Source: an optimization exercise on an open RTL-to-GDS flow (aim: small area, a short achievable clock period and few clock cycles). Production flows keep margins and buffers that such runs may drop.
Where RTL was checked, it was by simulation tests only, not by an equivalence proof against the original.
Some runs may be left out. An edit can pass the tests and still lose a function that they never use.
Only the layout flow was run in runs 4 to 8; the RTL was not checked for function there.
Power is estimated from default activity; no workload was simulated.

`flow/design.v`:
```
module cache(
    clk,
    proc_reset,
    proc_read,
    proc_write,
    proc_addr,
    proc_wdata,
    proc_stall,
    proc_rdata,
    mem_read,
    mem_write,
    mem_addr,
    mem_rdata,
    mem_wdata,
    mem_ready
);
    input          clk;
    input          proc_reset;
    input          proc_read, proc_write;
    input   [29:0] proc_addr;
    input   [31:0] proc_wdata;
    output reg        proc_stall;
    output reg [31:0] proc_rdata;
    input  [127:0] mem_rdata;
    input          mem_ready;
    output reg     mem_read, mem_write;
    output reg [27:0] mem_addr;
    output reg [127:0] mem_wdata;
	reg [127:0] block0, block1, block2, block3, block4, block5, block6, block7, block; 	 
	reg [7:0] valid, valid_save;
	reg [7:0] dirty, dirty_save;
	reg [24:0] tag0, tag1, tag2, tag3, tag4, tag5, tag6, tag7;
	reg [24:0] tag0_save, tag1_save, tag2_save, tag3_save, tag4_save, tag5_save, tag6_save, tag7_save;
	reg hit, stall, dirty_bit, valid_bit;
	reg [24:0] tag, tag_save;
	reg [127:0] data_4word;
	reg [1:0] state, next_state;
	reg [127:0] mem_data;
	reg [127:0] block0_save, block1_save,block2_save,block3_save,block4_save,block5_save,block6_save,block7_save;
	wire clk_i, rst_i;
assign clk_i = clk;
assign rst_i = proc_reset;
	always@ (*) begin   
		case(proc_addr[4:2])
		3'd0: begin
			dirty_bit = dirty_save[0];
			data_4word = block0_save;
			tag = tag0_save;
			valid_bit = valid_save[0];
		end
		3'd1: begin
			dirty_bit = dirty_save[1];
			data_4word = block1_save;
			tag = tag1_save;
			valid_bit = valid_save[1];
		end
		3'd2: begin
			dirty_bit = dirty_save[2];
			data_4word = block2_save;
			tag = tag2_save;
			valid_bit = valid_save[2];
		end
		3'd3: begin
			dirty_bit = dirty_save[3];
			data_4word = block3_save;
			tag = tag3_save;
			valid_bit = valid_save[3];
		end
		3'd4: begin
			dirty_bit = dirty_save[4];
			data_4word = block4_save;
			tag = tag4_save;
			valid_bit = valid_save[4];
		end
		3'd5: begin
			dirty_bit = dirty_save[5];
			data_4word = block5_save;
			tag = tag5_save;
			valid_bit = valid_save[5];
		end
		3'd6: begin
			dirty_bit = dirty_save[6];
			data_4word = block6_save;
			tag = tag6_save;
			valid_bit = valid_save[6];
		end
		3'd7: begin
			dirty_bit = dirty_save[7];
			data_4word = block7_save;
			tag = tag7_save;
			valid_bit = valid_save[7];
		end
		endcase
	end
	always @(valid_bit or tag or proc_addr or state) begin
		if(valid_bit && (tag == proc_addr[29:5]) && ~state[1] && ~state[0]) begin
			stall = 1'b0;
			hit = 1'b1;
		end
		else begin
			stall = 1'b1;
			hit = 1'b0;
		end
	end
	always @(*) begin
			case(proc_addr[1:0])
				2'd0: begin block = data_4word; block[31:0] = proc_wdata; end
				2'd1: begin block = data_4word; block[63:32] = proc_wdata; end
				2'd2: begin block = data_4word; block[95:64] = proc_wdata; end
				2'd3: begin block = data_4word; block[127:96] = proc_wdata; end
			endcase
	end
	always @(*)begin	 
		case(state) 
		2'b00:begin
			tag0 = tag0_save;
			tag1 = tag1_save;
			tag2 = tag2_save;
			tag3 = tag3_save;
			tag4 = tag4_save;
			tag5 = tag5_save;
			tag6 = tag6_save;
			tag7 = tag7_save;
		if(proc_write && hit) begin
			case(proc_addr[4:2])
			3'd0: begin 
				valid = valid_save;
				dirty = dirty_save;
				valid[0] = 1'b1;
				dirty[0] = 1'b1;
				block0 = block;
				block1 = block1_save;
				block2 = block2_save;
				block3 = block3_save;
				block4 = block4_save;
				block5 = block5_save;
				block6 = block6_save;
				block7 = block7_save;
				end
			3'd1: begin 
				valid = valid_save;
				dirty = dirty_save;
				valid[1] = 1'b1; 
				dirty[1] = 1'b1;
				block1 = block;
				block0 = block0_save;
				block2 = block2_save;
				block3 = block3_save;
				block4 = block4_save;
				block5 = block5_save;
				block6 = block6_save;
				block7 = block7_save;				
			end
			3'd2: begin 
				valid = valid_save;
				dirty = dirty_save;
				valid[2] = 1'b1; 
				dirty[2] = 1'b1;
				block2 = block;
				block0 = block0_save;
				block1 = block1_save;
				block3 = block3_save;	
				block4 = block4_save;
				block5 = block5_save;
				block6 = block6_save;
				block7 = block7_save;
			end
			3'd3: begin
				valid = valid_save;
				dirty = dirty_save;
				valid[3] = 1'b1; 
				dirty[3] = 1'b1;
				block3 = block;	
				block0 = block0_save;
				block1 = block1_save;
				block2 = block2_save;
				block4 = block4_save;
				block5 = block5_save;
				block6 = block6_save;
				block7 = block7_save;	
			end
			3'd4: begin 
				valid = valid_save;
				dirty = dirty_save;
				valid[4] = 1'b1; 
				dirty[4] = 1'b1;
				block4 = block; 
				block0 = block0_save;
				block1 = block1_save;
				block2 = block2_save;
				block3 = block3_save;
				block5 = block5_save;
				block6 = block6_save;
				block7 = block7_save;
			end
			3'd5: begin 
				valid = valid_save;
				dirty = dirty_save;
				valid[5] = 1'b1; 
				dirty[5] = 1'b1;
				block5 = block;
				block0 = block0_save;
				block1 = block1_save;
				block2 = block2_save;
				block3 = block3_save;
				block4 = block4_save;
				block6 = block6_save;
				block7 = block7_save; 
			end
			3'd6: begin 
				valid = valid_save;
				dirty = dirty_save;
				valid[6] = 1'b1; 
				dirty[6] = 1'b1;
				block6 = block; 
				block0 = block0_save;
				block1 = block1_save;
				block2 = block2_save;
				block3 = block3_save;
				block4 = block4_save;
				block5 = block5_save;
				block7 = block7_save;
			end
			3'd7: begin 
				valid = valid_save;
				dirty = dirty_save;
				valid[7] = 1'b1; 
				dirty[7] = 1'b1;
				block7 = block; 
				block0 = block0_save;
				block1 = block1_save;
				block2 = block2_save;
				block3 = block3_save;
				block4 = block4_save;
				block5 = block5_save;
				block6 = block6_save;
			end
			endcase
		end
		else begin
			valid = valid_save;
			dirty = dirty_save;
			block0 = block0_save;
			block1 = block1_save;
			block2 = block2_save;
			block3 = block3_save;
			block4 = block4_save;
			block5 = block5_save;
			block6 = block6_save;
			block7 = block7_save;
		end
		end
		2'b10:begin
			case(proc_addr[4:2])
			3'd0: begin 	
				valid = valid_save;
				dirty = dirty_save;
				valid[0] = 1'b1; 
				tag0 = proc_addr[29:5];
				tag1 = tag1_save;
				tag2 = tag2_save;
				tag3 = tag3_save;
				tag4 = tag4_save;
				tag5 = tag5_save;
				tag6 = tag6_save;
				tag7 = tag7_save;
				dirty[0] = 1'b0;
				block0 = mem_rdata;
				block1 = block1_save;
				block2 = block2_save;
				block3 = block3_save;
				block4 = block4_save;
				block5 = block5_save;
				block6 = block6_save;
				block7 = block7_save;				 
			end
			3'd1: begin 
				valid = valid_save;
				dirty = dirty_save;
				valid[1] = 1'b1; 
				tag1 = proc_addr[29:5];
				tag0 = tag0_save;
				tag2 = tag2_save;
				tag3 = tag3_save;
				tag4 = tag4_save;
				tag5 = tag5_save;
				tag6 = tag6_save;
				tag7 = tag7_save;
				dirty[1] = 1'b0;
				block1 = mem_rdata; 
				block0 = block0_save;
				block2 = block2_save;
				block3 = block3_save;
				block4 = block4_save;
				block5 = block5_save;
				block6 = block6_save;
				block7 = block7_save;
			end
			3'd2: begin 
				valid = valid_save;
				dirty = dirty_save;
				valid[2] = 1'b1; 
				tag2 = proc_addr[29:5];
				tag0 = tag0_save;
				tag1 = tag1_save;
				tag3 = tag3_save;
				tag4 = tag4_save;
				tag5 = tag5_save;
				tag6 = tag6_save;
				tag7 = tag7_save;
				dirty[2] = 1'b0;
				block2 = mem_rdata; 
				block0 = block0_save;
				block1 = block1_save;
				block3 = block3_save;
				block4 = block4_save;
				block5 = block5_save;
				block6 = block6_save;
				block7 = block7_save;
			end
			3'd3: begin 
				valid = valid_save;
				dirty = dirty_save;
				valid[3] = 1'b1; 
				tag3 = proc_addr[29:5];
				tag0 = tag0_save;
				tag1 = tag1_save;
				tag2 = tag2_save;
				tag4 = tag4_save;
				tag5 = tag5_save;
				tag6 = tag6_save;
				tag7 = tag7_save;
				dirty[3] = 1'b0;
				block3 = mem_rdata; 
				block0 = block0_save;
				block1 = block1_save;
				block2 = block2_save;
				block4 = block4_save;
				block5 = block5_save;
				block6 = block6_save;
				block7 = block7_save;
			end
			3'd4: begin 
				valid = valid_save;
				dirty = dirty_save;
				valid[4] = 1'b1; 
				tag4 = proc_addr[29:5];
				tag0 = tag0_save;
				tag1 = tag1_save;
				tag2 = tag2_save;
				tag3 = tag3_save;
				tag5 = tag5_save;
				tag6 = tag6_save;
				tag7 = tag7_save;
				dirty[4] = 1'b0;
				block4 = mem_rdata; 
				block0 = block0_save;
				block1 = block1_save;
				block2 = block2_save;
				block3 = block3_save;
				block5 = block5_save;
				block6 = block6_save;
				block7 = block7_save;
			end
			3'd5: begin 
				valid = valid_save;
				dirty = dirty_save;
				valid[5] = 1'b1; 
				tag5 = proc_addr[29:5];
				tag0 = tag0_save;
				tag1 = tag1_save;
				tag2 = tag2_save;
				tag3 = tag3_save;
				tag4 = tag4_save;
				tag6 = tag6_save;
				tag7 = tag7_save;
				dirty[5] = 1'b0;
				block5 = mem_rdata; 
				block0 = block0_save;
				block1 = block1_save;
				block2 = block2_save;
				block3 = block3_save;
				block4 = block4_save;
				block6 = block6_save;
				block7 = block7_save;
			end
			3'd6: begin 
				valid = valid_save;
				dirty = dirty_save;
				valid[6] = 1'b1; 
				tag6 = proc_addr[29:5];
				tag0 = tag0_save;
				tag1 = tag1_save;
				tag2 = tag2_save;
				tag3 = tag3_save;
				tag4 = tag4_save;
				tag5 = tag5_save;
				tag7 = tag7_save;
				dirty[6] = 1'b0;
				block6 = mem_rdata; 
				block0 = block0_save;
				block1 = block1_save;
				block2 = block2_save;
				block3 = block3_save;
				block4 = block4_save;
				block5 = block5_save;
				block7 = block7_save;
			end
			3'd7: begin 
				valid = valid_save;
				dirty = dirty_save;
				valid[7] = 1'b1; 
				tag7 = proc_addr[29:5];
				tag0 = tag0_save;
				tag1 = tag1_save;
				tag2 = tag2_save;
				tag3 = tag3_save;
				tag4 = tag4_save;
				tag5 = tag5_save;
				tag6 = tag6_save;
				dirty[7] = 1'b0;
				block7 = mem_rdata; 
				block0 = block0_save;
				block1 = block1_save;
				block2 = block2_save;
				block3 = block3_save;
				block4 = block4_save;
				block5 = block5_save;
				block6 = block6_save;
			end
			endcase
		end
		default: begin
				valid = valid_save;
				dirty = dirty_save;
				tag0 = tag0_save;
				tag1 = tag1_save;
				tag2 = tag2_save;
				tag3 = tag3_save;
				tag4 = tag4_save;
				tag5 = tag5_save;
				tag6 = tag6_save;
				tag7 = tag7_save;
				block0 = block0_save;
				block1 = block1_save;
				block2 = block2_save;
				block3 = block3_save;
				block4 = block4_save;
				block5 = block5_save;
				block6 = block6_save;
				block7 = block7_save;	
		end
		endcase
	end
	always @(*) begin	 
		case(state) 
			2'b00:begin 	 
				if(hit || ~(proc_read || proc_write)) begin
					next_state = 2'b00;
				end
				else if(dirty_bit) begin
					next_state = 2'b11;
				end
				else begin
					next_state = 2'b10;
				end
			end
			2'b01:begin
				next_state = 2'b00;
			end
			2'b10:begin	 
				if(mem_ready) begin
					next_state = 2'b00;
				end
				else begin
					next_state = 2'b10;
				end
			end
			2'b11:begin	 
				if(mem_ready) begin
					next_state = 2'b10;
				end
				else begin
					next_state = 2'b11;
				end
			end
		endcase
	end
	always @(*) begin	 
		case(state)	
			2'b00:begin	 
				proc_stall = stall;
				mem_read = 1'b0;
				mem_write = 1'b0;
				mem_addr = 28'b0;
				mem_wdata = 128'b0;
				if(proc_read) begin
					case(proc_addr[1:0])
						2'd0: proc_rdata = data_4word[31:0];
						2'd1: proc_rdata = data_4word[63:32];
						2'd2: proc_rdata = data_4word[95:64];
						2'd3: proc_rdata = data_4word[127:96];
					endcase
				end
				else begin
					proc_rdata = 32'b0;
				end
			end
			2'b01: begin
				proc_stall = 1'b0;
				proc_rdata = 32'b0;
				mem_read = 1'b0;
				mem_write = 1'b0;
				mem_addr = 28'b0;
				mem_wdata = 128'b0;
			end
			2'b10:begin	 
				proc_stall = 1'b1;
				proc_rdata = 32'b0;
				mem_read = 1'b1;
				mem_write = 1'b0;
				mem_addr = proc_addr[29:2];
				mem_wdata = 128'b0;
			end
			2'b11:begin	 
				proc_stall = 1'b1;
				proc_rdata = 32'b0;
				mem_read = 1'b0;
				mem_write = 1'b1;
				mem_addr = {tag, proc_addr[4:2]};
				mem_wdata = data_4word;
			end
		endcase
	end
	always@( posedge clk or posedge proc_reset ) begin
	    if( proc_reset ) begin
	    	state <= 2'b00;
			valid_save <= 8'b0;
			dirty_save <= 8'b0;  
			tag0_save <= 25'b0;  
			tag1_save <= 25'b0;  
			tag2_save <= 25'b0;  
			tag3_save <= 25'b0;  
			tag4_save <= 25'b0;  
			tag5_save <= 25'b0;  
			tag6_save <= 25'b0;  
			tag7_save <= 25'b0;  
		end
	    else begin
	    	state <= next_state;
			valid_save <= valid;
			dirty_save <= dirty;
			tag0_save <= tag0;
			tag1_save <= tag1;
			tag2_save <= tag2;
			tag3_save <= tag3;
			tag4_save <= tag4;
			tag5_save <= tag5;
			tag6_save <= tag6;
			tag7_save <= tag7;
	    end
	end
	always @(posedge clk_i or posedge rst_i) begin
		if(rst_i) begin
			block0_save <= 128'b0;
			block1_save <= 128'b0;
			block2_save <= 128'b0;
			block3_save <= 128'b0;
			block4_save <= 128'b0;
			block5_save <= 128'b0;
			block6_save <= 128'b0;
			block7_save <= 128'b0;	
		end
		else begin
			block0_save <= block0;
			block1_save <= block1;
			block2_save <= block2;
			block3_save <= block3;
			block4_save <= block4;
			block5_save <= block5;
			block6_save <= block6;
			block7_save <= block7;
		end
	end
endmodule
```
`flow/run.sh`:
```
#!/bin/bash
# synth_recipe.tcl (not shown) runs the flow's synth.tcl, then flattens the netlist and writes it again
# the make line also repeats each setting of config.mk as NAME=value (left out here)
make -C /OpenROAD-flow-scripts/flow DESIGN_CONFIG=/design/flow/config.mk WORK_HOME=/design/flow/orfs CLKGATE_MAP_FILE= SYNTH_SCRIPT=/design/flow/synth_recipe.tcl finish
```
`flow/config.mk`:
```
export PLATFORM = sky130hd
export DESIGN_NAME = cache
export DESIGN_NICKNAME = cache
export VERILOG_FILES = /design/flow/design.v
export SDC_FILE = /design/flow/constraint.sdc
export NUM_CORES = 4
export LEC_CHECK = 0
export CAP_MARGIN = 20
export CORE_MARGIN = 2
export CORE_UTILIZATION = 45
export PLACE_DENSITY = 0.6
export SLEW_MARGIN = 20
```
`flow/constraint.sdc`:
```
create_clock -name core_clock -period 8.0 [get_ports {clk}]
set_input_delay 1.6000 -clock core_clock [delete_from_list [all_inputs] [get_ports {clk}]]
set_output_delay 1.6000 -clock core_clock [all_outputs]
set_load 0.01 [all_outputs]
```
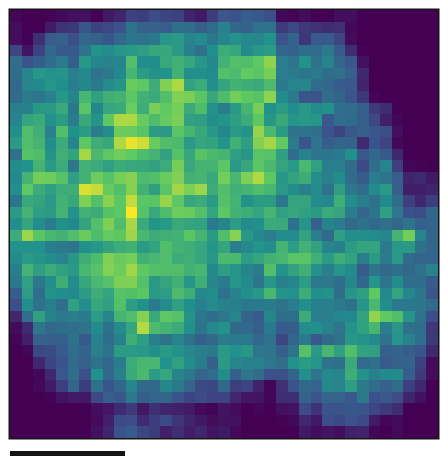
*Signal metal coverage by tile, run 1*
Scale bar: 100 um. The die is cut into 37 by 37 equal tiles; dark purple is low, yellow is high, scaled to the fullest tile. Values are wire area over tile area, all layers added.
nearly empty tiles: 11%
emptiest ninth of the die: upper right
mean over tiles: 0.30
tiles over half the peak: 39%
fullest tile: 0.73

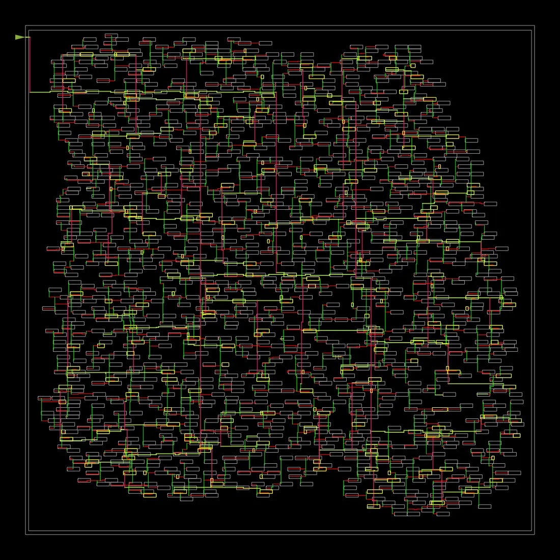
*Clock routing, run 1*
CTS sink cnt: 1242
sequential cell count: 1242
Clk power: 6.61 mW

==> summary.md, run 1 <==
| Metric | Value |
|---|---|
| Status | `timing/DRC/antenna clean` |
| Worst EP required | `6.40 ns` |
| Pre-CTS setup slack | `0.799 ns` |
| Net switching power | `approximately 9 mW` |
| Least-Margin Pin Slew | `~1.3 ns` |
| Later-pin clock latency in the skew report | `about 0.8 ns` |
| CTS resizes | `0` |
| Min Tclk post-route | `between 7 and 8 ns` |
| Initial antenna violation count | `18` |
| Final Cycle Share | `0.927` |
| CTS tree | `done` |
| Crit path kind | `in2out` |
| XOR/XNOR Fraction of Synth Area | `0.00203` |
| Largest net degree at the start of global routing | `160` |
| Gr ovfl total | `0` |
| Int Power | `17.1 mW` |
| Drt total wl | `around 240000 um` |
| F_max | `0.135 GHz` |
| Syn_area_per_cell | `roughly 12 um^2` |
| Worst hold endpoint | `valid_save[4]$_DFFE_PP0P_` |
| Post-CTS Setup Inserts | `0` |
| Core area | `approximately 130000 um^2` |
| Final Util | `0.536` |
| Port Buffers | `385` |
| VDD IR-drop max | `about 0.17 mV` |
| Number of global-route vias before repair | `~46000` |
| Flop pwr share | `0.414` |
| RSZ-0062 raised after global routing | `false` |
| Via Count | `roughly 46000` |
| Total global-route track usage | `0.350` |
| Setup Skew | `just under 0.03 ns` |
| Syn_nets | `5345` |
| Setup Total Neg Slack | `0 ns` |
| Total CTS buffers | `~140` |
| Worst min path class | `reg2reg` |
| Post-synthesis sequential area ratio | `0.514` |
| WL per Instance | `32.9 um` |
| DR vias/cell | `between 6 and 7` |
| Synth cell count leaders | `dfrtp_1, mux2_2, nand2_1, nor2_1, clkbuf_1` |
| Setup crit end kind | `output port` |
| Final hold violations | `0` |
| Launch point of the worst reg-to-reg path | `state[1]$_DFF_PP0_` |
| First-pass GRT wire length | `about 340000 um` |
| Die W | `371 um` |
| Power per standard cell area | `362 nW/um^2` |
| Sw Share | `0.339` |
| Starting density of the core | `0.453` |
| Number of flops mapped to enable cells by yosys | `0` |
| R2r setup slk | `3.49 ns` |
| Worst Hold Depth | `1` |
| Share of synthesized registers carrying an async set or reset | `1.00` |
| Largest family of logic cells by synthesized area | `multiplexers` |
| 1st-pass router iterations | `5` |
| Final setup violation count | `0` |
| Combinational share of power | `0.331` |
| Antenna viol nets, final | `0` |
| Synth unique cells | `between 60 and 70` |
| Largest area contributor in the netlist | `dfrtp_1` |
| Mapped Cells | `~5200` |
| Post-Synth Simple-Gate Area | `0.0752` |
| Bufs on Longest Clock Path | `3` |
| Post-layout nets | `5639` |
| IO Pins | `about 390` |
| Yosys Warn Count | `1` |
| Clk slew on worst S/H paths | `roughly 0.06 ns` |
| Syn-to-layout area delta | `18.1%` |
| # DRC | `0` |
| Mux share of post-synthesis cell area | `0.276` |
| Root Driver | `clkbuf_16` |
| Final HPWL DP | `around 160000 um` |
| Leak Pwr | `31.0 nW` |
| Most used DFF post-synth | `dfrtp_1` |
| Highest net fanout along the worst path | `57` |
| Critical Path AT | `between 5 and 6 ns` |
| Fraction of layout instances using a drive strength above 1 | `0.283` |
| Hold_buf cts | `0` |
| Die area | `~140000 um^2` |
| Synth area leaders | `dfrtp_1, mux2_2, mux2_1, mux2i_1, nand2_1` |
| Min Hold Slack | `between 0.4 and 0.5 ns` |
| Die Ht | `371 um` |
| Core Rows | `~130` |
Testbench counts for the RTL of run 1, summed over its fixed seeds: cycles 238,859.
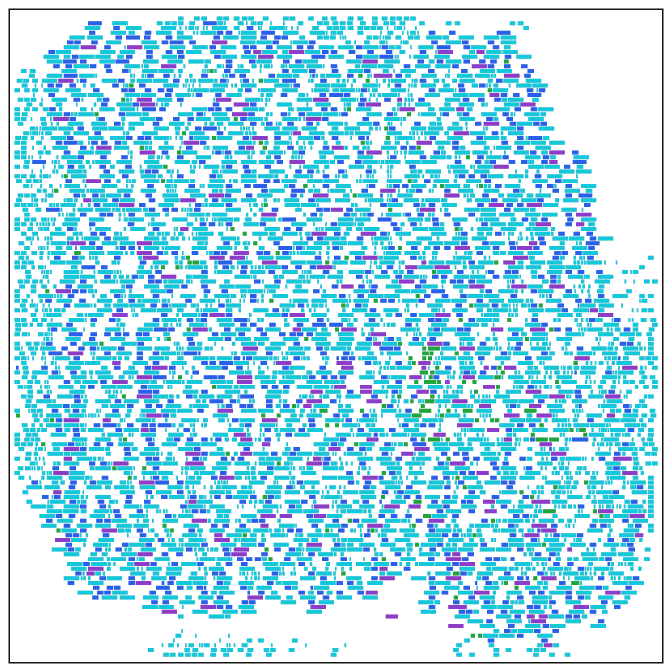
*Cell sizes after repair, run 1*
| size | color | cells |
|---|---|---|
| x6 and larger | purple | 233 |
| x2 | blue | 1160 |
| x3 and x4 | green | 177 |
| x1 and smaller | cyan | 3984 |

## run 1: power groups by stage
stage / Sequential (mW) / Clock (mW) / Combinational [mW]
5_1_grt: 11.1 / 6.92 / 9.13
3_3_place_gp: 10.6 / 0 / 8.26
6_report: 10.7 / 6.61 / 8.56
3_5_place_dp: 10.8 / 0 / 8.44
4_1_cts: 10.7 / 6.66 / 8.48
2_1_floorplan: 10.4 / 0 / 5.76
## run 1: logic make-up (layout without fill, tap and decap cells)
logic type / Yosys count / after routing
compound gates: 927 / 927
xor+xnor: 14 / 14
buf+inv: 456 / 860
flops: 1242 / 1242
mux: 1453 / 1453
other cells: 0 / 5
simple gates: 1058 / 1058
## run 1: registers in the layout, summed over array words and instances, names as in the netlist
signal       cells
block0_save    128
block1_save    128
block2_save    128
block3_save    128
block4_save    128
block5_save    128
block6_save    128
block7_save    128
tag0_save       25
tag1_save       25
tag2_save       25
tag3_save       25
tag4_save       25
tag5_save       25
tag6_save       25
tag7_save       25
dirty_save       8
valid_save       8
state            2
## run 1: critical path: stages
cell,delay (ns)
buf_8,0.45
or3_4,0.64
buf_12,0.29
buf_4,0.17
nor2_1,0.04
a21oi_1,0.66
a211oi_1,0.34
buf_4,0.23
a211oi_1,0.60
clkdlybuf4s50_1,0.68
## run 1: cells in the final DEF (no fill, tap or decap), types with 6 or more instances in the layout
cell type,count
nor2_1,381
buf_12,36
o221ai_1,35
xnor2_1,12
nor3_1,87
mux2_1,159
dfrtp_1,1241
a221oi_1,88
mux2_2,1067
a221o_1,7
o21a_1,25
o21ai_0,199
a22o_1,30
clkdlybuf4s50_1,380
a211oi_1,42
and2_1,58
clkbuf_8,31
clkinv_2,21
o22ai_4,6
a31oi_1,87
nor2b_1,54
inv_6,6
a22oi_1,45
o22a_1,10
inv_1,31
o22ai_1,101
a21oi_1,150
clkbuf_16,152
o21ai_1,49
clkbuf_1,37
nand2_1,405
nand2b_1,24
buf_4,149
a21boi_0,10
mux4_2,51
mux2i_1,176
## run 1: layout make-up
class | count | area, um^2 | share of cell area
antenna | 5 | 12.5 | 0.000175
clock inverter | 34 | 329 | 0.00460
timing repair buffer | 569 | 5690 | 0.0796
multi-input combinational | 3452 | 27600 | 0.387
clock buffer | 219 | 4360 | 0.0609
tap | 1768 | 2210 | 0.0310
sequential | 1242 | 31100 | 0.435
inverter | 38 | 164 | 0.00229
## run 1: worst max-delay path by stage
stage            startpoint                          to  slack [ns]
2_1_floorplan    proc_reset  block0_save[0]$_DFFE_PP0P_      -10.76
3_3_place_gp   proc_addr[4]                  proc_stall        0.75
3_5_place_dp   proc_addr[4]                  proc_stall        0.80
4_1_cts        proc_addr[4]                  proc_stall        0.78
5_1_grt        proc_addr[4]                  proc_stall        0.62
6_report       proc_addr[2]              proc_rdata[15]        0.58
## run 1: per-stage QoR
stage | power (mW) | cells | instance area [um^2]
after floorplan | 16.2 | 5150 | 60500
after global routing | 27.1 | 7322 | 71500
after global placement | 18.9 | 7069 | 66800
after CTS | 25.8 | 7322 | 71500
final | 25.9 | 7327 | 71500
after detailed placement | 19.2 | 7069 | 66800
## run 1: per-layer routing
metal	GRT usage	routed length [um]
met2	0.509	103000
met4	0.181	14000
met1	0.490	101000
met5	0	122
met3	0.0791	23300
==> run 2: changes to the inputs <==
==> flow/design.v (replaced) <==
module cache(
    clk,
    proc_reset,
    proc_read,
    proc_write,
    proc_addr,
    proc_wdata,
    proc_stall,
    proc_rdata,
    mem_read,
    mem_write,
    mem_addr,
    mem_rdata,
    mem_wdata,
    mem_ready
);
    input          clk;
    input          proc_reset;
    input          proc_read, proc_write;
    input   [29:0] proc_addr;
    input   [31:0] proc_wdata;
    output         proc_stall;
    output  [31:0] proc_rdata;
    input  [127:0] mem_rdata;
    input          mem_ready;
    output         mem_read, mem_write;
    output  [27:0] mem_addr;
    output [127:0] mem_wdata;
    reg        done_q;       
    reg        wb_q;         
    reg        rd_q;         
    reg [31:0]  rdata_q;
    reg [27:0]  maddr_q;
    reg [127:0] mwdata_q;
    reg [127:0] line  [0:7];
    reg [24:0]  tag   [0:7];
    reg [7:0]   valid;
    reg [7:0]   dirty;
    wire [2:0]  idx  = proc_addr[4:2];
    wire [1:0]  wsel = proc_addr[1:0];
    wire        req  = proc_read | proc_write;
    wire        look = ~done_q & ~wb_q & ~rd_q;
    wire [7:0] dec = 8'd1 << idx;
    reg  [7:0] match;
    reg  [127:0] line_sel;
    reg  [24:0]  tag_sel;
    integer i;
    always @(*) begin
        line_sel = 128'd0;
        tag_sel  = 25'd0;
        for (i = 0; i < 8; i = i + 1) begin
            match[i] = valid[i] & (tag[i] == proc_addr[29:5]);
            line_sel = line_sel | (line[i] & {128{dec[i]}});
            tag_sel  = tag_sel  | (tag[i]  & {25{dec[i]}});
        end
    end
    wire hit       = |(match & dec);
    wire vd        = |(valid & dirty & dec);
    wire go_wb     = look & req & ~hit & vd;
    wire go_rd     = (look & req & ~hit & ~vd) | (wb_q & mem_ready);
    wire fill      = rd_q & mem_ready;
    wire [31:0] cache_word = line_sel[32*wsel +: 32];
    wire [31:0] mem_word   = mem_rdata[32*wsel +: 32];
    always @(posedge clk or posedge proc_reset) begin
        if (proc_reset) begin
            done_q <= 1'b0;
            wb_q   <= 1'b0;
            rd_q   <= 1'b0;
        end else begin
            done_q <= (look & req & hit) | fill;
            wb_q   <= go_wb | (wb_q & ~mem_ready);
            rd_q   <= go_rd | (rd_q & ~mem_ready);
        end
    end
    always @(posedge clk) begin
        rdata_q       <= rd_q ? mem_word : cache_word;
        mwdata_q      <= line_sel;
        maddr_q[2:0]  <= idx;
        maddr_q[27:3] <= (go_wb | (wb_q & ~mem_ready)) ? tag_sel : proc_addr[29:5];
    end
    wire         wr    = done_q & proc_write;
    wire [127:0] wbus  = rd_q ? mem_rdata : {4{proc_wdata}};
    wire [3:0]   wdec  = 4'd1 << wsel;
    genvar g, w;
    generate
        for (g = 0; g < 8; g = g + 1) begin : L
            for (w = 0; w < 4; w = w + 1) begin : W
                always @(posedge clk)
                    if (dec[g] & (fill | (wr & wdec[w])))
                        line[g][32*w +: 32] <= wbus[32*w +: 32];
            end
            always @(posedge clk)
                if (dec[g] & fill)
                    tag[g] <= proc_addr[29:5];
            always @(posedge clk or posedge proc_reset) begin
                if (proc_reset)
                    valid[g] <= 1'b0;
                else if (dec[g] & fill)
                    valid[g] <= 1'b1;
            end
            always @(posedge clk)
                if (dec[g] & (fill | wr))
                    dirty[g] <= wr;
        end
    endgenerate
    assign proc_stall = ~done_q;
    assign proc_rdata = rdata_q;
    assign mem_read   = rd_q;
    assign mem_write  = wb_q;
    assign mem_addr   = maddr_q;
    assign mem_wdata  = mwdata_q;
endmodule
--- a/flow/config.mk
+++ b/flow/config.mk
@@ -9,4 +9,5 @@
 export CORE_MARGIN = 2
 export CORE_UTILIZATION = 45
 export PLACE_DENSITY = 0.6
+export SETUP_SLACK_MARGIN = 5
 export SLEW_MARGIN = 20
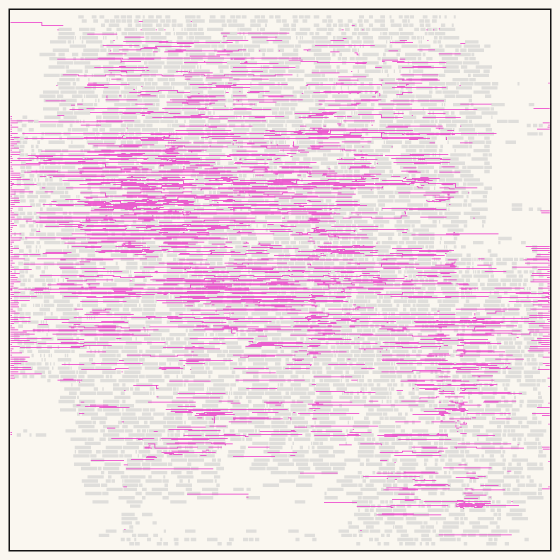
*Met3 routing, run 2*
wire length on this layer: 26.1 mm
share of all routed wire: 12%
nets with wire on the layer: 844
longest straight run: 202 um

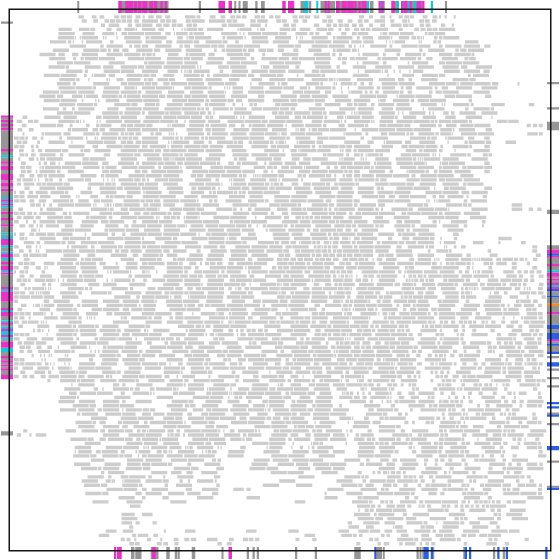
*Pin placement, run 2*
Pins as bars across the die edge, other pins in gray.
| port | color | pins | direction | edge |
|---|---|---|---|---|
| proc_rdata | cyan | 32 | output | 19 left, 11 top, 2 right |
| mem_rdata | magenta | 128 | input | 60 top, 49 left, 11 right, 8 bottom |
| mem_addr | blue | 28 | output | 18 right, 10 bottom |
| proc_read | orange | 1 | input | right |
all pins by edge: 129 left, 126 top, 76 right, 55 bottom

==> summary.md, run 2 <==
| Metric | Value |
|---|---|
| Final Util | `0.617 (+0.0812)` |
| Total global-route track usage | `0.334 (-0.0165)` |
| Final setup violation count | `0 (unchanged)` |
| 1st-pass router iterations | `6 (+1)` |
| Fraction of layout instances using a drive strength above 1 | `0.338 (+0.0553)` |
| Launch point of the worst reg-to-reg path | `rd_q$_DFF_PP0_` |
| Final hold violations | `0 (unchanged)` |
| Number of global-route vias before repair | `34800 (-25%)` |
| Int Power | `14.5 mW (-15%)` |
| Syn-to-layout area delta | `36.2%` |
| Status | `timing/DRC/antenna clean` |
| Net switching power | `5.58 mW (-36%)` |
| Mapped Cells | `3283 (-36%)` |
| Syn_area_per_cell | `16.5 um^2 (+41%)` |
| RSZ-0062 raised after global routing | `true` |
| Combinational share of power | `0.186 (-0.145)` |
| WL per Instance | `36.4 um (+11%)` |
| Least-Margin Pin Slew | `0.868 ns (-0.451 ns)` |
| Core Rows | `127 (-5.2%)` |
| Hold_buf cts | `0 (unchanged)` |
| Largest net degree at the start of global routing | `138 (-14%)` |
| Setup crit end kind | `flop` |
| Post-layout nets | `4311 (-24%)` |
| Most used DFF post-synth | `edfxtp_1` |
| Number of flops mapped to enable cells by yosys | `1232 (+1232)` |
| Highest net fanout along the worst path | `6 (-89%)` |
| Die area | `123000 um^2 (-10%)` |
| VDD IR-drop max | `0.215 mV (+29%)` |
| Via Count | `36900 (-21%)` |
| Synth unique cells | `45 (-32%)` |
| Worst min path class | `reg2reg` |
| CP Launch Point | `proc_addr[4]` |
| Initial antenna violation count | `6 (-12)` |
| Max reg flops | `approximately 1000` |
| Leading cell types in the layout, fill and taps excluded | `edfxtp_1, nand2_1, a22oi_1` |
| IO Pins | `386 (unchanged)` |
| Port Buffers | `385 (unchanged)` |
| Share of synthesized registers carrying an async set or reset | `0.00769 (-0.992)` |
| Most common cell after layout, fill and taps aside | `edfxtp_1` |
| R2r setup slk | `4.89 ns (+1.40 ns)` |
| Flop pwr share | `0.467 (+0.053)` |
| Clk slew on worst S/H paths | `0.06 ns (about the same)` |
| Gr ovfl total | `0 (unchanged)` |
| CTS tree | `done` |
| Critical Path AT | `3.98 ns (-1.84 ns)` |
| Root Driver | `clkbuf_16` |
| DR vias/cell | `6.30 (-0.71%)` |
| Min Tclk post-route | `3.33 ns (-4.08 ns)` |
| Worst EP required | `8.65 ns (+2.25 ns)` |
| Largest area contributor in the netlist | `edfxtp_1` |
| Syn_nets | `3478 (-35%)` |
| Starting density of the core | `0.453 (about the same)` |
| Post-synthesis sequential area ratio | `0.756 (+0.242)` |
| Synth area leaders | `edfxtp_1, dfxtp_1, a22oi_1, xnor2_1, mux4_2` |
| Worst Hold Depth | `2 (+1)` |
| Yosys Warn Count | `3 (+2)` |
| Crit path kind | `in2reg` |
Testbench counts for the RTL of run 2, summed over its fixed seeds: cycles 247,454.
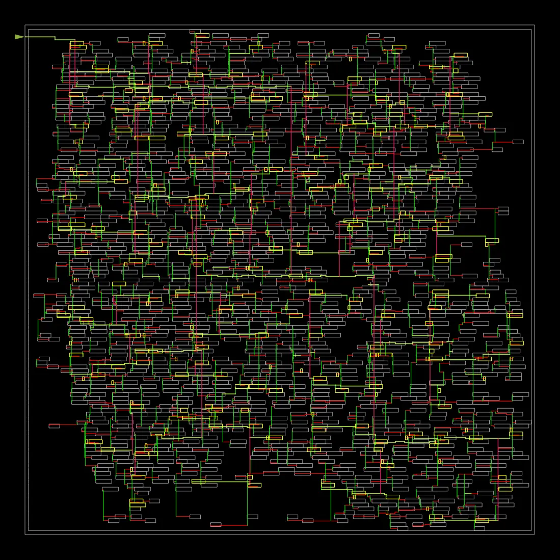
*Clock routing, run 2*
sequential cell count: 1431
Setup Skew: 0.0364 ns
total CTS buffers: 148
CTS sink cnt: 1431
later-pin clock latency in the skew report: 0.77 ns

[run 2: changes by cell type after synthesis, sizes merged, moves of 141 or more]
cell	delta
edfxtp	+1232
a22oi	+335
xnor2	+188
mux2	-1144
dfrtp	-1231
nor2	-299
o21ai	-232
dfxtp	+188
mux2i	-141
[run 2: kinds of logic (layout without fill, tap and decap cells)]
logic type,count (synthesis),count (layout),share of synthesized area
AOI/OAI and AO/OA,595,595,0.0838
xor gates and xnor gates,200,200,0.0323
buffers and inverters,221,1173,0.0171
DFF,1431,1431,0.756
muxes,193,193,0.0550
other,0,3,0
and+or+nand+nor,643,648,0.0556
[run 2: through the flow]
stage                     total power [mW]  std cells  area [um^2]  setup WS, ns  hold slack (ns)
after floorplan                       11.0       3283        56100          4.37            0.431
after detailed placement              12.6       5149        61000          2.54            0.448
after CTS                             19.8       5758        71900          4.66            0.463
final                                 20.1       5855        73900          4.67            0.484
after global placement                12.5       5149        61000          2.58            0.443
after global routing                  20.6       5852        73900          4.64            0.498
[run 2: worst min path at each step]
stage	start	end	slack, ns
floorplan	valid[6]$_DFFE_PP0P_	valid[6]$_DFFE_PP0P_	0.43
global placement	valid[6]$_DFFE_PP0P_	valid[6]$_DFFE_PP0P_	0.44
detailed placement	valid[6]$_DFFE_PP0P_	valid[6]$_DFFE_PP0P_	0.45
CTS	valid[6]$_DFFE_PP0P_	valid[6]$_DFFE_PP0P_	0.46
global route	line[1][40]$_DFFE_PP_	mwdata_q[40]$_DFF_P_	0.50
finish	line[1][40]$_DFFE_PP_	mwdata_q[40]$_DFF_P_	0.48
[run 2: area by class of cell]
class                           instances  area, um^2
Antenna cell                            3        7.51
Clock buffer                          207        4160
Clock inverter                         67         689
Fill cell                            8604       45900
Inverter                               17        83.8
Multi-Input combinational cell       1636       14900
Sequential cell                      1431       41200
Tap cell                             1612        2020
Timing Repair Buffer                  882       10800
[run 2: power by group through the flow]
stage / clock [mW] / sequential [mW] / combinational (mW)
finish: 6.97 / 9.40 / 3.75
global route: 7.29 / 9.42 / 3.85
CTS: 6.97 / 9.39 / 3.47
detailed placement: 0 / 9.56 / 3.02
global placement: 0 / 9.56 / 2.97
floorplan: 0 / 9.47 / 1.55
[run 2: worst max-delay path: stages]
cell and delay (ns):
buf_16 0.12, buf_12 0.13, nor3b_4 0.06, buf_4 0.14, buf_8 0.12, buf_6 0.13, buf_16 0.16, a22o_1 0.22
a221oi_2 0.20, nand3_1 0.16, mux4_2 0.62, mux2_4 0.31
[run 2: per-layer routing]
layer	share of wire	track usage	wire length [um]	vias to the layer above
li1	-	-	-	14800
met1	0.37	0.455	78900	18700
met2	0.45	0.514	96900	2852
met3	0.12	0.0743	26100	482
met4	0.054	0.152	11600	2
met5	0.000061	0	13	-
[run 2: timing repair]
action / 4_1_cts / 5_1_grt
resized for setup: 1086 / 191
buffers inserted: 265 / 67
pin swaps: 140 / 90
cloned: 70 / 27
endpoints found under the setup margin: 1565 / 938
==> run 3: changes to the inputs <==
--- a/flow/config.mk
+++ b/flow/config.mk
@@ -9,5 +9,4 @@
 export CORE_MARGIN = 2
 export CORE_UTILIZATION = 45
 export PLACE_DENSITY = 0.6
-export SETUP_SLACK_MARGIN = 5
 export SLEW_MARGIN = 20
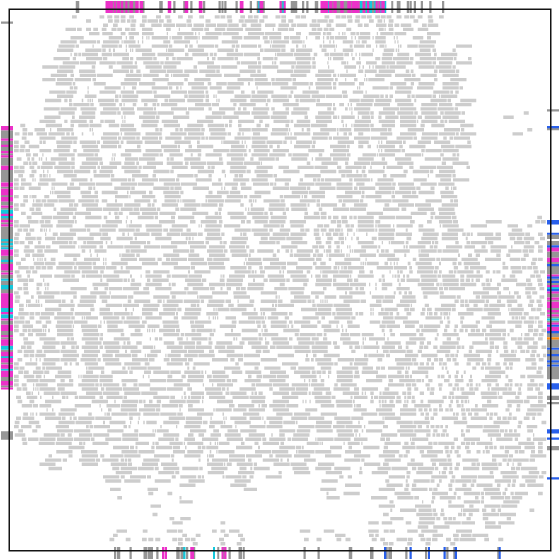
*Pin placement, run 3*
Pins as bars across the die edge, other pins in gray.
Die W: 351 um
Die Ht: 351 um
Port Buffers: 385

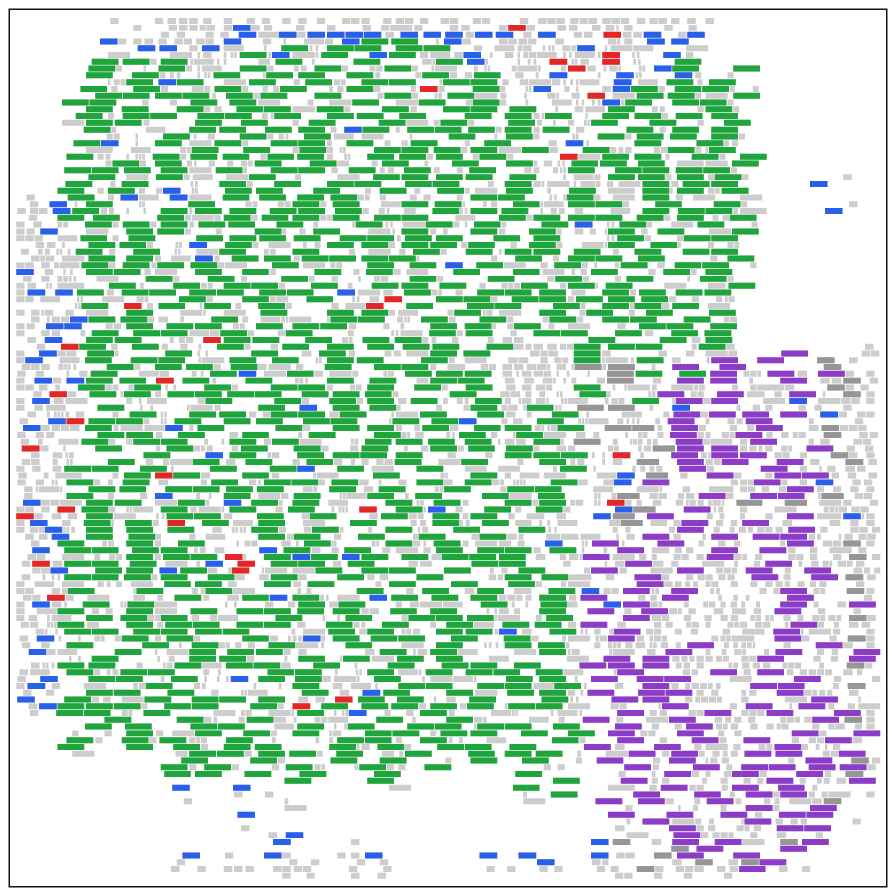
*Sequential cells grouped by signal name, run 3*
Other sequential cells in the stronger gray, the rest of the logic in the fainter gray.
| name in the netlist | color | sequential cells |
|---|---|---|
| line | green | 1024 |
| mwdata_q | blue | 128 |
| tag | purple | 200 |
| rdata_q | red | 32 |

==> summary.md, run 3 <==
| Metric | Value |
|---|---|
| Status | `timing/DRC/antenna clean` |
| Post-synthesis sequential area ratio | `0.756 (unchanged)` |
| Max reg flops | `1024 (unchanged)` |
| Critical Path AT | `5.15 ns (+1.17 ns)` |
| Worst hold start | `valid[6]$_DFFE_PP0P_` |
| Yosys Warn Count | `3 (unchanged)` |
| Syn-to-layout area delta | `19.9%` |
| Pre-CTS setup slack | `2.53 ns (-0.00757 ns)` |
| CTS tree | `done` |
| Hold_buf cts | `0 (unchanged)` |
| Final setup violation count | `0 (unchanged)` |
| Most common cell after layout, fill and taps aside | `edfxtp_1` |
| Setup Skew | `0.0239 ns (-0.0125 ns)` |
| Syn_nets | `3478 (unchanged)` |
| Largest area contributor in the netlist | `edfxtp_1` |
| Worst Path Buf+Inv | `3 (-3)` |
| IO Pins | `386 (unchanged)` |
| Most frequent CP cell | `buf_4` |
| VDD IR-drop max | `0.235 mV (+9.2%)` |
| Placed cell count | `5151 (+0.039%)` |
| Starting density of the core | `0.453 (unchanged)` |
| Setup crit end kind | `flop` |
| Crit path kind | `in2reg` |
| Worst path cell trace | `buf_4 -> and3b_4 -> buf_12 -> nand2_1 -> nor2_4 -> buf_4` |
| Final hold violations | `0 (unchanged)` |
| Post-layout nets | `3885 (-9.9%)` |
| Launch point of the worst reg-to-reg path | `rd_q$_DFF_PP0_` |
| Mapped Cells | `3283 (unchanged)` |
| CTS resizes | `0 (-100%)` |
| Number of global-route vias before repair | `31700 (-8.8%)` |
| Total CTS buffers | `149 (+0.68%)` |
| Synth area leaders | `edfxtp_1, dfxtp_1, a22oi_1, xnor2_1, mux4_2` |
| Least-Margin Pin Slew | `1.09 ns (+0.220 ns)` |
| Worst EP required | `8.45 ns (-0.20 ns)` |
| RSZ-0062 raised after global routing | `false` |
| Post-CTS Setup Inserts | `0 (-100%)` |
| Number of flops mapped to enable cells by yosys | `1232 (unchanged)` |
| Syn_area_per_cell | `16.5 um^2 (unchanged)` |
| Min Tclk post-route | `4.70 ns (+1.36 ns)` |
| Leading cell types in the layout, fill and taps excluded | `edfxtp_1, clkdlybuf4s50_1, a22oi_1` |
| Later-pin clock latency in the skew report | `0.76 ns (about the same)` |
| Final Util | `0.543 (-0.0736)` |
| R2r setup slk | `4.57 ns (-0.32 ns)` |
| Fraction of layout instances using a drive strength above 1 | `0.137 (-0.201)` |
| CP delay by family, top | `simple AND/OR/NAND/NOR gates` |
| CP max stage cell | `nor2_4` |
| 1st-pass router iterations | `9 (+3)` |
| Largest net degree at the start of global routing | `119 (-14%)` |
| Non-Filler Instances | `5428 (-7.3%)` |
| Min Hold Slack | `0.475 ns (-0.00895 ns)` |
| Worst min path class | `reg2reg` |
| Highest net fanout along the worst path | `78 (+72)` |
| Total global-route track usage | `0.287 (-0.0467)` |
| Share of synthesized registers carrying an async set or reset | `0.00769 (unchanged)` |
| Clk slew on worst S/H paths | `0.06 ns (about the same)` |
| Most used DFF post-synth | `edfxtp_1` |
| CTS sink cnt | `1431 (unchanged)` |
| Root Driver | `clkbuf_16` |
| DR vias/cell | `6.11 (-3.0%)` |
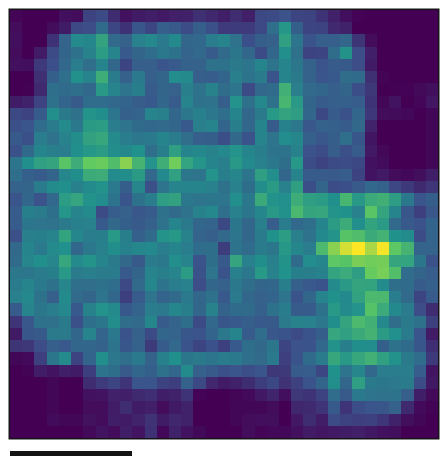
*Signal metal coverage by tile, run 3*
Scale bar: 100 um. The die is cut into 35 by 35 equal tiles; dark purple is low, yellow is high, scaled to the fullest tile. Values are wire area over tile area, all layers added.
WL per Instance: 32.9 um
drt total wl: 178000 um
Via Count: 33100

==> run 3: how the worst max path moves through the flow <==
stage,from,endpoint,slack (ns),cells after the start
after CTS,proc_addr[2],line[3][68]$_DFFE_PP_,3.32,6
after floorplan,proc_addr[3],line[1][100]$_DFFE_PP_,2.97,8
after detailed placement,proc_addr[2],line[3][92]$_DFFE_PP_,2.53,6
after global routing,proc_addr[2],line[3][24]$_DFFE_PP_,3.17,6
final,proc_addr[2],line[3][14]$_DFFE_PP_,3.30,6
after global placement,proc_addr[4],maddr_q[17]$_DFF_P_,2.47,8
==> run 3: worst reg2reg max path, stage by stage (launching register included) <==
cell and delay [ns]:
dfrtp_4 0.62, buf_4 0.68, buf_4 0.78, nand2b_1 0.66, nand2_1 0.36
==> run 3: area by class of cell <==
cell class	count	area (um^2)
tap	1612	2020
clock buffer	208	4240
sequential	1431	41000
inverter	17	63.8
fill	9651	54700
antenna	2	5.00
multi-input combinational	1631	12600
clock inverter	67	598
timing repair buffer	460	4500
==> run 3: cell families after synthesis <==
logic type      count (synthesis)  share of synthesized area
compound gates                595                     0.0838
xor+xnor                      200                     0.0323
buf+inv                       221                     0.0171
flops                        1431                      0.756
mux                           193                     0.0550
simple gates                  643                     0.0556
==> run 3: stage by stage <==
step,cell area (um^2),total power [mW]
global placement,60200,12.4
finish,65100,19.2
floorplan,54300,10.9
global route,65100,19.7
detailed placement,60200,12.5
CTS,65100,19.2
==> run 3: metal layers <==
layer  vias to the layer above  wire, um  global-route usage
li1                      13800         -                   -
met1                     17100     68400               0.387
met2                      1962     85300               0.461
met3                       283     18100              0.0645
met4                         2      6450              0.0986
met5                         -        13                   0
==> run 3: power breakdown <==
part / internal [mW] / switching (mW) / total [mW] / leakage, nW
Sequential: 9.15 / 0.226 / 9.37 / 12.8
Clock: 3.95 / 2.90 / 6.85 / 2.38
Combinational: 0.943 / 2.03 / 2.98 / 6.08
### Met3 routing, run 3

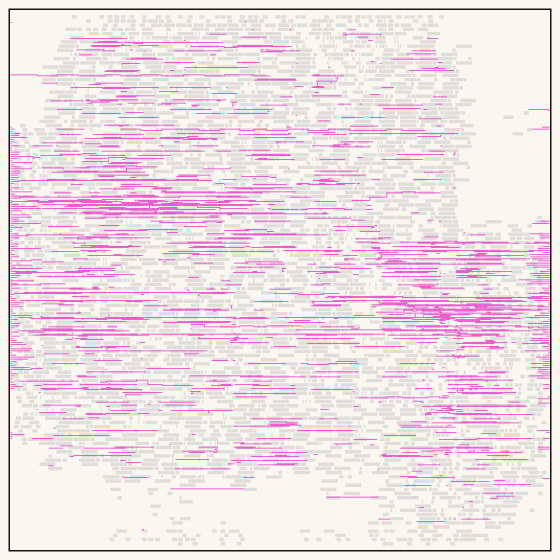

==> run 4: changes to the inputs <==
==> flow/design.v (replaced) <==
module cache(
    clk,
    proc_reset,
    proc_read,
    proc_write,
    proc_addr,
    proc_wdata,
    proc_stall,
    proc_rdata,
    mem_read,
    mem_write,
    mem_addr,
    mem_rdata,
    mem_wdata,
    mem_ready
);
    input          clk;
    input          proc_reset;
    input          proc_read, proc_write;
    input   [29:0] proc_addr;
    input   [31:0] proc_wdata;
    output         proc_stall;
    output  [31:0] proc_rdata;
    input  [127:0] mem_rdata;
    input          mem_ready;
    output         mem_read, mem_write;
    output  [27:0] mem_addr;
    output [127:0] mem_wdata;
    reg        done_q;       
    reg        wb_q;         
    reg        rd_q;         
    reg        fill_q;       
    reg [31:0]  rdata_q;
    reg [27:0]  maddr_q;
    reg [127:0] buf_q;       
    reg [7:0]   ldec_q;      
    reg [3:0]   wen_q;       
    reg [3:0]   wsrc_q;      
    reg [127:0] line  [0:7];
    reg [24:0]  tag   [0:7];
    reg [7:0]   valid;
    reg [7:0]   dirty;
    wire [2:0]  idx  = proc_addr[4:2];
    wire [1:0]  wsel = proc_addr[1:0];
    wire        req  = proc_read | proc_write;
    wire        look = ~done_q & ~wb_q & ~rd_q;
    wire [7:0] dec  = 8'd1 << idx;
    wire [3:0] wdec = 4'd1 << wsel;
    reg  [7:0] match;
    reg  [127:0] line_sel;
    reg  [24:0]  tag_sel;
    integer i;
    always @(*) begin
        line_sel = 128'd0;
        tag_sel  = 25'd0;
        for (i = 0; i < 8; i = i + 1) begin
            match[i] = valid[i] & (tag[i] == proc_addr[29:5]);
            line_sel = line_sel | (line[i] & {128{dec[i]}});
            tag_sel  = tag_sel  | (tag[i]  & {25{dec[i]}});
        end
    end
    wire hit   = |(match & dec);
    wire vd    = |(valid & dirty & dec);
    wire [31:0] cache_word = line_sel[32*wsel +: 32];
    wire [31:0] mem_word   = mem_rdata[32*wsel +: 32];
    always @(posedge clk or posedge proc_reset) begin
        if (proc_reset) begin
            done_q <= 1'b0;
            wb_q   <= 1'b0;
            rd_q   <= 1'b0;
        end else begin
            done_q <= (look & req & hit) | (rd_q & mem_ready);
            wb_q   <= (look & req & ~hit & vd) | (wb_q & ~mem_ready);
            rd_q   <= (look & req & ~hit & ~vd) | (wb_q & mem_ready) | (rd_q & ~mem_ready);
        end
    end
    always @(posedge clk) begin
        fill_q        <= rd_q;
        rdata_q       <= rd_q ? mem_word : cache_word;
        buf_q         <= rd_q ? mem_rdata : line_sel;
        maddr_q[2:0]  <= idx;
        maddr_q[27:3] <= (vd & ~rd_q & ~(wb_q & mem_ready)) ? tag_sel : proc_addr[29:5];
        ldec_q        <= dec;
        wen_q         <= rd_q ? 4'b1111 : (proc_write ? wdec : 4'b0000);
        wsrc_q        <= rd_q ? ~(proc_write ? wdec : 4'b0000) : 4'b0000;
    end
    wire [127:0] wbus;
    genvar g, w;
    generate
        for (w = 0; w < 4; w = w + 1) begin : B
            assign wbus[32*w +: 32] = wsrc_q[w] ? buf_q[32*w +: 32] : proc_wdata;
        end
        for (g = 0; g < 8; g = g + 1) begin : L
            wire sel = done_q & ldec_q[g];
            for (w = 0; w < 4; w = w + 1) begin : W
                always @(posedge clk)
                    if (sel & wen_q[w])
                        line[g][32*w +: 32] <= wbus[32*w +: 32];
            end
            always @(posedge clk)
                if (sel & fill_q)
                    tag[g] <= maddr_q[27:3];
            always @(posedge clk or posedge proc_reset) begin
                if (proc_reset)
                    valid[g] <= 1'b0;
                else if (sel & fill_q)
                    valid[g] <= 1'b1;
            end
            always @(posedge clk)
                if (sel & (fill_q | proc_write))
                    dirty[g] <= proc_write;
        end
    endgenerate
    assign proc_stall = ~done_q;
    assign proc_rdata = rdata_q;
    assign mem_read   = rd_q;
    assign mem_write  = wb_q;
    assign mem_addr   = maddr_q;
    assign mem_wdata  = buf_q;
endmodule
--- a/flow/config.mk
+++ b/flow/config.mk
@@ -9,4 +9,5 @@
 export CORE_MARGIN = 2
 export CORE_UTILIZATION = 45
 export PLACE_DENSITY = 0.6
+export SETUP_SLACK_MARGIN = 5
 export SLEW_MARGIN = 20
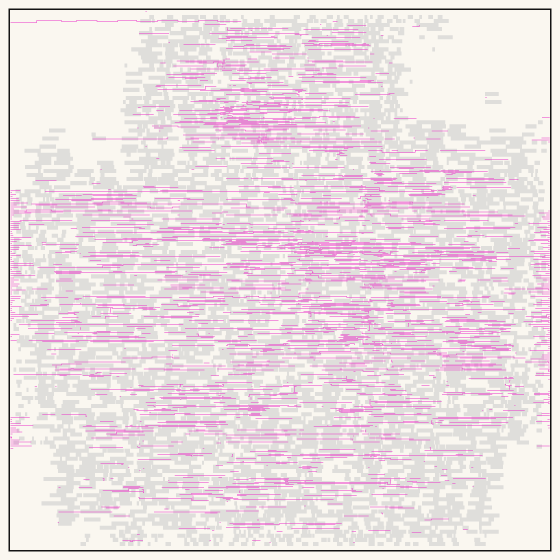
*Met3 routing, run 4*
share of all routed wire: 11%
wire length on this layer: 24.0 mm
main direction: horizontal
longest straight run: 261 um

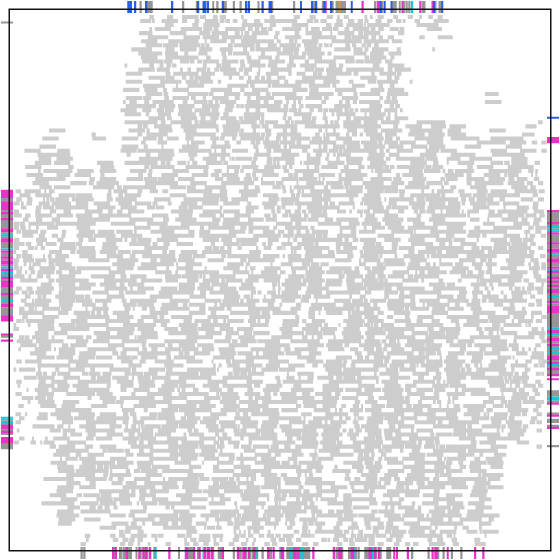
*Pin placement, run 4*
Pins as bars across the die edge, other pins in gray.
Die Ht: 362 um
Die W: 362 um

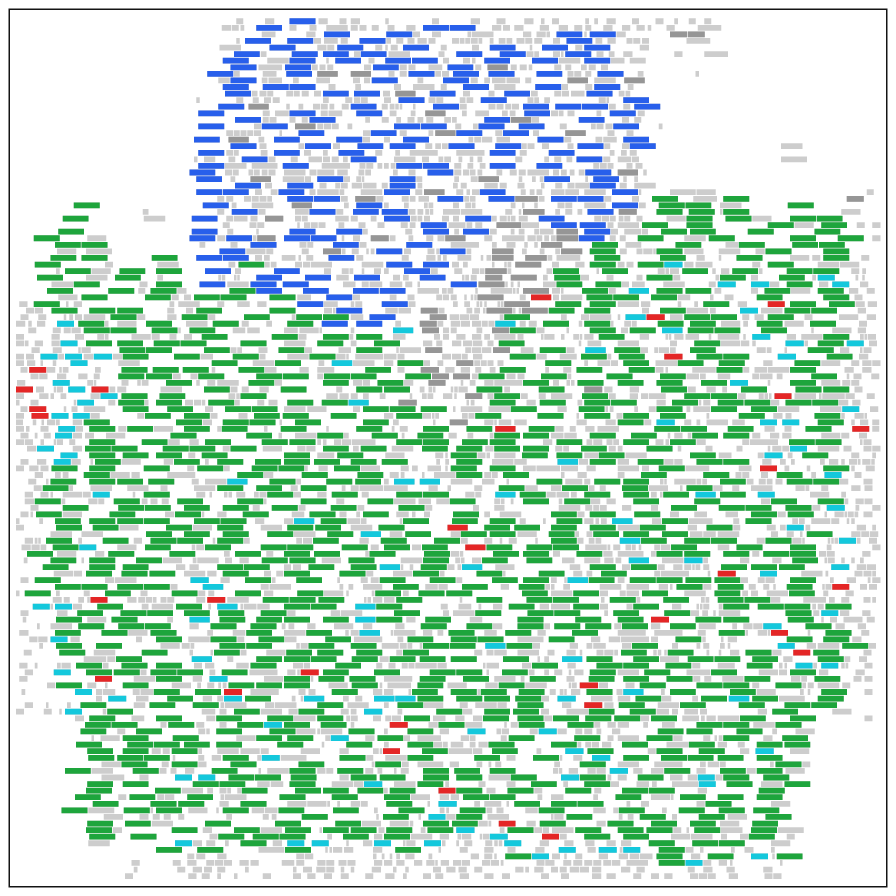
*Sequential cells grouped by signal name, run 4*
Other sequential cells in the stronger gray, the rest of the logic in the fainter gray.
Final Util: 0.553
sequential cell area share: 0.591
sequential cell area: 41700 um^2

==> summary.md, run 4 <==
| Metric | Value |
|---|---|
| Status | `timing/DRC/antenna clean` |
| Via Count | `36700 (+11%)` |
| Port Buffers | `385 (unchanged)` |
| Core Rows | `about 130` |
| VDD IR-drop max | `0.273 mV (+16%)` |
| Max reg flops | `1024 (unchanged)` |
| CTS tree | `done` |
| Relative slew margins | `0.314` |
| GR Layer Usage met1 | `0.442 (+0.0550)` |
| Synth area leaders | `edfxtp_1, dfxtp_1, mux2_2, mux4_2, xnor2_1` |
| Worst min path class | `reg2reg` |
| Setup crit end kind | `flop` |
| Non-Filler Instances | `5659 (+4.3%)` |
| Hold_buf cts | `0 (unchanged)` |
| DR vias/cell | `6.49 (+6.3%)` |
| FILL cells | `10000 (+4.1%)` |
| Setup Skew | `0.0284 ns (+0.00451 ns)` |
| # DRC | `0` |
| Crit path kind | `in2reg` |
| 1st-pass router iterations | `6 (-3)` |
| Total global-route track usage | `0.319 (+0.0319)` |
| Leading cell types in the layout, fill and taps excluded | `edfxtp_1, mux2_2, xnor2_1` |
| Fin. max-slew vios | `0` |
| Mapped Cells | `3400 (+3.6%)` |
| IO Pins | `386 (unchanged)` |
| WL per Instance | `37.9 um (+15%)` |
| Largest area contributor in the netlist | `edfxtp_1` |
| Syn_nets | `3595 (+3.4%)` |
| Final setup violation count | `0 (unchanged)` |
| Leak Pwr | `about 24 nW` |
| Yosys Warn Count | `3 (unchanged)` |
| H-tree depth | `4` |
| Worst EP required | `8.63 ns (+0.18 ns)` |
| Synthesized area | `around 58000 um^2` |
| Most common cell after layout, fill and taps aside | `edfxtp_1` |
| Drt total wl | `214000 um (+20%)` |
| Final HPWL DP | `119000 um` |
| Number of global-route vias before repair | `35300 (+11%)` |
| Root Driver | `clkbuf_16` |
| Post-synthesis sequential area ratio | `0.716 (-0.0402)` |
| Synth unique cells | `approximately 80` |
| Most flop-heavy register | `line` |
| Synth cell count leaders | `edfxtp_1, mux2_2, dfxtp_1, xnor2_1, a22oi_1` |
| Worst hold start | `maddr_q[24]$_DFF_P_` |
| Min Tclk post-route | `3.02 ns (-1.67 ns)` |
| Clk slew on worst S/H paths | `0.06 ns (about the same)` |
| Max-cap violations | `0` |
| Total CTS buffers | `153 (+2.7%)` |
| Gr ovfl total | `0` |
| Syn_area_per_cell | `17.0 um^2 (+2.8%)` |
| Share of the synthesized area in the top cell type | `0.640` |
| Iter 0 DRT Violations | `about 5600` |
| Antenna viol nets, final | `0` |
| Placed cell count | `5275 (+2.4%)` |
| Syn-to-layout area delta | `21.9%` |
| Most used DFF post-synth | `edfxtp_1` |
| Starting density of the core | `0.453 (about the same)` |
| Yosys reg bits | `1448` |
| Later-pin clock latency in the skew report | `0.79 ns (+0.03 ns)` |
| Critical Path AT | `3.65 ns (-1.50 ns)` |
| Least-Margin Pin Slew | `1.03 ns (-0.0583 ns)` |
| CP Launch Point | `proc_addr[19]` |
| Placer congestion estimate | `approximately 0.90` |
| Highest net fanout along the worst path | `9 (-88%)` |
| RSZ-0062 raised after global routing | `true` |
| Final hold violations | `0 (unchanged)` |
| Setup Total Neg Slack | `0 ns` |
| Fraction of layout instances using a drive strength above 1 | `0.295 (+0.158)` |
| Crit start category | `input port` |
| Initial antenna violation count | `9` |
| Post-layout nets | `4059 (+4.5%)` |
| Final Total Pwr | `21.7 mW (+13%)` |
| Launch point of the worst reg-to-reg path | `rd_q$_DFF_PP0_` |
| GR peak layer | `met2` |
| Met3 global-route usage | `0.0673 (+0.00281)` |
| Share of synthesized registers carrying an async set or reset | `0.00760 (-0.0000902)` |
| GRT met2 Usage | `0.496 (+0.0346)` |
| Largest net degree at the start of global routing | `53 (-55%)` |
| CTS sink cnt | `1448 (+1.2%)` |
| Leading registers by flop count | `line x1024, tag x200, buf_q x128` |
| Core area | `128000 um^2` |
| First-pass GRT wire length | `289000 um` |
| Die area | `between 100000 and 150000 um^2` |
| Number of flops mapped to enable cells by yosys | `1232 (unchanged)` |
==> run 4: cell types whose count changed in the layout (fill, tap and decap cells not counted), sizes merged, moves of 75 or more <==
cell           delta
mux2            +183
nand2           -190
buf             +117
clkdlybuf4s50   -217
clkdlybuf4s15   +112
mux2i            +75
a22oi           -239
==> run 4: final timing paths <==
path | endpoint | slack (ns) | depth (start not counted)
setup / recovery | rd_q$_DFF_PP0_ | 4.98 | 7
setup reg to reg | rdata_q[19]$_DFF_P_ | 5.12 | 6
min in group asynchronous | done_q$_DFF_PP0_ | 1.26 | 2
hold reg to reg | tag[0][21]$_DFFE_PP_ | 0.46 | 0
hold / removal | tag[0][21]$_DFFE_PP_ | 0.46 | 0
max in group asynchronous | rd_q$_DFF_PP0_ | 6.36 | 2
==> run 4: stage by stage <==
| stage | hold slack (ns) | cell area [um^2] | setup slack, ns | util |
|---|---|---|---|---|
| 6_report | 0.462 | 70500 | 4.98 | 0.553 |
| 5_1_grt | 0.459 | 70400 | 4.96 | 0.552 |
| 4_1_cts | 0.464 | 70000 | 4.92 | 0.549 |
| 3_5_place_dp | 0.489 | 63300 | 2.90 | 0.497 |
| 3_3_place_gp | 0.476 | 63300 | 2.92 | 0.497 |
| 2_1_floorplan | 0.447 | 58400 | 4.71 | - |
==> run 4: kinds of logic (layout without fill, tap and decap cells) <==
family / Yosys count / after routing / share of synthesized area
xor+xnor: 200 / 200 / 0.0303
simple gates: 370 / 371 / 0.0328
mux: 466 / 466 / 0.107
flops: 1448 / 1448 / 0.716
compound gates: 658 / 658 / 0.0868
buf+inv: 258 / 851 / 0.0271
other cells: 0 / 3 / 0
==> run 4: timing repair <==
| action | CTS | global route |
|---|---|---|
| endpoints found under the setup margin | 365 | 70 |
| cloned | 20 | 6 |
| setup buffers | 51 | 19 |
| endpoints found under the hold margin | 0 | 0 |
| pin swaps | 8 | 8 |
| resized for setup | 878 | 53 |
==> run 4: layout make-up <==
type / count / area, um^2 / area share
multi-input cells: 1695 / 15800 / 0.224
clock buffers: 201 / 4110 / 0.0583
diodes: 3 / 7.51 / 0.000107
repair inverters: 1 / 8.76 / 0.000124
well taps: 1662 / 2080 / 0.0295
clock inverters: 84 / 823 / 0.0117
flip-flops and latches: 1448 / 41700 / 0.591
inverters: 19 / 95.1 / 0.00135
repair buffers: 546 / 5900 / 0.0838
==> run 4: metal layers <==
layer	share of wire	up-vias
li1	-	14600
met1	0.39	19100
met2	0.46	2611
met3	0.11	412
met4	0.039	2
met5	0.000061	-
==> run 4: power by group <==
group	switching [mW]	internal, mW
clock	3.04	4.00
combinational	2.77	1.60
sequential	0.630	9.65
==> run 4: worst max-delay path, cell delays in order <==
cell and delay (ns):
dlygate4sd2_1 0.63, xnor2_2 0.23, nand4_1 0.22, nor4_1 0.51, a22oi_1 0.15, nand4_1 0.17
o221ai_1 0.14
==> run 5: changes to the inputs <==
==> flow/design.v (replaced) <==
module cache(
    clk,
    proc_reset,
    proc_read,
    proc_write,
    proc_addr,
    proc_wdata,
    proc_stall,
    proc_rdata,
    mem_read,
    mem_write,
    mem_addr,
    mem_rdata,
    mem_wdata,
    mem_ready
);
    input          clk;
    input          proc_reset;
    input          proc_read, proc_write;
    input   [29:0] proc_addr;
    input   [31:0] proc_wdata;
    output         proc_stall;
    output  [31:0] proc_rdata;
    input  [127:0] mem_rdata;
    input          mem_ready;
    output         mem_read, mem_write;
    output  [27:0] mem_addr;
    output [127:0] mem_wdata;
    reg        done_q;       
    reg        wt_q;         
    reg        wb_q;         
    reg        rd_q;         
    reg        ph;           
    reg        fill_q;       
    reg [31:0]  rdata_q;
    reg [27:0]  maddr_q;
    reg [127:0] buf_q;       
    reg [3:0]   wen_q;       
    reg [127:0] sa [0:3];    
    reg [127:0] sb [0:3];    
    reg [24:0]  ta [0:3];
    reg [24:0]  tb [0:3];
    reg [7:0]   valid;
    reg [7:0]   dirty;
    wire [2:0]  idx  = proc_addr[4:2];
    wire [1:0]  wsel = proc_addr[1:0];
    wire        req  = proc_read | proc_write;
    wire        look = ~done_q & ~wt_q & ~wb_q & ~rd_q;
    wire        inb  = idx[0] ^ ph;             
    wire [7:0] dec  = 8'd1 << idx;
    wire [3:0] pdec = 4'd1 << idx[2:1];
    wire [3:0] wdec = 4'd1 << wsel;
    reg  [127:0] line_sel;
    reg  [24:0]  tag_sel;
    integer i;
    always @(*) begin
        line_sel = 128'd0;
        tag_sel  = 25'd0;
        for (i = 0; i < 4; i = i + 1) begin
            line_sel = line_sel | ((inb ? sb[i] : sa[i]) & {128{pdec[i]}});
            tag_sel  = tag_sel  | ((inb ? tb[i] : ta[i]) & {25{pdec[i]}});
        end
    end
    reg  [3:0] mta, mtb;
    always @(*)
        for (i = 0; i < 4; i = i + 1) begin
            mta[i] = (ta[i] == proc_addr[29:5]);
            mtb[i] = (tb[i] == proc_addr[29:5]);
        end
    wire [3:0] mt  = inb ? mtb : mta;
    wire vld   = |(valid & dec);
    wire hit   = vld & |(mt & pdec);
    wire vd    = |(valid & dirty & dec);
    wire hitw  = look & req & hit & proc_write & inb;    
    wire [31:0] cache_word = line_sel[32*wsel +: 32];
    wire [31:0] mem_word   = mem_rdata[32*wsel +: 32];
    always @(posedge clk or posedge proc_reset) begin
        if (proc_reset) begin
            done_q <= 1'b0;
            wt_q   <= 1'b0;
            wb_q   <= 1'b0;
            rd_q   <= 1'b0;
            ph     <= 1'b0;
        end else begin
            done_q <= (look & req & hit & ~hitw) | wt_q | (rd_q & mem_ready);
            wt_q   <= hitw;
            wb_q   <= (look & req & ~hit & vd) | (wb_q & ~mem_ready);
            rd_q   <= (look & req & ~hit & ~vd) | (wb_q & mem_ready) | (rd_q & ~mem_ready);
            ph     <= ~ph;
        end
    end
    always @(posedge clk) begin
        fill_q        <= rd_q;
        rdata_q       <= rd_q ? mem_word : cache_word;
        buf_q         <= rd_q ? mem_rdata : line_sel;
        maddr_q[2:0]  <= idx;
        maddr_q[27:3] <= (vd & ~rd_q & ~(wb_q & mem_ready)) ? tag_sel : proc_addr[29:5];
        wen_q         <= rd_q ? 4'b1111 : (proc_write ? wdec : 4'b0000);
    end
    wire         st_mem = rd_q & mem_ready;          
    wire [127:0] wbus;
    genvar g, w;
    generate
        for (w = 0; w < 4; w = w + 1) begin : B
            assign wbus[32*w +: 32] = (proc_write & wdec[w]) ? proc_wdata :
                                      rd_q ? mem_rdata[32*w +: 32] : buf_q[32*w +: 32];
        end
        for (g = 0; g < 4; g = g + 1) begin : P
            wire sel = pdec[g] & inb;
            for (w = 0; w < 4; w = w + 1) begin : W
                always @(posedge clk)
                    sa[g][32*w +: 32] <= (sel & (st_mem | (done_q & wen_q[w]))) ?
                                         wbus[32*w +: 32] : sb[g][32*w +: 32];
            end
            always @(posedge clk) begin
                sb[g] <= sa[g];
                tb[g] <= ta[g];
                ta[g] <= (sel & (st_mem | (done_q & fill_q))) ? proc_addr[29:5] : tb[g];
            end
        end
        for (g = 0; g < 8; g = g + 1) begin : L
            always @(posedge clk or posedge proc_reset) begin
                if (proc_reset)
                    valid[g] <= 1'b0;
                else if (done_q & dec[g] & fill_q)
                    valid[g] <= 1'b1;
            end
            always @(posedge clk)
                if (done_q & dec[g] & (fill_q | proc_write))
                    dirty[g] <= proc_write;
        end
    endgenerate
    assign proc_stall = ~done_q;
    assign proc_rdata = rdata_q;
    assign mem_read   = rd_q;
    assign mem_write  = wb_q;
    assign mem_addr   = maddr_q;
    assign mem_wdata  = buf_q;
endmodule
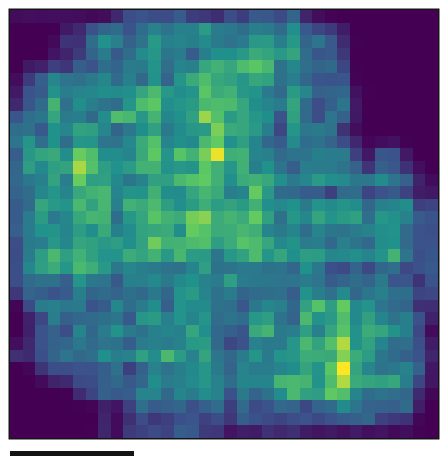
*Signal metal coverage by tile, run 5*
Scale bar: 100 um. The die is cut into 34 by 34 equal tiles; dark purple is low, yellow is high, scaled to the fullest tile. Values are wire area over tile area, all layers added.
densest ninth of the die: center
mean over tiles: 0.31
emptiest ninth of the die: upper right
fullest tile: 0.85
nearly empty tiles: 11%

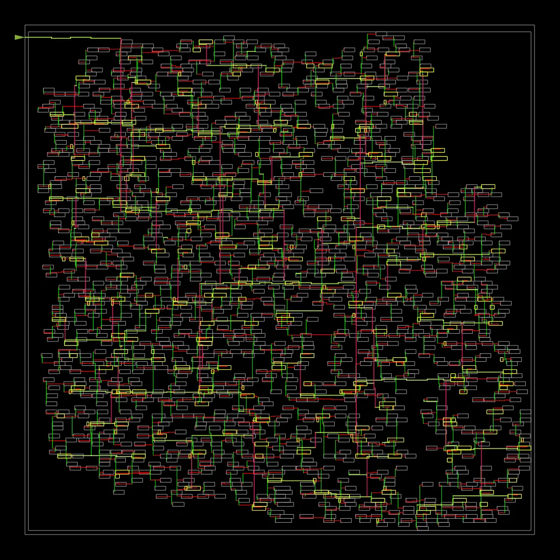
*Clock routing, run 5*
clkbuf count: 216
total CTS buffers: 149
CTS sink cnt: 1438
Setup Skew: 0.0367 ns
later-pin clock latency in the skew report: 0.78 ns

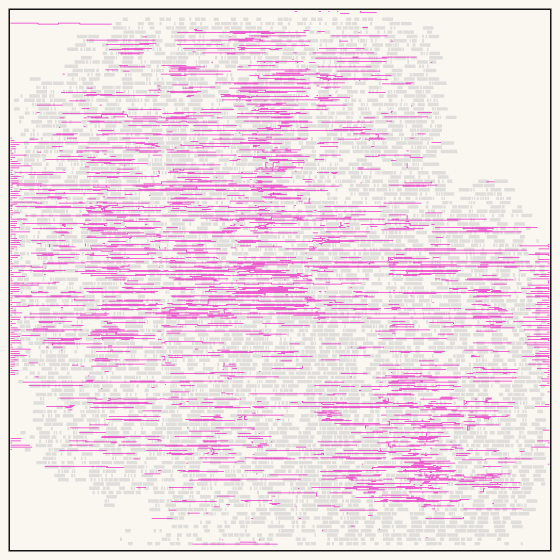
*Met3 routing, run 5*
nets with wire on the layer: 883
wire length on this layer: 22.8 mm
share of all routed wire: 10%

==> summary.md, run 5 <==
| Metric | Value |
|---|---|
| Status | `timing/DRC/antenna clean` |
| Die area | `119000 um^2 (-9.5%)` |
| Via Count | `45800 (+25%)` |
| Worst path cell trace | `buf_16 -> xnor2_4 -> buf_12 -> buf_12 -> mux2i_2 -> xnor2_1 -> nand4_1 -> nor4_2 -> a41oi_2 -> a31oi_4 -> and4_1` |
| Crit start category | `input port` |
| Core area | `115000 um^2 (-10%)` |
| Yosys reg bits | `1438 (-0.69%)` |
| Number of global-route vias before repair | `41200 (+17%)` |
| RSZ-0062 raised after global routing | `true` |
| Relative slew margins | `0.360 (+0.0457)` |
| Placer congestion estimate | `0.918 (+2.4%)` |
| Leading cell types in the layout, fill and taps excluded | `dfxtp_1, nand2_1, o21ai_1` |
| 1st-pass router iterations | `6 (unchanged)` |
| Number of flops mapped to enable cells by yosys | `8 (-99%)` |
| Largest net degree at the start of global routing | `72 (+36%)` |
| Starting density of the core | `0.455 (+0.00224)` |
| Combinational share of power | `0.296 (+0.095)` |
| Max-cap violations | `0 (unchanged)` |
| Net switching power | `10.1 mW (+57%)` |
| Non-Filler Instances | `7623 (+35%)` |
| # DRC | `0 (unchanged)` |
| Setup Total Neg Slack | `0 ns (unchanged)` |
| Most used DFF post-synth | `dfxtp_1` |
| Syn_area_per_cell | `9.37 um^2 (-45%)` |
| Synthesized area | `52200 um^2 (-9.6%)` |
| Final hold violations | `0 (unchanged)` |
| Post-route worst setup slack | `4.50 ns (-0.478 ns)` |
| CP delay by family, top | `simple AND/OR/NAND/NOR gates` |
| Syn_nets | `5764 (+60%)` |
| Synth unique cells | `68 (-13%)` |
| Fin. max-slew vios | `0 (unchanged)` |
| Power per standard cell area | `between 400 and 500 nW/um^2` |
| Most instantiated library cell after synthesis | `dfxtp_1` |
| Leak Pwr | `27.8 nW (+17%)` |
| Yosys Warn Count | `5 (+2)` |
| Fraction of layout instances using a drive strength above 1 | `0.189 (-0.106)` |
| IO Pins | `386 (unchanged)` |
| Syn-to-layout area delta | `29.6%` |
| Min Tclk post-route | `3.50 ns (+0.478 ns)` |
| Final Cycle Share | `0.438` |
| Hold_buf cts | `0 (unchanged)` |
| Highest net fanout along the worst path | `24 (+15)` |
| Crit path kind | `in2reg` |
| Bufs on Longest Clock Path | `3` |
| Int Power | `18.5 mW (+21%)` |
| WL per Instance | `28.5 um (-25%)` |
| Setup crit end kind | `flop` |
| CTS tree | `done` |
| Leading registers by flop count | `sa x512, sb x512, buf_q x128` |
| Worst EP required | `8.70 ns (+0.07 ns)` |
| Final HPWL DP | `122000 um (+1.9%)` |
| Initial antenna violation count | `22 (+13)` |
| Share of the synthesized area in the top cell type | `0.543 (-0.0969)` |
| Die W | `345 um (-4.9%)` |
| Clock Power Share | `0.246 (-0.079)` |
| First-pass GRT wire length | `291000 um (+0.62%)` |
| Post-layout nets | `6190 (+53%)` |
| Final setup violation count | `0 (unchanged)` |
| Synth cell count leaders | `dfxtp_1, nand2_1, o21ai_0, a21oi_1, mux2i_1` |
| DR vias/cell | `6.01 (-7.4%)` |
| Flop pwr share | `0.458 (-0.016)` |
| Sw Share | `0.353 (+0.0567)` |
| CP max stage cell | `nor4_2` |
| Die Ht | `345 um (-4.9%)` |
| Iter 0 DRT Violations | `5827 (+3.9%)` |
| Root Driver | `clkbuf_16` |
| Most frequent CP cell | `buf_12` |
| VDD IR-drop max | `0.266 mV (-2.3%)` |
| Mapped Cells | `5569 (+64%)` |
| Most common cell after layout, fill and taps aside | `dfxtp_1` |
| Total global-route track usage | `0.335 (+0.0163)` |
| Worst min path class | `reg2reg` |
| H-tree depth | `4 (unchanged)` |
| Worst Path Buf+Inv | `3 (+2)` |
| Synth area leaders | `dfxtp_1, nand2_1, mux2i_1, o21ai_0, a21oi_1` |
| Slowest stage delay, CP | `0.41 ns (-0.22 ns)` |
| Core Rows | `124 (-5.3%)` |
| Post-synthesis sequential area ratio | `0.554 (-0.162)` |
| Clk slew on worst S/H paths | `0.06 ns (about the same)` |
| Share of synthesized registers carrying an async set or reset | `0.00904 (+0.00144)` |
| Drt total wl | `217000 um (+1.3%)` |
| Least-Margin Pin Slew | `0.958 ns (-0.0715 ns)` |
| Pre-CTS setup slack | `2.21 ns (-0.690 ns)` |
| Antenna viol nets, final | `0 (unchanged)` |
| F_max | `roughly 0.29 GHz` |
| Gr ovfl total | `0 (unchanged)` |
| Critical Path AT | `4.21 ns (+0.56 ns)` |
| Placed cell count | `7130 (+35%)` |
| Port Buffers | `385 (unchanged)` |
| Largest area contributor in the netlist | `dfxtp_1` |
[run 5: cell types whose count changed in the layout (fill, tap and decap cells not counted), moves of 128 or more]
cell      delta
a21oi_1    +352
a22oi_1    -133
dfxtp_1   +1221
edfxtp_1  -1224
inv_1      +150
mux2_2     -215
mux2i_1    +326
nand2_1   +1093
o21ai_0    +140
o21ai_1    +425
o22ai_1    +134
xnor2_1    -128
[run 5: cell type report]
class / count / area (um^2)
Antenna cell: 9 / 22.5
Timing Repair Buffer: 656 / 7800
Clock buffer: 216 / 4370
Sequential cell: 1438 / 29200
Multi-Input combinational cell: 3576 / 23100
Clock inverter: 42 / 510
Fill cell: 9712 / 47000
Tap cell: 1512 / 1890
Inverter: 174 / 677
[run 5: cells by family after synthesis]
kind of cell    share of synthesized area
simple gates                        0.120
flops                               0.554
compound gates                      0.143
mux                                 0.126
buf+inv                            0.0433
xor+xnor                           0.0145
[run 5: timing repair]
action | CTS | global route
setup endpoints to repair | 993 | 553
pin swaps | 78 | 75
setup buffers | 115 | 32
resized for setup | 1106 | 207
cloned | 55 | 24
[run 5: metal layers]
layer	vias up	track usage	wire, um
met2	2848	0.505	94500
met4	4	0.164	11900
met3	532	0.0641	22800
met1	22300	0.461	88000
li1	20100	-	-
met5	-	0	27
[run 5: worst reg2reg max path, delay by kind of cell, from the launching register on]
kind | cells | cell delay (ns)
AOI/OAI and AO/OA | 2 | 0.46
xor gates and xnor gates | 2 | 0.52
buffers and inverters | 2 | 0.34
DFF | 1 | 0.50
muxes | 1 | 0.34
and+or+nand+nor | 3 | 0.90
[run 5: power groups by stage]
stage	Sequential (mW)	Combinational (mW)	Clock, mW
4_1_cts	13.0	7.93	7.05
3_5_place_dp	13.0	7.42	0
2_1_floorplan	12.3	4.64	0
5_1_grt	13.4	9.08	7.36
6_report	13.1	8.48	7.03
3_3_place_gp	12.9	7.33	0
[run 5: per-stage QoR]
step                      instance area [um^2]  power (mW)  hold WS [ns]  utilization
after floorplan                          53800        16.9         0.330            -
after global placement                   57500        20.2         0.331        0.502
after detailed placement                 57500        20.4         0.334        0.502
after CTS                                66200        27.9         0.335        0.577
after global routing                     67600        29.8         0.337        0.590
final                                    67600        28.6         0.328        0.590
[run 5: worst paths after layout]
check                              startpoint                   end  slack (ns)  depth (start not counted)
min in group asynchronous          proc_reset  valid[4]$_DFFE_PP0P_        1.15                          2
max                              proc_addr[2]        wt_q$_DFF_PP0_        4.50                         11
max reg2reg                      ph$_DFF_PP0_        wt_q$_DFF_PP0_        4.88                         10
max in group asynchronous          proc_reset        rd_q$_DFF_PP0_        6.46                          2
min                        sa[1][107]$_DFF_P_    sb[1][107]$_DFF_P_        0.33                          0
min reg2reg                sa[1][107]$_DFF_P_    sb[1][107]$_DFF_P_        0.33                          0
==> run 6: changes to the inputs <==
==> flow/flow/run.sh (new file) <==
#!/bin/bash
set -euo pipefail
export BUFFER_PORTS_ARGS="-buffer_cell sky130_fd_sc_hd__buf_2"
bash standard.sh > orfs_make.log 2>&1
==> flow/standard.sh (new file) <==
#!/bin/bash
# synth_recipe.tcl (not shown) runs the flow's synth.tcl, then flattens the netlist and writes it again
# the make line also repeats each setting of config.mk as NAME=value (left out here)
make -C /OpenROAD-flow-scripts/flow DESIGN_CONFIG=/design/flow/config.mk WORK_HOME=/design/flow/orfs CLKGATE_MAP_FILE= SYNTH_SCRIPT=/design/flow/synth_recipe.tcl "${@:-finish}"
removed: flow/run.sh
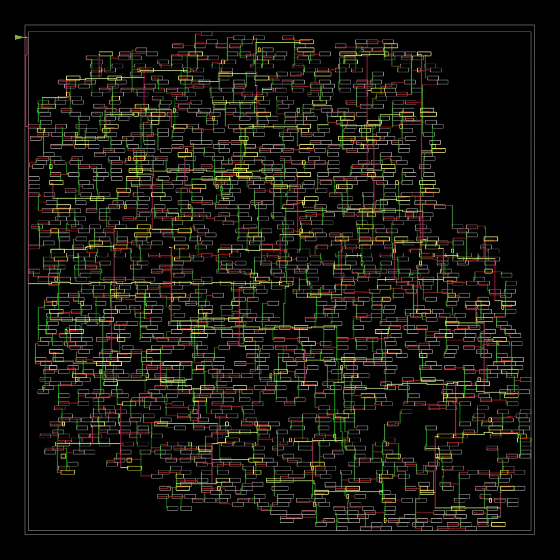
*Clock routing, run 6*
sequential cell count: 1438
Setup Skew: 0.0528 ns
Clk power: 7.36 mW
clkbuf count: 212

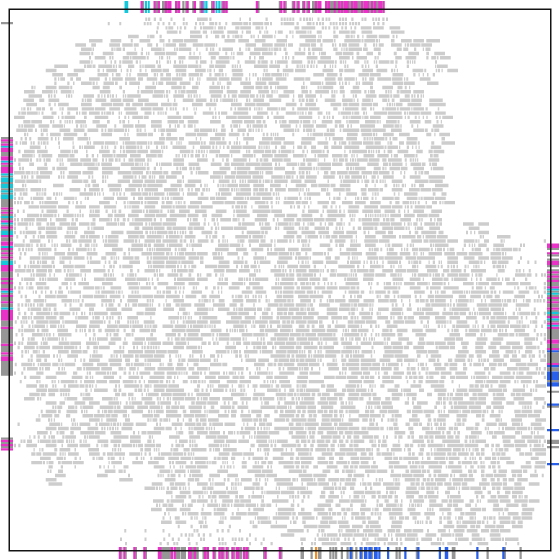
*Pin placement, run 6*
Pins as bars across the die edge, other pins in gray.
| port | color | pins | direction | edge |
|---|---|---|---|---|
| mem_rdata | magenta | 128 | input | 44 top, 41 left, 24 bottom, 19 right |
| proc_rdata | cyan | 32 | output | 19 left, 8 top, 5 right |
| proc_read | orange | 1 | input | bottom |
| mem_addr | blue | 28 | output | 17 bottom, 11 right |
all pins by edge: 119 left, 98 bottom, 97 top, 72 right

==> summary.md, run 6 <==
| Metric | Value |
|---|---|
| Final setup violation count | `0 (unchanged)` |
| Later-pin clock latency in the skew report | `0.79 ns (about the same)` |
| Synth cell count leaders | `dfxtp_1, nand2_1, o21ai_0, a21oi_1, mux2i_1` |
| Root Driver | `clkbuf_16` |
| Via Count | `45000 (-1.7%)` |
| CTS tree | `done` |
| Antenna viol nets, final | `0 (unchanged)` |
| RSZ-0062 raised after global routing | `true` |
| Hold_buf cts | `0 (unchanged)` |
| Share of synthesized registers carrying an async set or reset | `0.00904 (unchanged)` |
| Min Hold Slack | `0.316 ns (-0.0127 ns)` |
| Share of the synthesized area in the top cell type | `0.543 (unchanged)` |
| Final Cycle Share | `0.431 (-0.00668)` |
| Synth area leaders | `dfxtp_1, nand2_1, mux2i_1, o21ai_0, a21oi_1` |
| Die Ht | `345 um (unchanged)` |
| Iter 0 DRT Violations | `5328 (-8.6%)` |
| Final hold violations | `0 (unchanged)` |
| Die area | `119000 um^2 (unchanged)` |
| Most instantiated library cell after synthesis | `dfxtp_1` |
| Relative slew margins | `0.418 (+0.0579)` |
| Worst min path class | `reg2reg` |
| Mapped Cells | `5569 (unchanged)` |
| Leading registers by flop count | `sa x512, sb x512, buf_q x128` |
| Largest net degree at the start of global routing | `73 (+1.4%)` |
| Total CTS buffers | `151 (+1.3%)` |
| Crit path kind | `in2reg` |
| Clk slew on worst S/H paths | `0.06 ns (about the same)` |
| Fraction of layout instances using a drive strength above 1 | `0.218 (+0.0295)` |
| Starting density of the core | `0.455 (unchanged)` |
| Number of global-route vias before repair | `41500 (+0.75%)` |
| Setup crit end kind | `flop` |
| Bufs on Longest Clock Path | `3 (unchanged)` |
| Post-layout nets | `6174 (-0.26%)` |
| H-tree depth | `4 (unchanged)` |
| IO Pins | `386 (unchanged)` |
| Final HPWL DP | `118000 um (-3.2%)` |
| Gr ovfl total | `0 (unchanged)` |
| Max-cap violations | `0 (unchanged)` |
| Port Buffers | `385 (unchanged)` |
| Crit start category | `input port` |
| F_max | `0.290 GHz (+1.6%)` |
| Number of flops mapped to enable cells by yosys | `8 (unchanged)` |
| Synthesized area | `52200 um^2 (unchanged)` |
| Syn-to-layout area delta | `26.4%` |
| WL per Instance | `28.0 um (-1.9%)` |
| Worst EP required | `8.70 ns (about the same)` |
| Initial antenna violation count | `37 (+68%)` |
| Most used DFF post-synth | `dfxtp_1` |
| Total global-route track usage | `0.336 (+0.000950)` |
| Least-Margin Pin Slew | `0.871 ns (-0.0870 ns)` |
| Yosys reg bits | `1438 (unchanged)` |
| Setup Total Neg Slack | `0 ns (unchanged)` |
| Syn_area_per_cell | `9.37 um^2 (unchanged)` |
| Highest net fanout along the worst path | `5 (-79%)` |
| Drt total wl | `213000 um (-1.9%)` |
| Status | `timing/DRC/antenna clean` |
| Largest area contributor in the netlist | `dfxtp_1` |
| Yosys Warn Count | `5 (unchanged)` |
| Core area | `115000 um^2 (unchanged)` |
| Critical Path AT | `4.15 ns (-0.06 ns)` |
| Syn_nets | `5764 (unchanged)` |
| CTS sink cnt | `1438 (unchanged)` |
| Power per standard cell area | `433 nW/um^2 (+2.3%)` |
| Synth unique cells | `68 (unchanged)` |
| Leading cell types in the layout, fill and taps excluded | `dfxtp_1, nand2_1, mux2i_1` |
| First-pass GRT wire length | `291000 um (about the same)` |
| VDD IR-drop max | `0.259 mV (-2.9%)` |
| Fin. max-slew vios | `0 (unchanged)` |
| Min Tclk post-route | `3.45 ns (-0.0535 ns)` |
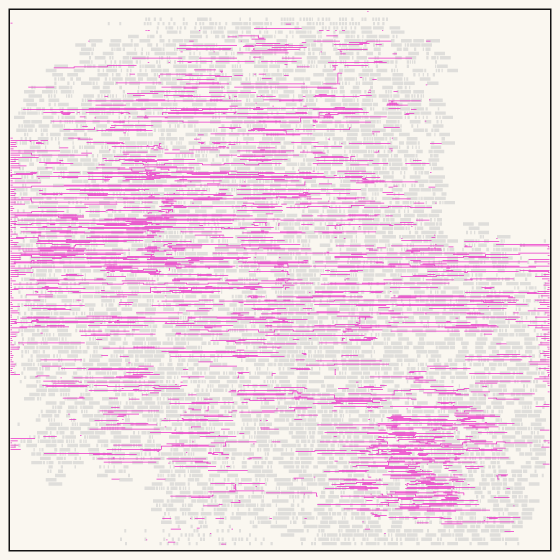
*Met3 routing, run 6*
share of all routed wire: 11%
longest straight run: 184 um

==> run 6: repair_timing <==
item,4_1_cts,5_1_grt
gates cloned,62,21
pin swaps,42,38
gates resized for setup,341,129
setup endpoints to repair,853,473
setup buffers,83,54
==> run 6: worst max-delay path, stage by stage <==
cell       delay, ns
buf_16          0.12
xnor2_4         0.27
buf_12          0.18
bufbuf_16       0.30
mux2i_2         0.35
xnor2_1         0.24
nand4_1         0.19
nor4_2          0.24
a41oi_1         0.11
a31oi_4         0.29
and4_1          0.23
==> run 6: layout make-up <==
cell class / count / area (um^2)
fillers: 9782 / 48700
flip-flops and latches: 1438 / 29000
multi-input cells: 3581 / 23200
repair buffers: 633 / 5950
clock buffers: 212 / 4330
well taps: 1512 / 1890
clock inverters: 63 / 893
inverters: 174 / 673
diodes: 9 / 22.5
==> run 6: power by group <==
part           switching, mW  internal [mW]
Clock                   3.11           4.25
Sequential              2.19           10.7
Combinational           4.95           3.39
Total                   10.3           18.3
==> run 6: path summary, 6_finish.rpt <==
kind	startpoint	endpoint	slack (ns)	cells past startpoint
min in group asynchronous	proc_reset	valid[7]$_DFFE_PP0P_	0.87	2
max in group asynchronous	proc_reset	rd_q$_DFF_PP0_	6.71	2
setup / recovery	proc_addr[2]	wt_q$_DFF_PP0_	4.55	11
hold reg to reg	sa[0][51]$_DFF_P_	sb[0][51]$_DFF_P_	0.32	0
setup reg to reg	ph$_DFF_PP0_	wt_q$_DFF_PP0_	4.91	10
hold / removal	sa[0][51]$_DFF_P_	sb[0][51]$_DFF_P_	0.32	0
==> run 6: stage by stage <==
stage                     utilization  power (mW)  cells  setup WS [ns]  instance area, um^2
after floorplan                     -        16.9   5569           4.46                53800
after CTS                       0.562        28.0   7538           4.67                64500
final                           0.576        28.6   7622           4.55                66000
after global routing            0.575        29.7   7615           4.51                66000
after detailed placement        0.484        19.9   7118           2.74                55400
after global placement          0.484        19.7   7118           2.81                55400
==> run 6: logic make-up after synthesis <==
kind of cell	share of synthesized area
and+or+nand+nor	0.120
DFF	0.554
AOI/OAI and AO/OA	0.143
muxes	0.126
buffers and inverters	0.0433
xor gates and xnor gates	0.0145
==> run 6: per-layer routing <==
layer | GRT usage | vias to the layer above | part of all wire
met1 | 0.443 | 21800 | 0.40
met4 | 0.175 | 30 | 0.058
met5 | 0 | - | 0.00094
met2 | 0.505 | 2581 | 0.43
met3 | 0.0898 | 506 | 0.11
li1 | - | 20100 | -
### Signal metal coverage by tile, run 6

Scale bar: 100 um. The die is cut into 34 by 34 equal tiles; dark purple is low, yellow is high, scaled to the fullest tile. Values are wire area over tile area, all layers added.
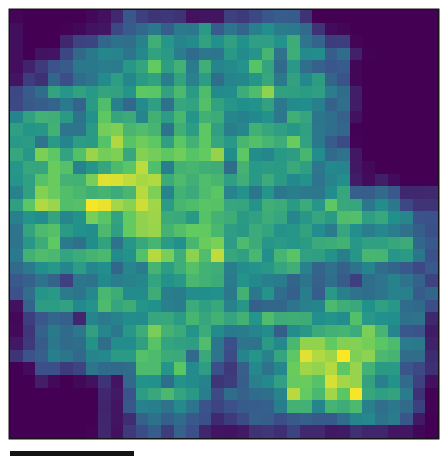

==> run 7: changes to the inputs <==
--- a/flow/design.v
+++ b/flow/design.v
@@ -61,15 +61,8 @@
             tag_sel  = tag_sel  | ((inb ? tb[i] : ta[i]) & {25{pdec[i]}});
         end
     end
-    reg  [3:0] mta, mtb;
-    always @(*)
-        for (i = 0; i < 4; i = i + 1) begin
-            mta[i] = (ta[i] == proc_addr[29:5]);
-            mtb[i] = (tb[i] == proc_addr[29:5]);
-        end
-    wire [3:0] mt  = inb ? mtb : mta;
     wire vld   = |(valid & dec);
-    wire hit   = vld & |(mt & pdec);
+    wire hit   = vld & (tag_sel == proc_addr[29:5]);
     wire vd    = |(valid & dirty & dec);
     wire hitw  = look & req & hit & proc_write & inb;    
     wire [31:0] cache_word = line_sel[32*wsel +: 32];
==> flow/run.sh (new file) <==
#!/bin/bash
# synth_recipe.tcl (not shown) runs the flow's synth.tcl, then flattens the netlist and writes it again
# the make line also repeats each setting of config.mk as NAME=value (left out here)
make -C /OpenROAD-flow-scripts/flow DESIGN_CONFIG=/design/flow/config.mk WORK_HOME=/design/flow/orfs CLKGATE_MAP_FILE= SYNTH_SCRIPT=/design/flow/synth_recipe.tcl finish
removed: flow/flow/run.sh
removed: flow/standard.sh
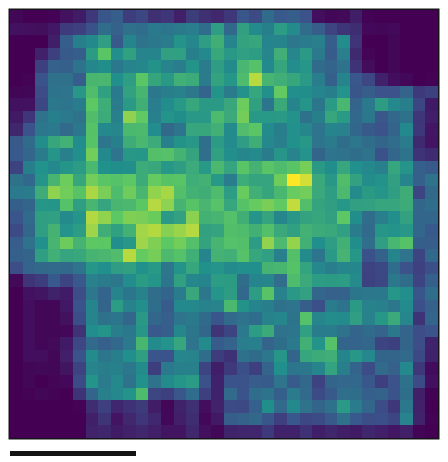
*Signal metal coverage by tile, run 7*
Scale bar: 100 um. The die is cut into 34 by 34 equal tiles; dark purple is low, yellow is high, scaled to the fullest tile. Values are wire area over tile area, all layers added.
total global-route track usage: 0.320
WL per Instance: 26.0 um
Via Count: 42200

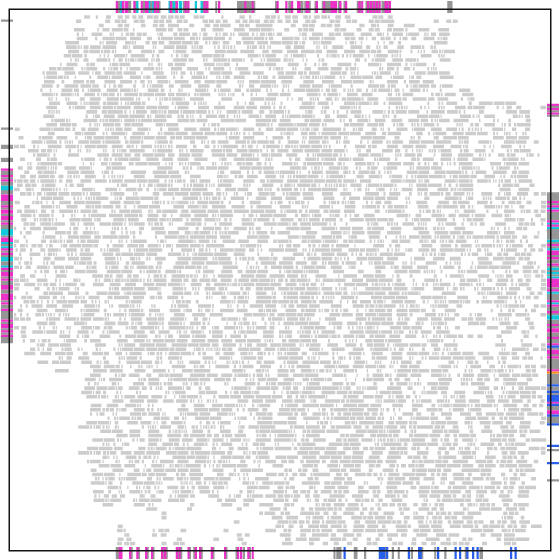
*Pin placement, run 7*
Pins as bars across the die edge, other pins in gray.
| port | color | pins | direction | edge |
|---|---|---|---|---|
| proc_rdata | cyan | 32 | output | 12 right, 10 left, 10 top |
| mem_rdata | magenta | 128 | input | 44 top, 33 right, 32 left, 19 bottom |
| proc_read | orange | 1 | input | right |
| mem_addr | blue | 28 | output | 17 bottom, 11 right |
all pins by edge: 118 right, 110 top, 87 left, 71 bottom

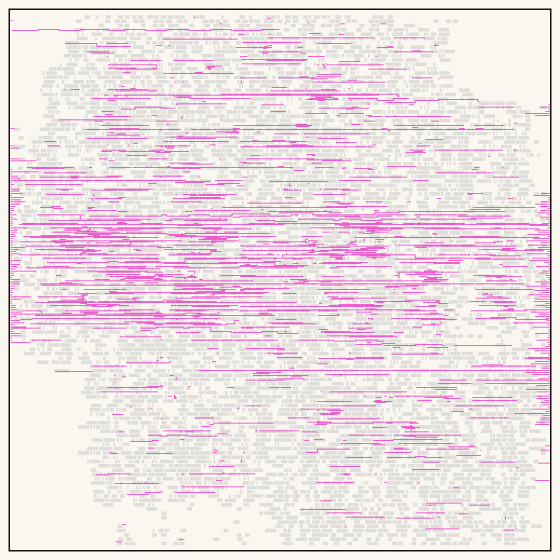
*Met3 routing, run 7*
longest straight run: 220 um
share of all routed wire: 9.6%
main direction: horizontal
wire length on this layer: 18500 um

==> summary.md, run 7 <==
| Metric | Value |
|---|---|
| Fin. max-slew vios | `0 (unchanged)` |
| F_max | `0.273 GHz (-5.7%)` |
| Setup Skew | `0.0335 ns (-0.0193 ns)` |
| VDD IR-drop max | `0.246 mV (-4.8%)` |
| Starting density of the core | `0.453 (-0.00241)` |
| Synth area leaders | `dfxtp_1, nand2_1, mux2i_1, o21ai_0, a21oi_1` |
| Number of flops mapped to enable cells by yosys | `8 (unchanged)` |
| Drt total wl | `193000 um (-9.5%)` |
| Least-Margin Pin Slew | `1.15 ns (+0.282 ns)` |
| Yosys reg bits | `1438 (unchanged)` |
| CTS tree | `done` |
| RSZ-0062 raised after global routing | `true` |
| Leading cell types in the layout, fill and taps excluded | `dfxtp_1, nand2_1, o21ai_0` |
| Synth unique cells | `42 (-38%)` |
| Later-pin clock latency in the skew report | `0.77 ns (-0.02 ns)` |
| Crit path kind | `in2reg` |
| Setup Total Neg Slack | `0 ns (unchanged)` |
| Root Driver | `clkbuf_16` |
| Number of global-route vias before repair | `39100 (-5.9%)` |
| Sw Share | `0.339 (-0.0195)` |
| Bufs on Longest Clock Path | `3 (unchanged)` |
| Worst Hold Depth | `0 (unchanged)` |
| First-pass GRT wire length | `273000 um (-6.0%)` |
| Post-layout nets | `5982 (-3.1%)` |
| Worst EP required | `8.70 ns (about the same)` |
| Final Cycle Share | `0.457 (+0.0260)` |
| CTS sink cnt | `1438 (unchanged)` |
| Syn_area_per_cell | `9.46 um^2 (+0.87%)` |
| Final Util | `0.590 (+0.0140)` |
| Setup crit end kind | `flop` |
| Reg2Reg Depth | `11 (+1)` |
| Complex-gate fraction of the synthesized area | `0.125 (-0.0178)` |
| Syn_nets | `5576 (-3.3%)` |
| Highest net fanout along the worst path | `4 (-1)` |
| Post-Synth Adder-Cell Area | `0 (unchanged)` |
| Yosys Warn Count | `5 (unchanged)` |
| Final setup violation count | `0 (unchanged)` |
| Max-cap violations | `0 (unchanged)` |
| Largest family of logic cells by synthesized area | `simple AND/OR/NAND/NOR gates` |
| Clk slew on worst S/H paths | `0.06 ns (about the same)` |
| Initial antenna violation count | `18 (-51%)` |
| Largest area contributor in the netlist | `dfxtp_1` |
| IO Pins | `386 (unchanged)` |
| Worst min path class | `reg2reg` |
| Post-Synth Simple-Gate Area | `0.134 (+0.0140)` |
| Int Power | `17.9 mW (-2.1%)` |
| Mapped Cells | `5381 (-3.4%)` |
| Mux share of post-synthesis cell area | `0.128 (+0.00275)` |
| XOR/XNOR Fraction of Synth Area | `0.00484 (-0.00970)` |
| Combinational share of power | `0.278 (-0.014)` |
| Leading registers by flop count | `sa x512, sb x512, buf_q x128` |
| Share of the synthesized area in the top cell type | `0.557 (+0.0141)` |
| Share of synthesized registers carrying an async set or reset | `0.00904 (unchanged)` |
| Final HPWL DP | `108000 um (-8.6%)` |
| Iter 0 DRT Violations | `4499 (-16%)` |
| Die area | `116000 um^2 (-2.5%)` |
| Most instantiated library cell after synthesis | `dfxtp_1` |
| FILL cells | `9429 (-3.6%)` |
| Power per standard cell area | `410 nW/um^2 (-5.4%)` |
| Status | `timing/DRC/antenna clean` |
| Antenna viol nets, final | `0 (unchanged)` |
| Net switching power | `9.21 mW (-10%)` |
| Die Ht | `340 um (-1.3%)` |
| H-tree depth | `4 (unchanged)` |
| Flop pwr share | `0.465 (+0.014)` |
| Total CTS buffers | `148 (-2.0%)` |
| Min Tclk post-route | `3.66 ns (+0.208 ns)` |
run 7: changes by cell type in the layout (fill, tap and decap cells not counted), sizes merged, moves of 28 or more:
| cell | previous run | this run |
|---|---|---|
| buf | 601 | 278 |
| clkdlybuf4s50 | 0 | 188 |
| clkdlybuf4s15 | 0 | 98 |
| nand3b | 4 | 61 |
| inv | 175 | 136 |
| xnor2 | 50 | 12 |
| dlygate4sd2 | 0 | 34 |
| mux2 | 89 | 120 |
| nor3b | 1 | 29 |
run 7: metal layers:
layer / vias up / part of all wire / global-route usage
li1: 19300 / - / -
met1: 20500 / 0.43 / 0.451
met2: 2025 / 0.42 / 0.472
met3: 355 / 0.096 / 0.0691
met4: 10 / 0.046 / 0.141
met5: - / 0.00032 / 0
run 7: repair_timing:
action	4_1_cts	5_1_grt
buffers inserted	83	42
hold buffers	0	0
pin swaps	70	62
gates cloned	68	12
resized for setup	980	231
endpoints found under the setup margin	998	664
run 7: stage by stage:
step | hold WS (ns) | cell area [um^2] | power, mW | cells | worst slack, ns
2_1_floorplan | 0.323 | 52500 | 16.0 | 5381 | 4.08
3_3_place_gp | 0.327 | 55900 | 19.0 | 6932 | 2.29
3_5_place_dp | 0.331 | 55900 | 19.2 | 6932 | 2.23
4_1_cts | 0.335 | 64900 | 26.7 | 7343 | 4.44
5_1_grt | 0.343 | 66200 | 28.4 | 7397 | 4.25
6_report | 0.336 | 66200 | 27.2 | 7409 | 4.34
run 7: worst max-delay path: stages:
cell and delay [ns]:
buf_12 0.11, xnor2_4 0.13, buf_12 0.15, buf_16 0.13, buf_6 0.12, mux2_4 0.29, or4_4 0.46, xor2_4 0.18
nor4_4 0.36, nand4_1 0.20, nor4_4 0.40, and4_1 0.23
run 7: area by class of cell:
| type | count | area, um^2 | share of cell area |
|---|---|---|---|
| antenna | 12 | 30.0 | 0.000453 |
| clock buffer | 229 | 4500 | 0.0680 |
| clock inverter | 31 | 364 | 0.00550 |
| inverter | 133 | 505 | 0.00763 |
| multi-input combinational | 3441 | 21900 | 0.330 |
| sequential | 1438 | 29200 | 0.441 |
| tap | 1500 | 1880 | 0.0283 |
| timing repair buffer | 625 | 7870 | 0.119 |
run 7: power groups by stage:
stage	clock [mW]	combinational (mW)	sequential [mW]
floorplan	0	4.02	12.0
finish	6.97	7.55	12.6
detailed placement	0	6.67	12.5
CTS	7.01	7.18	12.5
global route	7.32	8.15	12.9
global placement	0	6.58	12.5
run 7: cell families after synthesis:
family	after synthesis
flip-flops	1438
XOR/XNOR	26
multiplexers	591
AND/OR/NAND/NOR	1584
AO/OA/AOI/OAI	1230
buffers and inverters	512
run 7: path summary, 6_finish.rpt:
check | start | slack (ns) | to
worst max-delay path | proc_addr[2] | 4.34 | wt_q$_DFF_PP0_
worst min-delay path | ta[1][15]$_DFF_P_ | 0.34 | tb[1][15]$_DFF_P_
worst max register to register | ph$_DFF_PP0_ | 4.72 | wt_q$_DFF_PP0_
worst min register to register | ta[1][15]$_DFF_P_ | 0.34 | tb[1][15]$_DFF_P_
max in group asynchronous | proc_reset | 6.29 | rd_q$_DFF_PP0_
min in group asynchronous | proc_reset | 1.27 | ph$_DFF_PP0_
==> run 8: changes to the inputs <==
--- a/flow/config.mk
+++ b/flow/config.mk
@@ -11,3 +11,4 @@
 export PLACE_DENSITY = 0.6
 export SETUP_SLACK_MARGIN = 5
 export SLEW_MARGIN = 20
+export TNS_END_PERCENT = 5
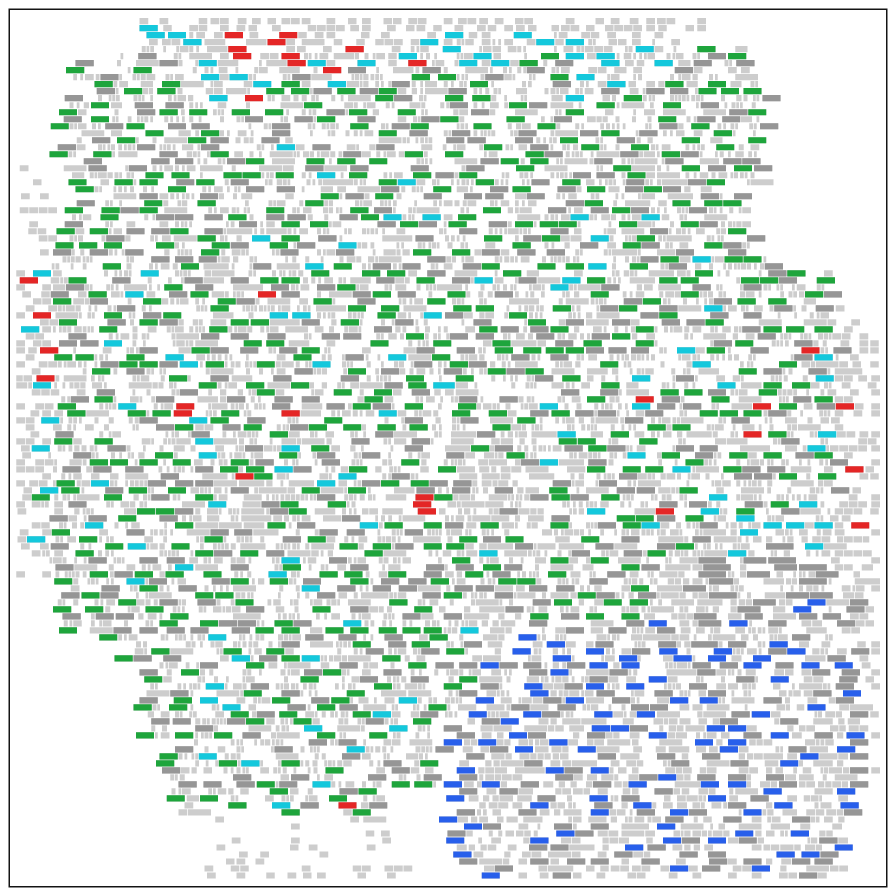
*Sequential cells grouped by signal name, run 8*
Other sequential cells in the stronger gray, the rest of the logic in the fainter gray.
| name in the netlist | color | sequential cells |
|---|---|---|
| rdata_q | red | 32 |
| ta | blue | 100 |
| buf_q | cyan | 128 |
| sa | green | 512 |

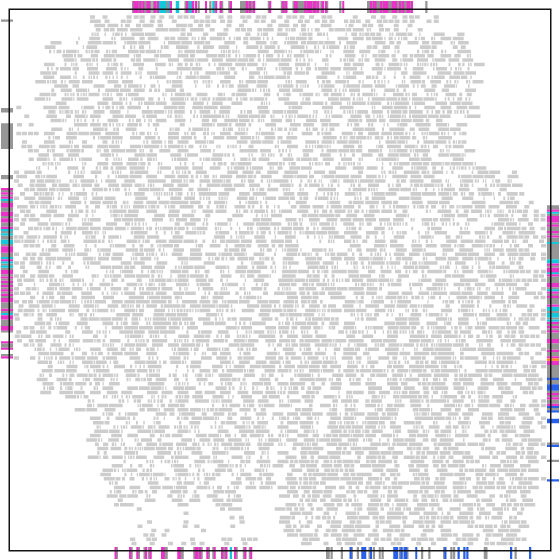
*Pin placement, run 8*
Pins as bars across the die edge, other pins in gray.
| port | color | pins | direction | edge |
|---|---|---|---|---|
| proc_read | orange | 1 | input | right |
| mem_rdata | magenta | 128 | input | 50 top, 31 left, 28 right, 19 bottom |
| proc_rdata | cyan | 32 | output | 11 top, 11 right, 9 left, 1 bottom |
| mem_addr | blue | 28 | output | 18 bottom, 10 right |
all pins by edge: 117 top, 102 right, 90 left, 77 bottom

==> summary.md, run 8 <==
| Metric | Value |
|---|---|
| Final Total Pwr | `26.9 mW (-1.1%)` |
| Final HPWL DP | `107000 um (-0.60%)` |
| Syn_nets | `5576 (unchanged)` |
| Setup Total Neg Slack | `0 ns (unchanged)` |
| Worst path cell trace | `buf_16 -> xnor2_4 -> buf_6 -> buf_6 -> buf_16 -> buf_4 -> buf_4 -> mux2i_1 -> or4_4 -> xor2_2 -> nor4_4 -> nand4_1 -> nor4_4 -> and4_1` |
| Gr ovfl total | `0` |
| Worst Hold Depth | `0 (unchanged)` |
| Yosys Warn Count | `5 (unchanged)` |
| 1st-pass router iterations | `7` |
| CP delay by family, top | `simple AND/OR/NAND/NOR gates` |
| Final Cycle Share | `0.461 (+0.00379)` |
| Via Count | `41000 (-2.8%)` |
| Syn_area_per_cell | `9.46 um^2 (unchanged)` |
| Core Rows | `around 120` |
| Setup Skew | `0.0325 ns (-0.00100 ns)` |
| Crit path depth | `14 (+2)` |
| Highest net fanout along the worst path | `7 (+3)` |
| VDD IR-drop max | `0.248 mV (+0.80%)` |
| Final hold violations | `0` |
| Root Driver | `clkbuf_16` |
| Critical Path AT | `between 4 and 5 ns` |
| Synth unique cells | `42 (unchanged)` |
| Fraction of layout instances using a drive strength above 1 | `0.120` |
| Clk slew on worst S/H paths | `0.06 ns (about the same)` |
| Design Area, Final | `63900 um^2 (-3.6%)` |
| Antenna viol nets, final | `1 (+1)` |
| Final setup violation count | `0 (unchanged)` |
| Number of global-route vias before repair | `38400 (-1.8%)` |
| Mapped Cells | `5381 (unchanged)` |
| Number of flops mapped to enable cells by yosys | `8 (unchanged)` |
| Total CTS buffers | `148 (unchanged)` |
| Power per standard cell area | `421 nW/um^2 (+2.6%)` |
| Share of the synthesized area in the top cell type | `0.557 (unchanged)` |
| Leading registers by flop count | `sa x512, sb x512, buf_q x128` |
| # DRC | `0` |
| Fin. max-slew vios | `0 (unchanged)` |
| Largest area contributor in the netlist | `dfxtp_1` |
| Iter 0 DRT Violations | `3935 (-13%)` |
| Largest net degree at the start of global routing | `approximately 140` |
| Worst min path class | `reg2reg` |
| CTS tree | `done` |
| RSZ-0062 raised after global routing | `true` |
| Synthesized area | `slightly above 50000 um^2` |
| Launch point of the worst reg-to-reg path | `ph$_DFF_PP0_` |
| CTS sink cnt | `1438 (unchanged)` |
| CP max stage cell | `or4_4` |
| Most used DFF post-synth | `dfxtp_1` |
| H-tree depth | `4 (unchanged)` |
| Total global-route track usage | `0.300 (-0.0201)` |
| Least-Margin Pin Slew | `1.08 ns (-0.0745 ns)` |
| Crit path kind | `in2reg` |
| Placed Area | `55900 um^2 (about the same)` |
| Crit start category | `input port` |
| Worst EP required | `8.68 ns (-0.02 ns)` |
| Post-synthesis sequential area ratio | `0.569` |
| Die Ht | `340 um (unchanged)` |
| Synth cell count leaders | `dfxtp_1, nand2_1, o21ai_0, a21oi_1, mux2i_1` |
| Relative slew margins | `0.281` |
| Most common cell after layout, fill and taps aside | `dfxtp_1` |
| Initial antenna violation count | `20 (+2)` |
| Min Tclk post-route | `3.69 ns (+0.0303 ns)` |
| Max-cap violations | `0 (unchanged)` |
| Leak Pwr | `26.2 nW` |
| Reg2Reg Depth | `13 (+2)` |
| DR vias/cell | `roughly 5.6` |
| Worst hold start | `sa[0][15]$_DFF_P_` |
| Status | `failed layout checks` |
| Failed Checks | `antenna violations` |
| Setup crit end kind | `flop` |
| Starting density of the core | `0.453 (unchanged)` |
| F_max | `0.271 GHz (-0.82%)` |
| WL per Instance | `24.6 um (-5.5%)` |
| IO Pins | `386 (unchanged)` |
| Most instantiated library cell after synthesis | `dfxtp_1` |
| Post-layout nets | `5916 (-1.1%)` |
| Share of synthesized registers carrying an async set or reset | `0.00904 (unchanged)` |
| Drt total wl | `181000 um (-6.3%)` |
| Placer congestion estimate | `roughly 0.85` |
| Leading cell types in the layout, fill and taps excluded | `dfxtp_1, nand2_1, o21ai_0` |
| Core area | `approximately 110000 um^2` |
| Worst Path Buf+Inv | `6 (+2)` |
| Synth area leaders | `dfxtp_1, nand2_1, mux2i_1, o21ai_0, a21oi_1` |
| Bufs on Longest Clock Path | `3 (unchanged)` |
| Port Buffers | `385` |
| Syn-to-layout area delta | `25.5%` |
| CP Launch Point | `proc_addr[2]` |
| Die area | `116000 um^2 (unchanged)` |
| First-pass GRT wire length | `259000 um (-5.2%)` |
| Slowest stage delay, CP | `0.43 ns (-0.03 ns)` |
| Die W | `around 340 um` |
| Yosys reg bits | `1438 (unchanged)` |
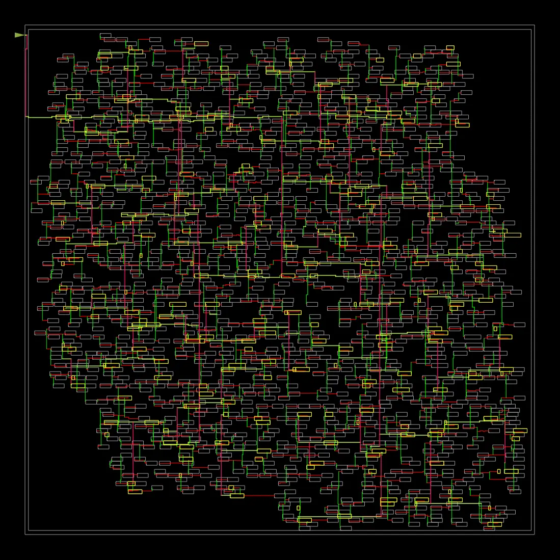
*Clock routing, run 8*
clkbuf count: 233
later-pin clock latency in the skew report: 0.76 ns

[run 8: worst paths after layout]
check | to | slack [ns]
max | wt_q$_DFF_PP0_ | 4.31
min | sb[0][15]$_DFF_P_ | 0.34
max reg2reg | wt_q$_DFF_PP0_ | 4.66
min reg2reg | sb[0][15]$_DFF_P_ | 0.34
max in group asynchronous | rd_q$_DFF_PP0_ | 6.38
min in group asynchronous | valid[0]$_DFFE_PP0P_ | 1.21
[run 8: final cells by class]
class | instances | area [um^2]
clock inverter | 27 | 328
timing repair buffer | 560 | 6620
tap | 1500 | 1880
multi-input combinational | 3440 | 20900
fill | 9736 | 48500
clock buffer | 233 | 4630
inverter | 133 | 503
sequential | 1438 | 28900
antenna | 15 | 37.5
[run 8: stage by stage]
| stage | utilization | worst slack [ns] | std cells | hold slack, ns |
|---|---|---|---|---|
| 2_1_floorplan | - | 4.08 | 5381 | 0.323 |
| 3_3_place_gp | 0.498 | 1.95 | 6950 | 0.326 |
| 3_5_place_dp | 0.498 | 1.87 | 6950 | 0.332 |
| 4_1_cts | 0.562 | 4.30 | 7296 | 0.335 |
| 5_1_grt | 0.568 | 4.23 | 7332 | 0.339 |
| 6_report | 0.568 | 4.31 | 7346 | 0.335 |
[run 8: kinds of logic after synthesis]
logic type,after synthesis,share of synthesized area
AOI/OAI and AO/OA,1230,0.125
xor gates and xnor gates,26,0.00484
buffers and inverters,512,0.0396
DFF,1438,0.569
muxes,591,0.128
and+or+nand+nor,1584,0.134
[run 8: what timing repair did]
| action | CTS | global route |
|---|---|---|
| gates cloned | 38 | 6 |
| buffers inserted | 48 | 29 |
| setup endpoints to repair | 993 | 889 |
| resized for setup | 185 | 74 |
| pin swaps | 23 | 24 |
| hold buffers | 0 | 0 |
| hold endpoints to repair | 0 | 0 |
[run 8: worst register-to-register path: stages, from the launching register on]
cell	delay (ns)
dfrtp_1	0.66
xnor2_4	0.15
buf_6	0.15
buf_6	0.12
buf_16	0.13
buf_4	0.15
buf_4	0.14
mux2i_1	0.11
or4_4	0.43
xor2_2	0.17
nor4_4	0.20
nand4_1	0.26
nor4_4	0.33
and4_1	0.24
[run 8: power breakdown]
part	switching, mW	internal (mW)	total (mW)
registers	1.82	10.5	12.3
logic	4.27	3.22	7.49
clock network	2.84	4.18	7.03
total	8.94	17.9	26.9
[run 8: layer usage]
metal  track usage  wire (um)  up-vias
li1              -          -    19200
met1         0.421      78300    19800
met2         0.443      76700     1800
met3        0.0694      17600      314
met4         0.129       8050        8
met5             0         54        -
--- run 9: outline of the changes from run 8 ---
flow/design.v: 132 -> 160 lines; modules unchanged: 0
  cache: edited, 132 -> 160 lines
==> flow/flow/run.sh (new file) <==
#!/bin/bash
set -euo pipefail
export BUFFER_PORTS_ARGS="-buffer_cell sky130_fd_sc_hd__buf_2"
bash standard.sh > orfs_make.log 2>&1
==> flow/standard.sh (new file) <==
#!/bin/bash
# synth_recipe.tcl (not shown) runs the flow's synth.tcl, then flattens the netlist and writes it again
# the make line also repeats each setting of config.mk as NAME=value (left out here)
make -C /OpenROAD-flow-scripts/flow DESIGN_CONFIG=/design/flow/config.mk WORK_HOME=/design/flow/orfs CLKGATE_MAP_FILE= SYNTH_SCRIPT=/design/flow/synth_recipe.tcl "${@:-finish}"
--- a/flow/config.mk
+++ b/flow/config.mk
@@ -8,7 +8,8 @@
 export CAP_MARGIN = 20
 export CORE_MARGIN = 2
-export CORE_UTILIZATION = 45
-export PLACE_DENSITY = 0.6
+export CORE_UTILIZATION = 65
+export CTS_CLUSTER_DIAMETER = 150
+export CTS_CLUSTER_SIZE = 20
+export PLACE_DENSITY = 0.75
 export SETUP_SLACK_MARGIN = 5
 export SLEW_MARGIN = 20
-export TNS_END_PERCENT = 5
removed: flow/run.sh
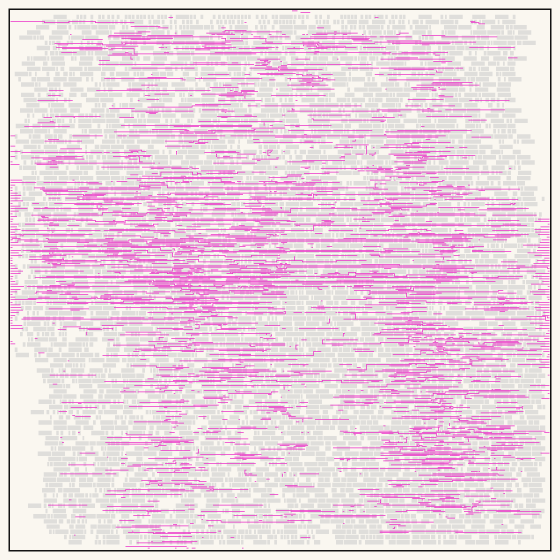
*Met3 routing, run 9*
Via Count: 42100
met3 global-route usage: 0.118

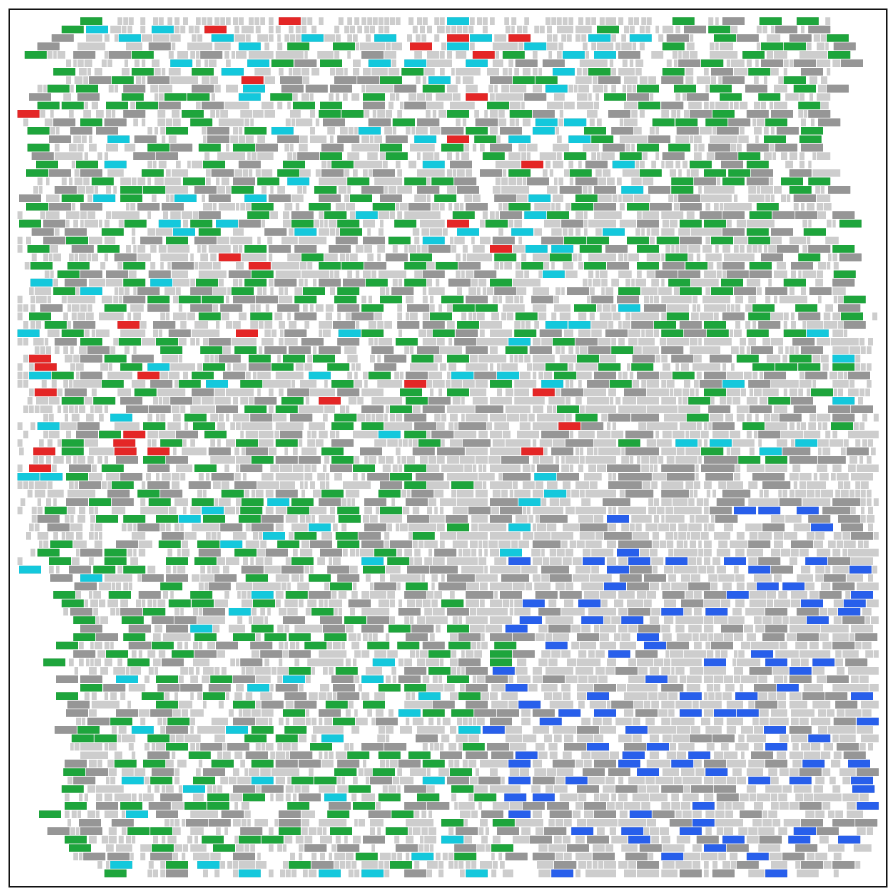
*Sequential cells grouped by signal name, run 9*
Other sequential cells in the stronger gray, the rest of the logic in the fainter gray.
Seq. pwr: 13.0 mW
Final Util: 0.789
sequential cell area: 29500 um^2

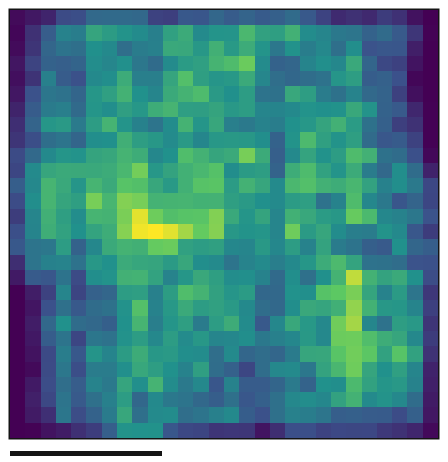
*Signal metal coverage by tile, run 9*
Scale bar: 100 um. The die is cut into 28 by 28 equal tiles; dark purple is low, yellow is high, scaled to the fullest tile. Values are wire area over tile area, all layers added.
mean over tiles: 0.43
densest ninth of the die: center
fullest tile: 0.98
tiles over half the peak: 40%
nearly empty tiles: 2.8%

==> summary.md, run 9 <==
| Metric | Value |
|---|---|
| Worst EP required | `8.56 ns (-0.12 ns)` |
| Die Ht | `282 um (-17%)` |
| CP delay by family, top | `compound AO/OA/AOI/OAI gates` |
| Crit path kind | `in2reg` |
| Most used DFF post-synth | `dfxtp_1` |
| Leak Pwr | `24.8 nW (-5.3%)` |
| Antenna viol nets, final | `0 (-1)` |
| Die W | `282 um (-17%)` |
| VDD IR-drop max | `0.233 mV (-6.0%)` |
| Most instantiated library cell after synthesis | `dfxtp_1` |
| Starting density of the core | `0.653 (+0.200)` |
| # DRC | `0 (unchanged)` |
| Synth area leaders | `dfxtp_1, a22oi_1, o21ai_0, mux2_2, nand2_1` |
| Highest net fanout along the worst path | `13 (+6)` |
| Pre-CTS setup slack | `2.91 ns (+1.05 ns)` |
| Placer congestion estimate | `0.935 (+9.4%)` |
| Initial antenna violation count | `31 (+55%)` |
| Non-Filler Instances | `6232 (-15%)` |
| Drt total wl | `188000 um (+3.9%)` |
| Largest net degree at the start of global routing | `149 (+7.2%)` |
| Final hold violations | `0 (unchanged)` |
| Final setup violation count | `0 (unchanged)` |
| R2r setup slk | `5.04 ns (+0.38 ns)` |
| Core Rows | `102 (-17%)` |
| Root Driver | `clkbuf_16` |
| Status | `timing/DRC/antenna clean` |
| Number of flops mapped to enable cells by yosys | `8 (unchanged)` |
| Relative slew margins | `0.146 (-0.135)` |
| Worst hold endpoint | `sb[2][62]$_DFF_P_` |
| Worst hold start | `sa[2][62]$_DFF_P_` |
| Syn_area_per_cell | `10.6 um^2 (+12%)` |
| Min Hold Slack | `0.344 ns (+0.00827 ns)` |
| Placed cell count | `5900 (-15%)` |
| Die area | `79700 um^2 (-31%)` |
| CTS tree | `done` |
| RSZ-0062 raised after global routing | `true` |
| Launch point of the worst reg-to-reg path | `rd_q$_DFF_PP0_` |
| Largest area contributor in the netlist | `dfxtp_1` |
| Setup Total Neg Slack | `0 ns (unchanged)` |
| Mapped Cells | `4765 (-11%)` |
| Port Buffers | `385 (unchanged)` |
| IO Pins | `386 (unchanged)` |
| Min Tclk post-route | `3.34 ns (-0.345 ns)` |
| Leading cell types in the layout, fill and taps excluded | `dfxtp_1, nand2_1, o21ai_0` |
| Critical Path AT | `3.91 ns (-0.46 ns)` |
| Gr ovfl total | `0 (unchanged)` |
| Crit Reg-Reg Endpoint | `sa[1][90]$_DFF_P_` |
| Share of the synthesized area in the top cell type | `0.563 (+0.00572)` |
| Slowest stage delay, CP | `0.38 ns (-0.05 ns)` |
| Hold_buf cts | `0 (unchanged)` |
| Post-route worst setup slack | `4.66 ns (+0.345 ns)` |
| Leading registers by flop count | `sa x512, sb x512, buf_q x128` |
| First-pass GRT wire length | `259000 um (-0.11%)` |
| Power per standard cell area | `400 nW/um^2 (-5.0%)` |
| Most common cell after layout, fill and taps aside | `dfxtp_1` |
| Bufs on Longest Clock Path | `3 (unchanged)` |
Testbench counts for the RTL of run 9, summed over its fixed seeds: cycles 248,862.
[run 9: cell types whose count changed after synthesis, sizes merged, moves of 113 or more]
cell / before / now
mux2i: 434 / 128
nand4: 3 / 135
o22ai: 133 / 3
nor4: 151 / 38
a22oi: 1 / 527
a21oi: 452 / 36
nand2: 1241 / 646
xor2: 14 / 143
[run 9: final cells by class]
type / count / area share
Antenna cell: 32 / 0.00132
Clock buffer: 95 / 0.0356
Clock inverter: 3 / 0.000617
Inverter: 27 / 0.00167
Multi-Input combinational cell: 2962 / 0.367
Sequential cell: 1461 / 0.485
Tap cell: 1040 / 0.0214
Timing Repair Buffer: 612 / 0.0865
[run 9: worst max-delay path by stage]
stage | slack [ns] | end | from | cells after the start
floorplan | 4.58 | rdata_q[13]$_DFF_P_ | proc_addr[2] | 9
global placement | 3.06 | sa[2][93]$_DFF_P_ | proc_addr[2] | 6
detailed placement | 2.91 | sa[2][74]$_DFF_P_ | proc_addr[2] | 5
CTS | 4.79 | wb_o$_DFF_PP0_ | proc_addr[27] | 9
global route | 4.66 | wb_o$_DFF_PP0_ | proc_addr[15] | 9
finish | 4.66 | wb_o$_DFF_PP0_ | proc_addr[15] | 9
[run 9: where the power goes]
group | internal (mW) | leakage (nW) | switching [mW] | total, mW
clock | 1.92 | 1.08 | 2.39 | 4.31
combinational | 2.99 | 11.4 | 3.98 | 6.97
sequential | 10.6 | 12.3 | 2.37 | 13.0
total | 15.5 | 24.8 | 8.74 | 24.3
[run 9: cells by family after synthesis]
kind of cell | after synthesis | share of synthesized area
multiplexers | 390 | 0.0912
XOR/XNOR | 221 | 0.0384
AND/OR/NAND/NOR | 980 | 0.0853
AO/OA/AOI/OAI | 1338 | 0.169
buffers and inverters | 375 | 0.0302
flip-flops | 1461 | 0.586
[run 9: through the flow]
| stage | total power, mW | area, um^2 |
|---|---|---|
| after floorplan | 16.1 | 51400 |
| after global placement | 18.5 | 53500 |
| after detailed placement | 18.7 | 53500 |
| after CTS | 23.5 | 59300 |
| after global routing | 25.1 | 60700 |
| final | 24.3 | 60800 |
[run 9: what timing repair did]
action | in CTS | in global routing
cloned | 45 | 15
pin swaps | 120 | 79
resized for setup | 390 | 163
endpoints found under the setup margin | 786 | 396
setup buffers | 99 | 43
[run 9: per-layer routing]
metal / vias to the layer above / GRT usage / wire length (um)
met5: - / 0 / 185
met4: 24 / 0.311 / 16200
li1: 17900 / - / -
met2: 3156 / 0.644 / 80000
met3: 808 / 0.118 / 23500
met1: 20300 / 0.570 / 67800

## Gallery

Clock routing.
shot_01.png
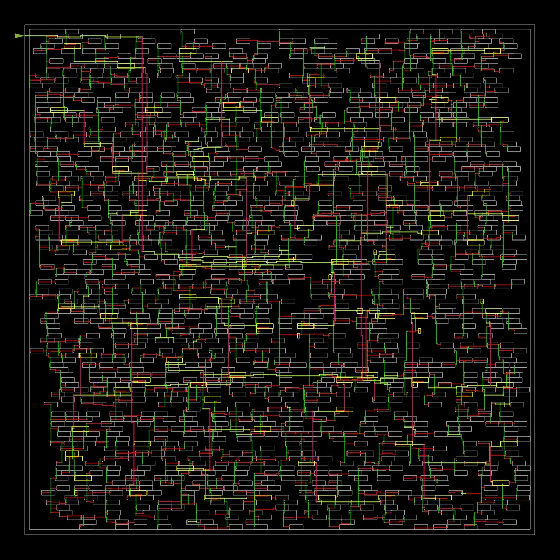
shot_02.png
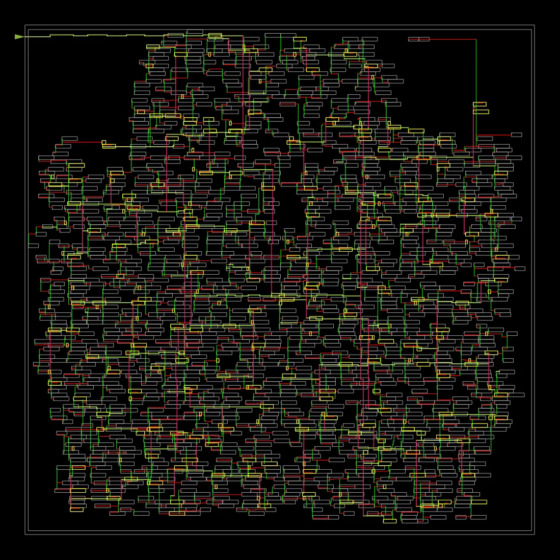
shot_03.png
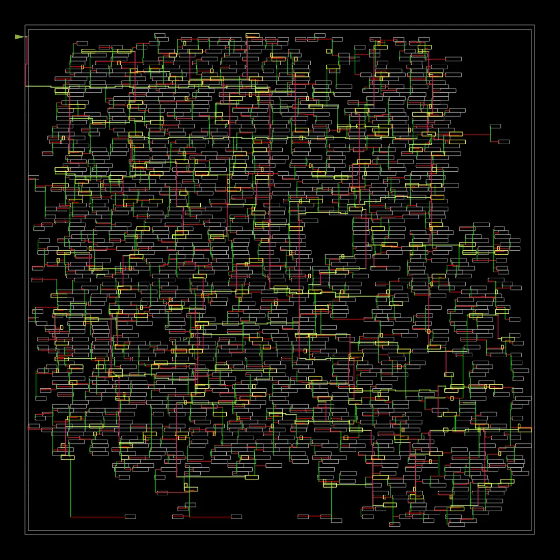
shot_04.png
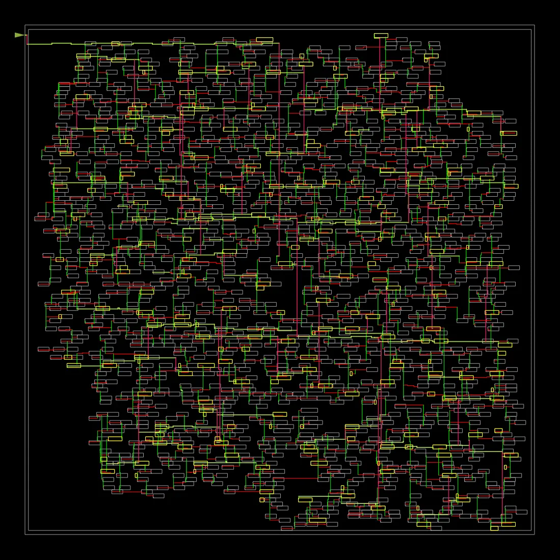
- shot_02.png = run 4
- shot_03.png = run 3
- shot_04.png = run 7
- shot_01.png = run 9
The one with the fewest clock buffers is shot_01.png.


==> screenshots <==
Signal metal coverage by tile.
image #1
Scale bar: 100 um. The die is cut into 36 by 36 equal tiles; dark purple is low, yellow is high, scaled to the fullest tile. Values are wire area over tile area, all layers added.
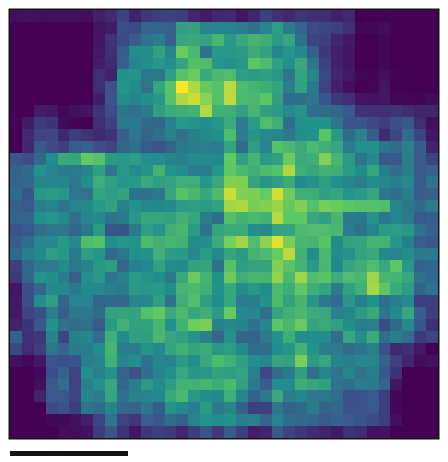
image #2
Scale bar: 100 um. The die is cut into 35 by 35 equal tiles; dark purple is low, yellow is high, scaled to the fullest tile. Values are wire area over tile area, all layers added.
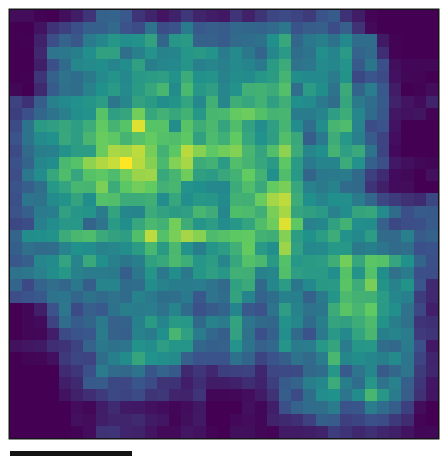
image #3
Scale bar: 100 um. The die is cut into 34 by 34 equal tiles; dark purple is low, yellow is high, scaled to the fullest tile. Values are wire area over tile area, all layers added.
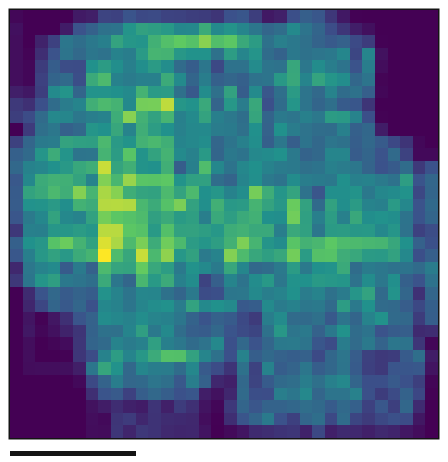
| picture | from |
|---|---|
| image #2 | run 2 |
| image #1 | run 4 |
| image #3 | run 8 |

Key to image #2:
emptiest ninth of the die: lower left
mean over tiles: 0.30
nearly empty tiles: 9.1%
densest ninth of the die: center
fullest tile: 0.79
tiles over half the peak: 32%

[re-timing with driven ports]
Ports are ideal in the flow. The routed layouts listed here were re-timed in OpenROAD.
Step 1 assumes that a clkbuf_16 drives the clock port and a buf_2 every other input.
Step 2 moves the port delays by t, midway between the first and last clock arrival at a register: inputs arrive t later, outputs are due t later. That takes back most of the time a late clock gives input paths.
Slacks: ideal ports / drivers / drivers and shift; pairs: ideal ports / drivers.
run | t (ns) | setup slack, ns | worst slew at a driven data input, ns
run 1 | 0.869 | 0.584 / 0.533 / 0.533 | 0.12
run 2 | 0.839 | 4.666 / 4.492 / 3.654 | 0.28
run 3 | 0.833 | 3.301 / 3.357 / 2.524 | 0.11
run 4 | 0.851 | 4.975 / 4.806 / 3.956 | 0.36
run 5 | 0.841 | 4.498 / 4.512 / 3.671 | 0.17
run 6 | 0.845 | 4.551 / 4.570 / 3.725 | 0.15
run 7 | 0.829 | 4.343 / 4.369 / 3.540 | 0.20
run 8 | 0.820 | 4.313 / 4.327 / 3.507 | 0.14
run 9 | 0.737 | 4.658 / 4.568 / 3.831 | 0.32
For run 4, which loses most, drivers alone change the setup slack by -0.169 ns; drivers and shift together by -1.019 ns.
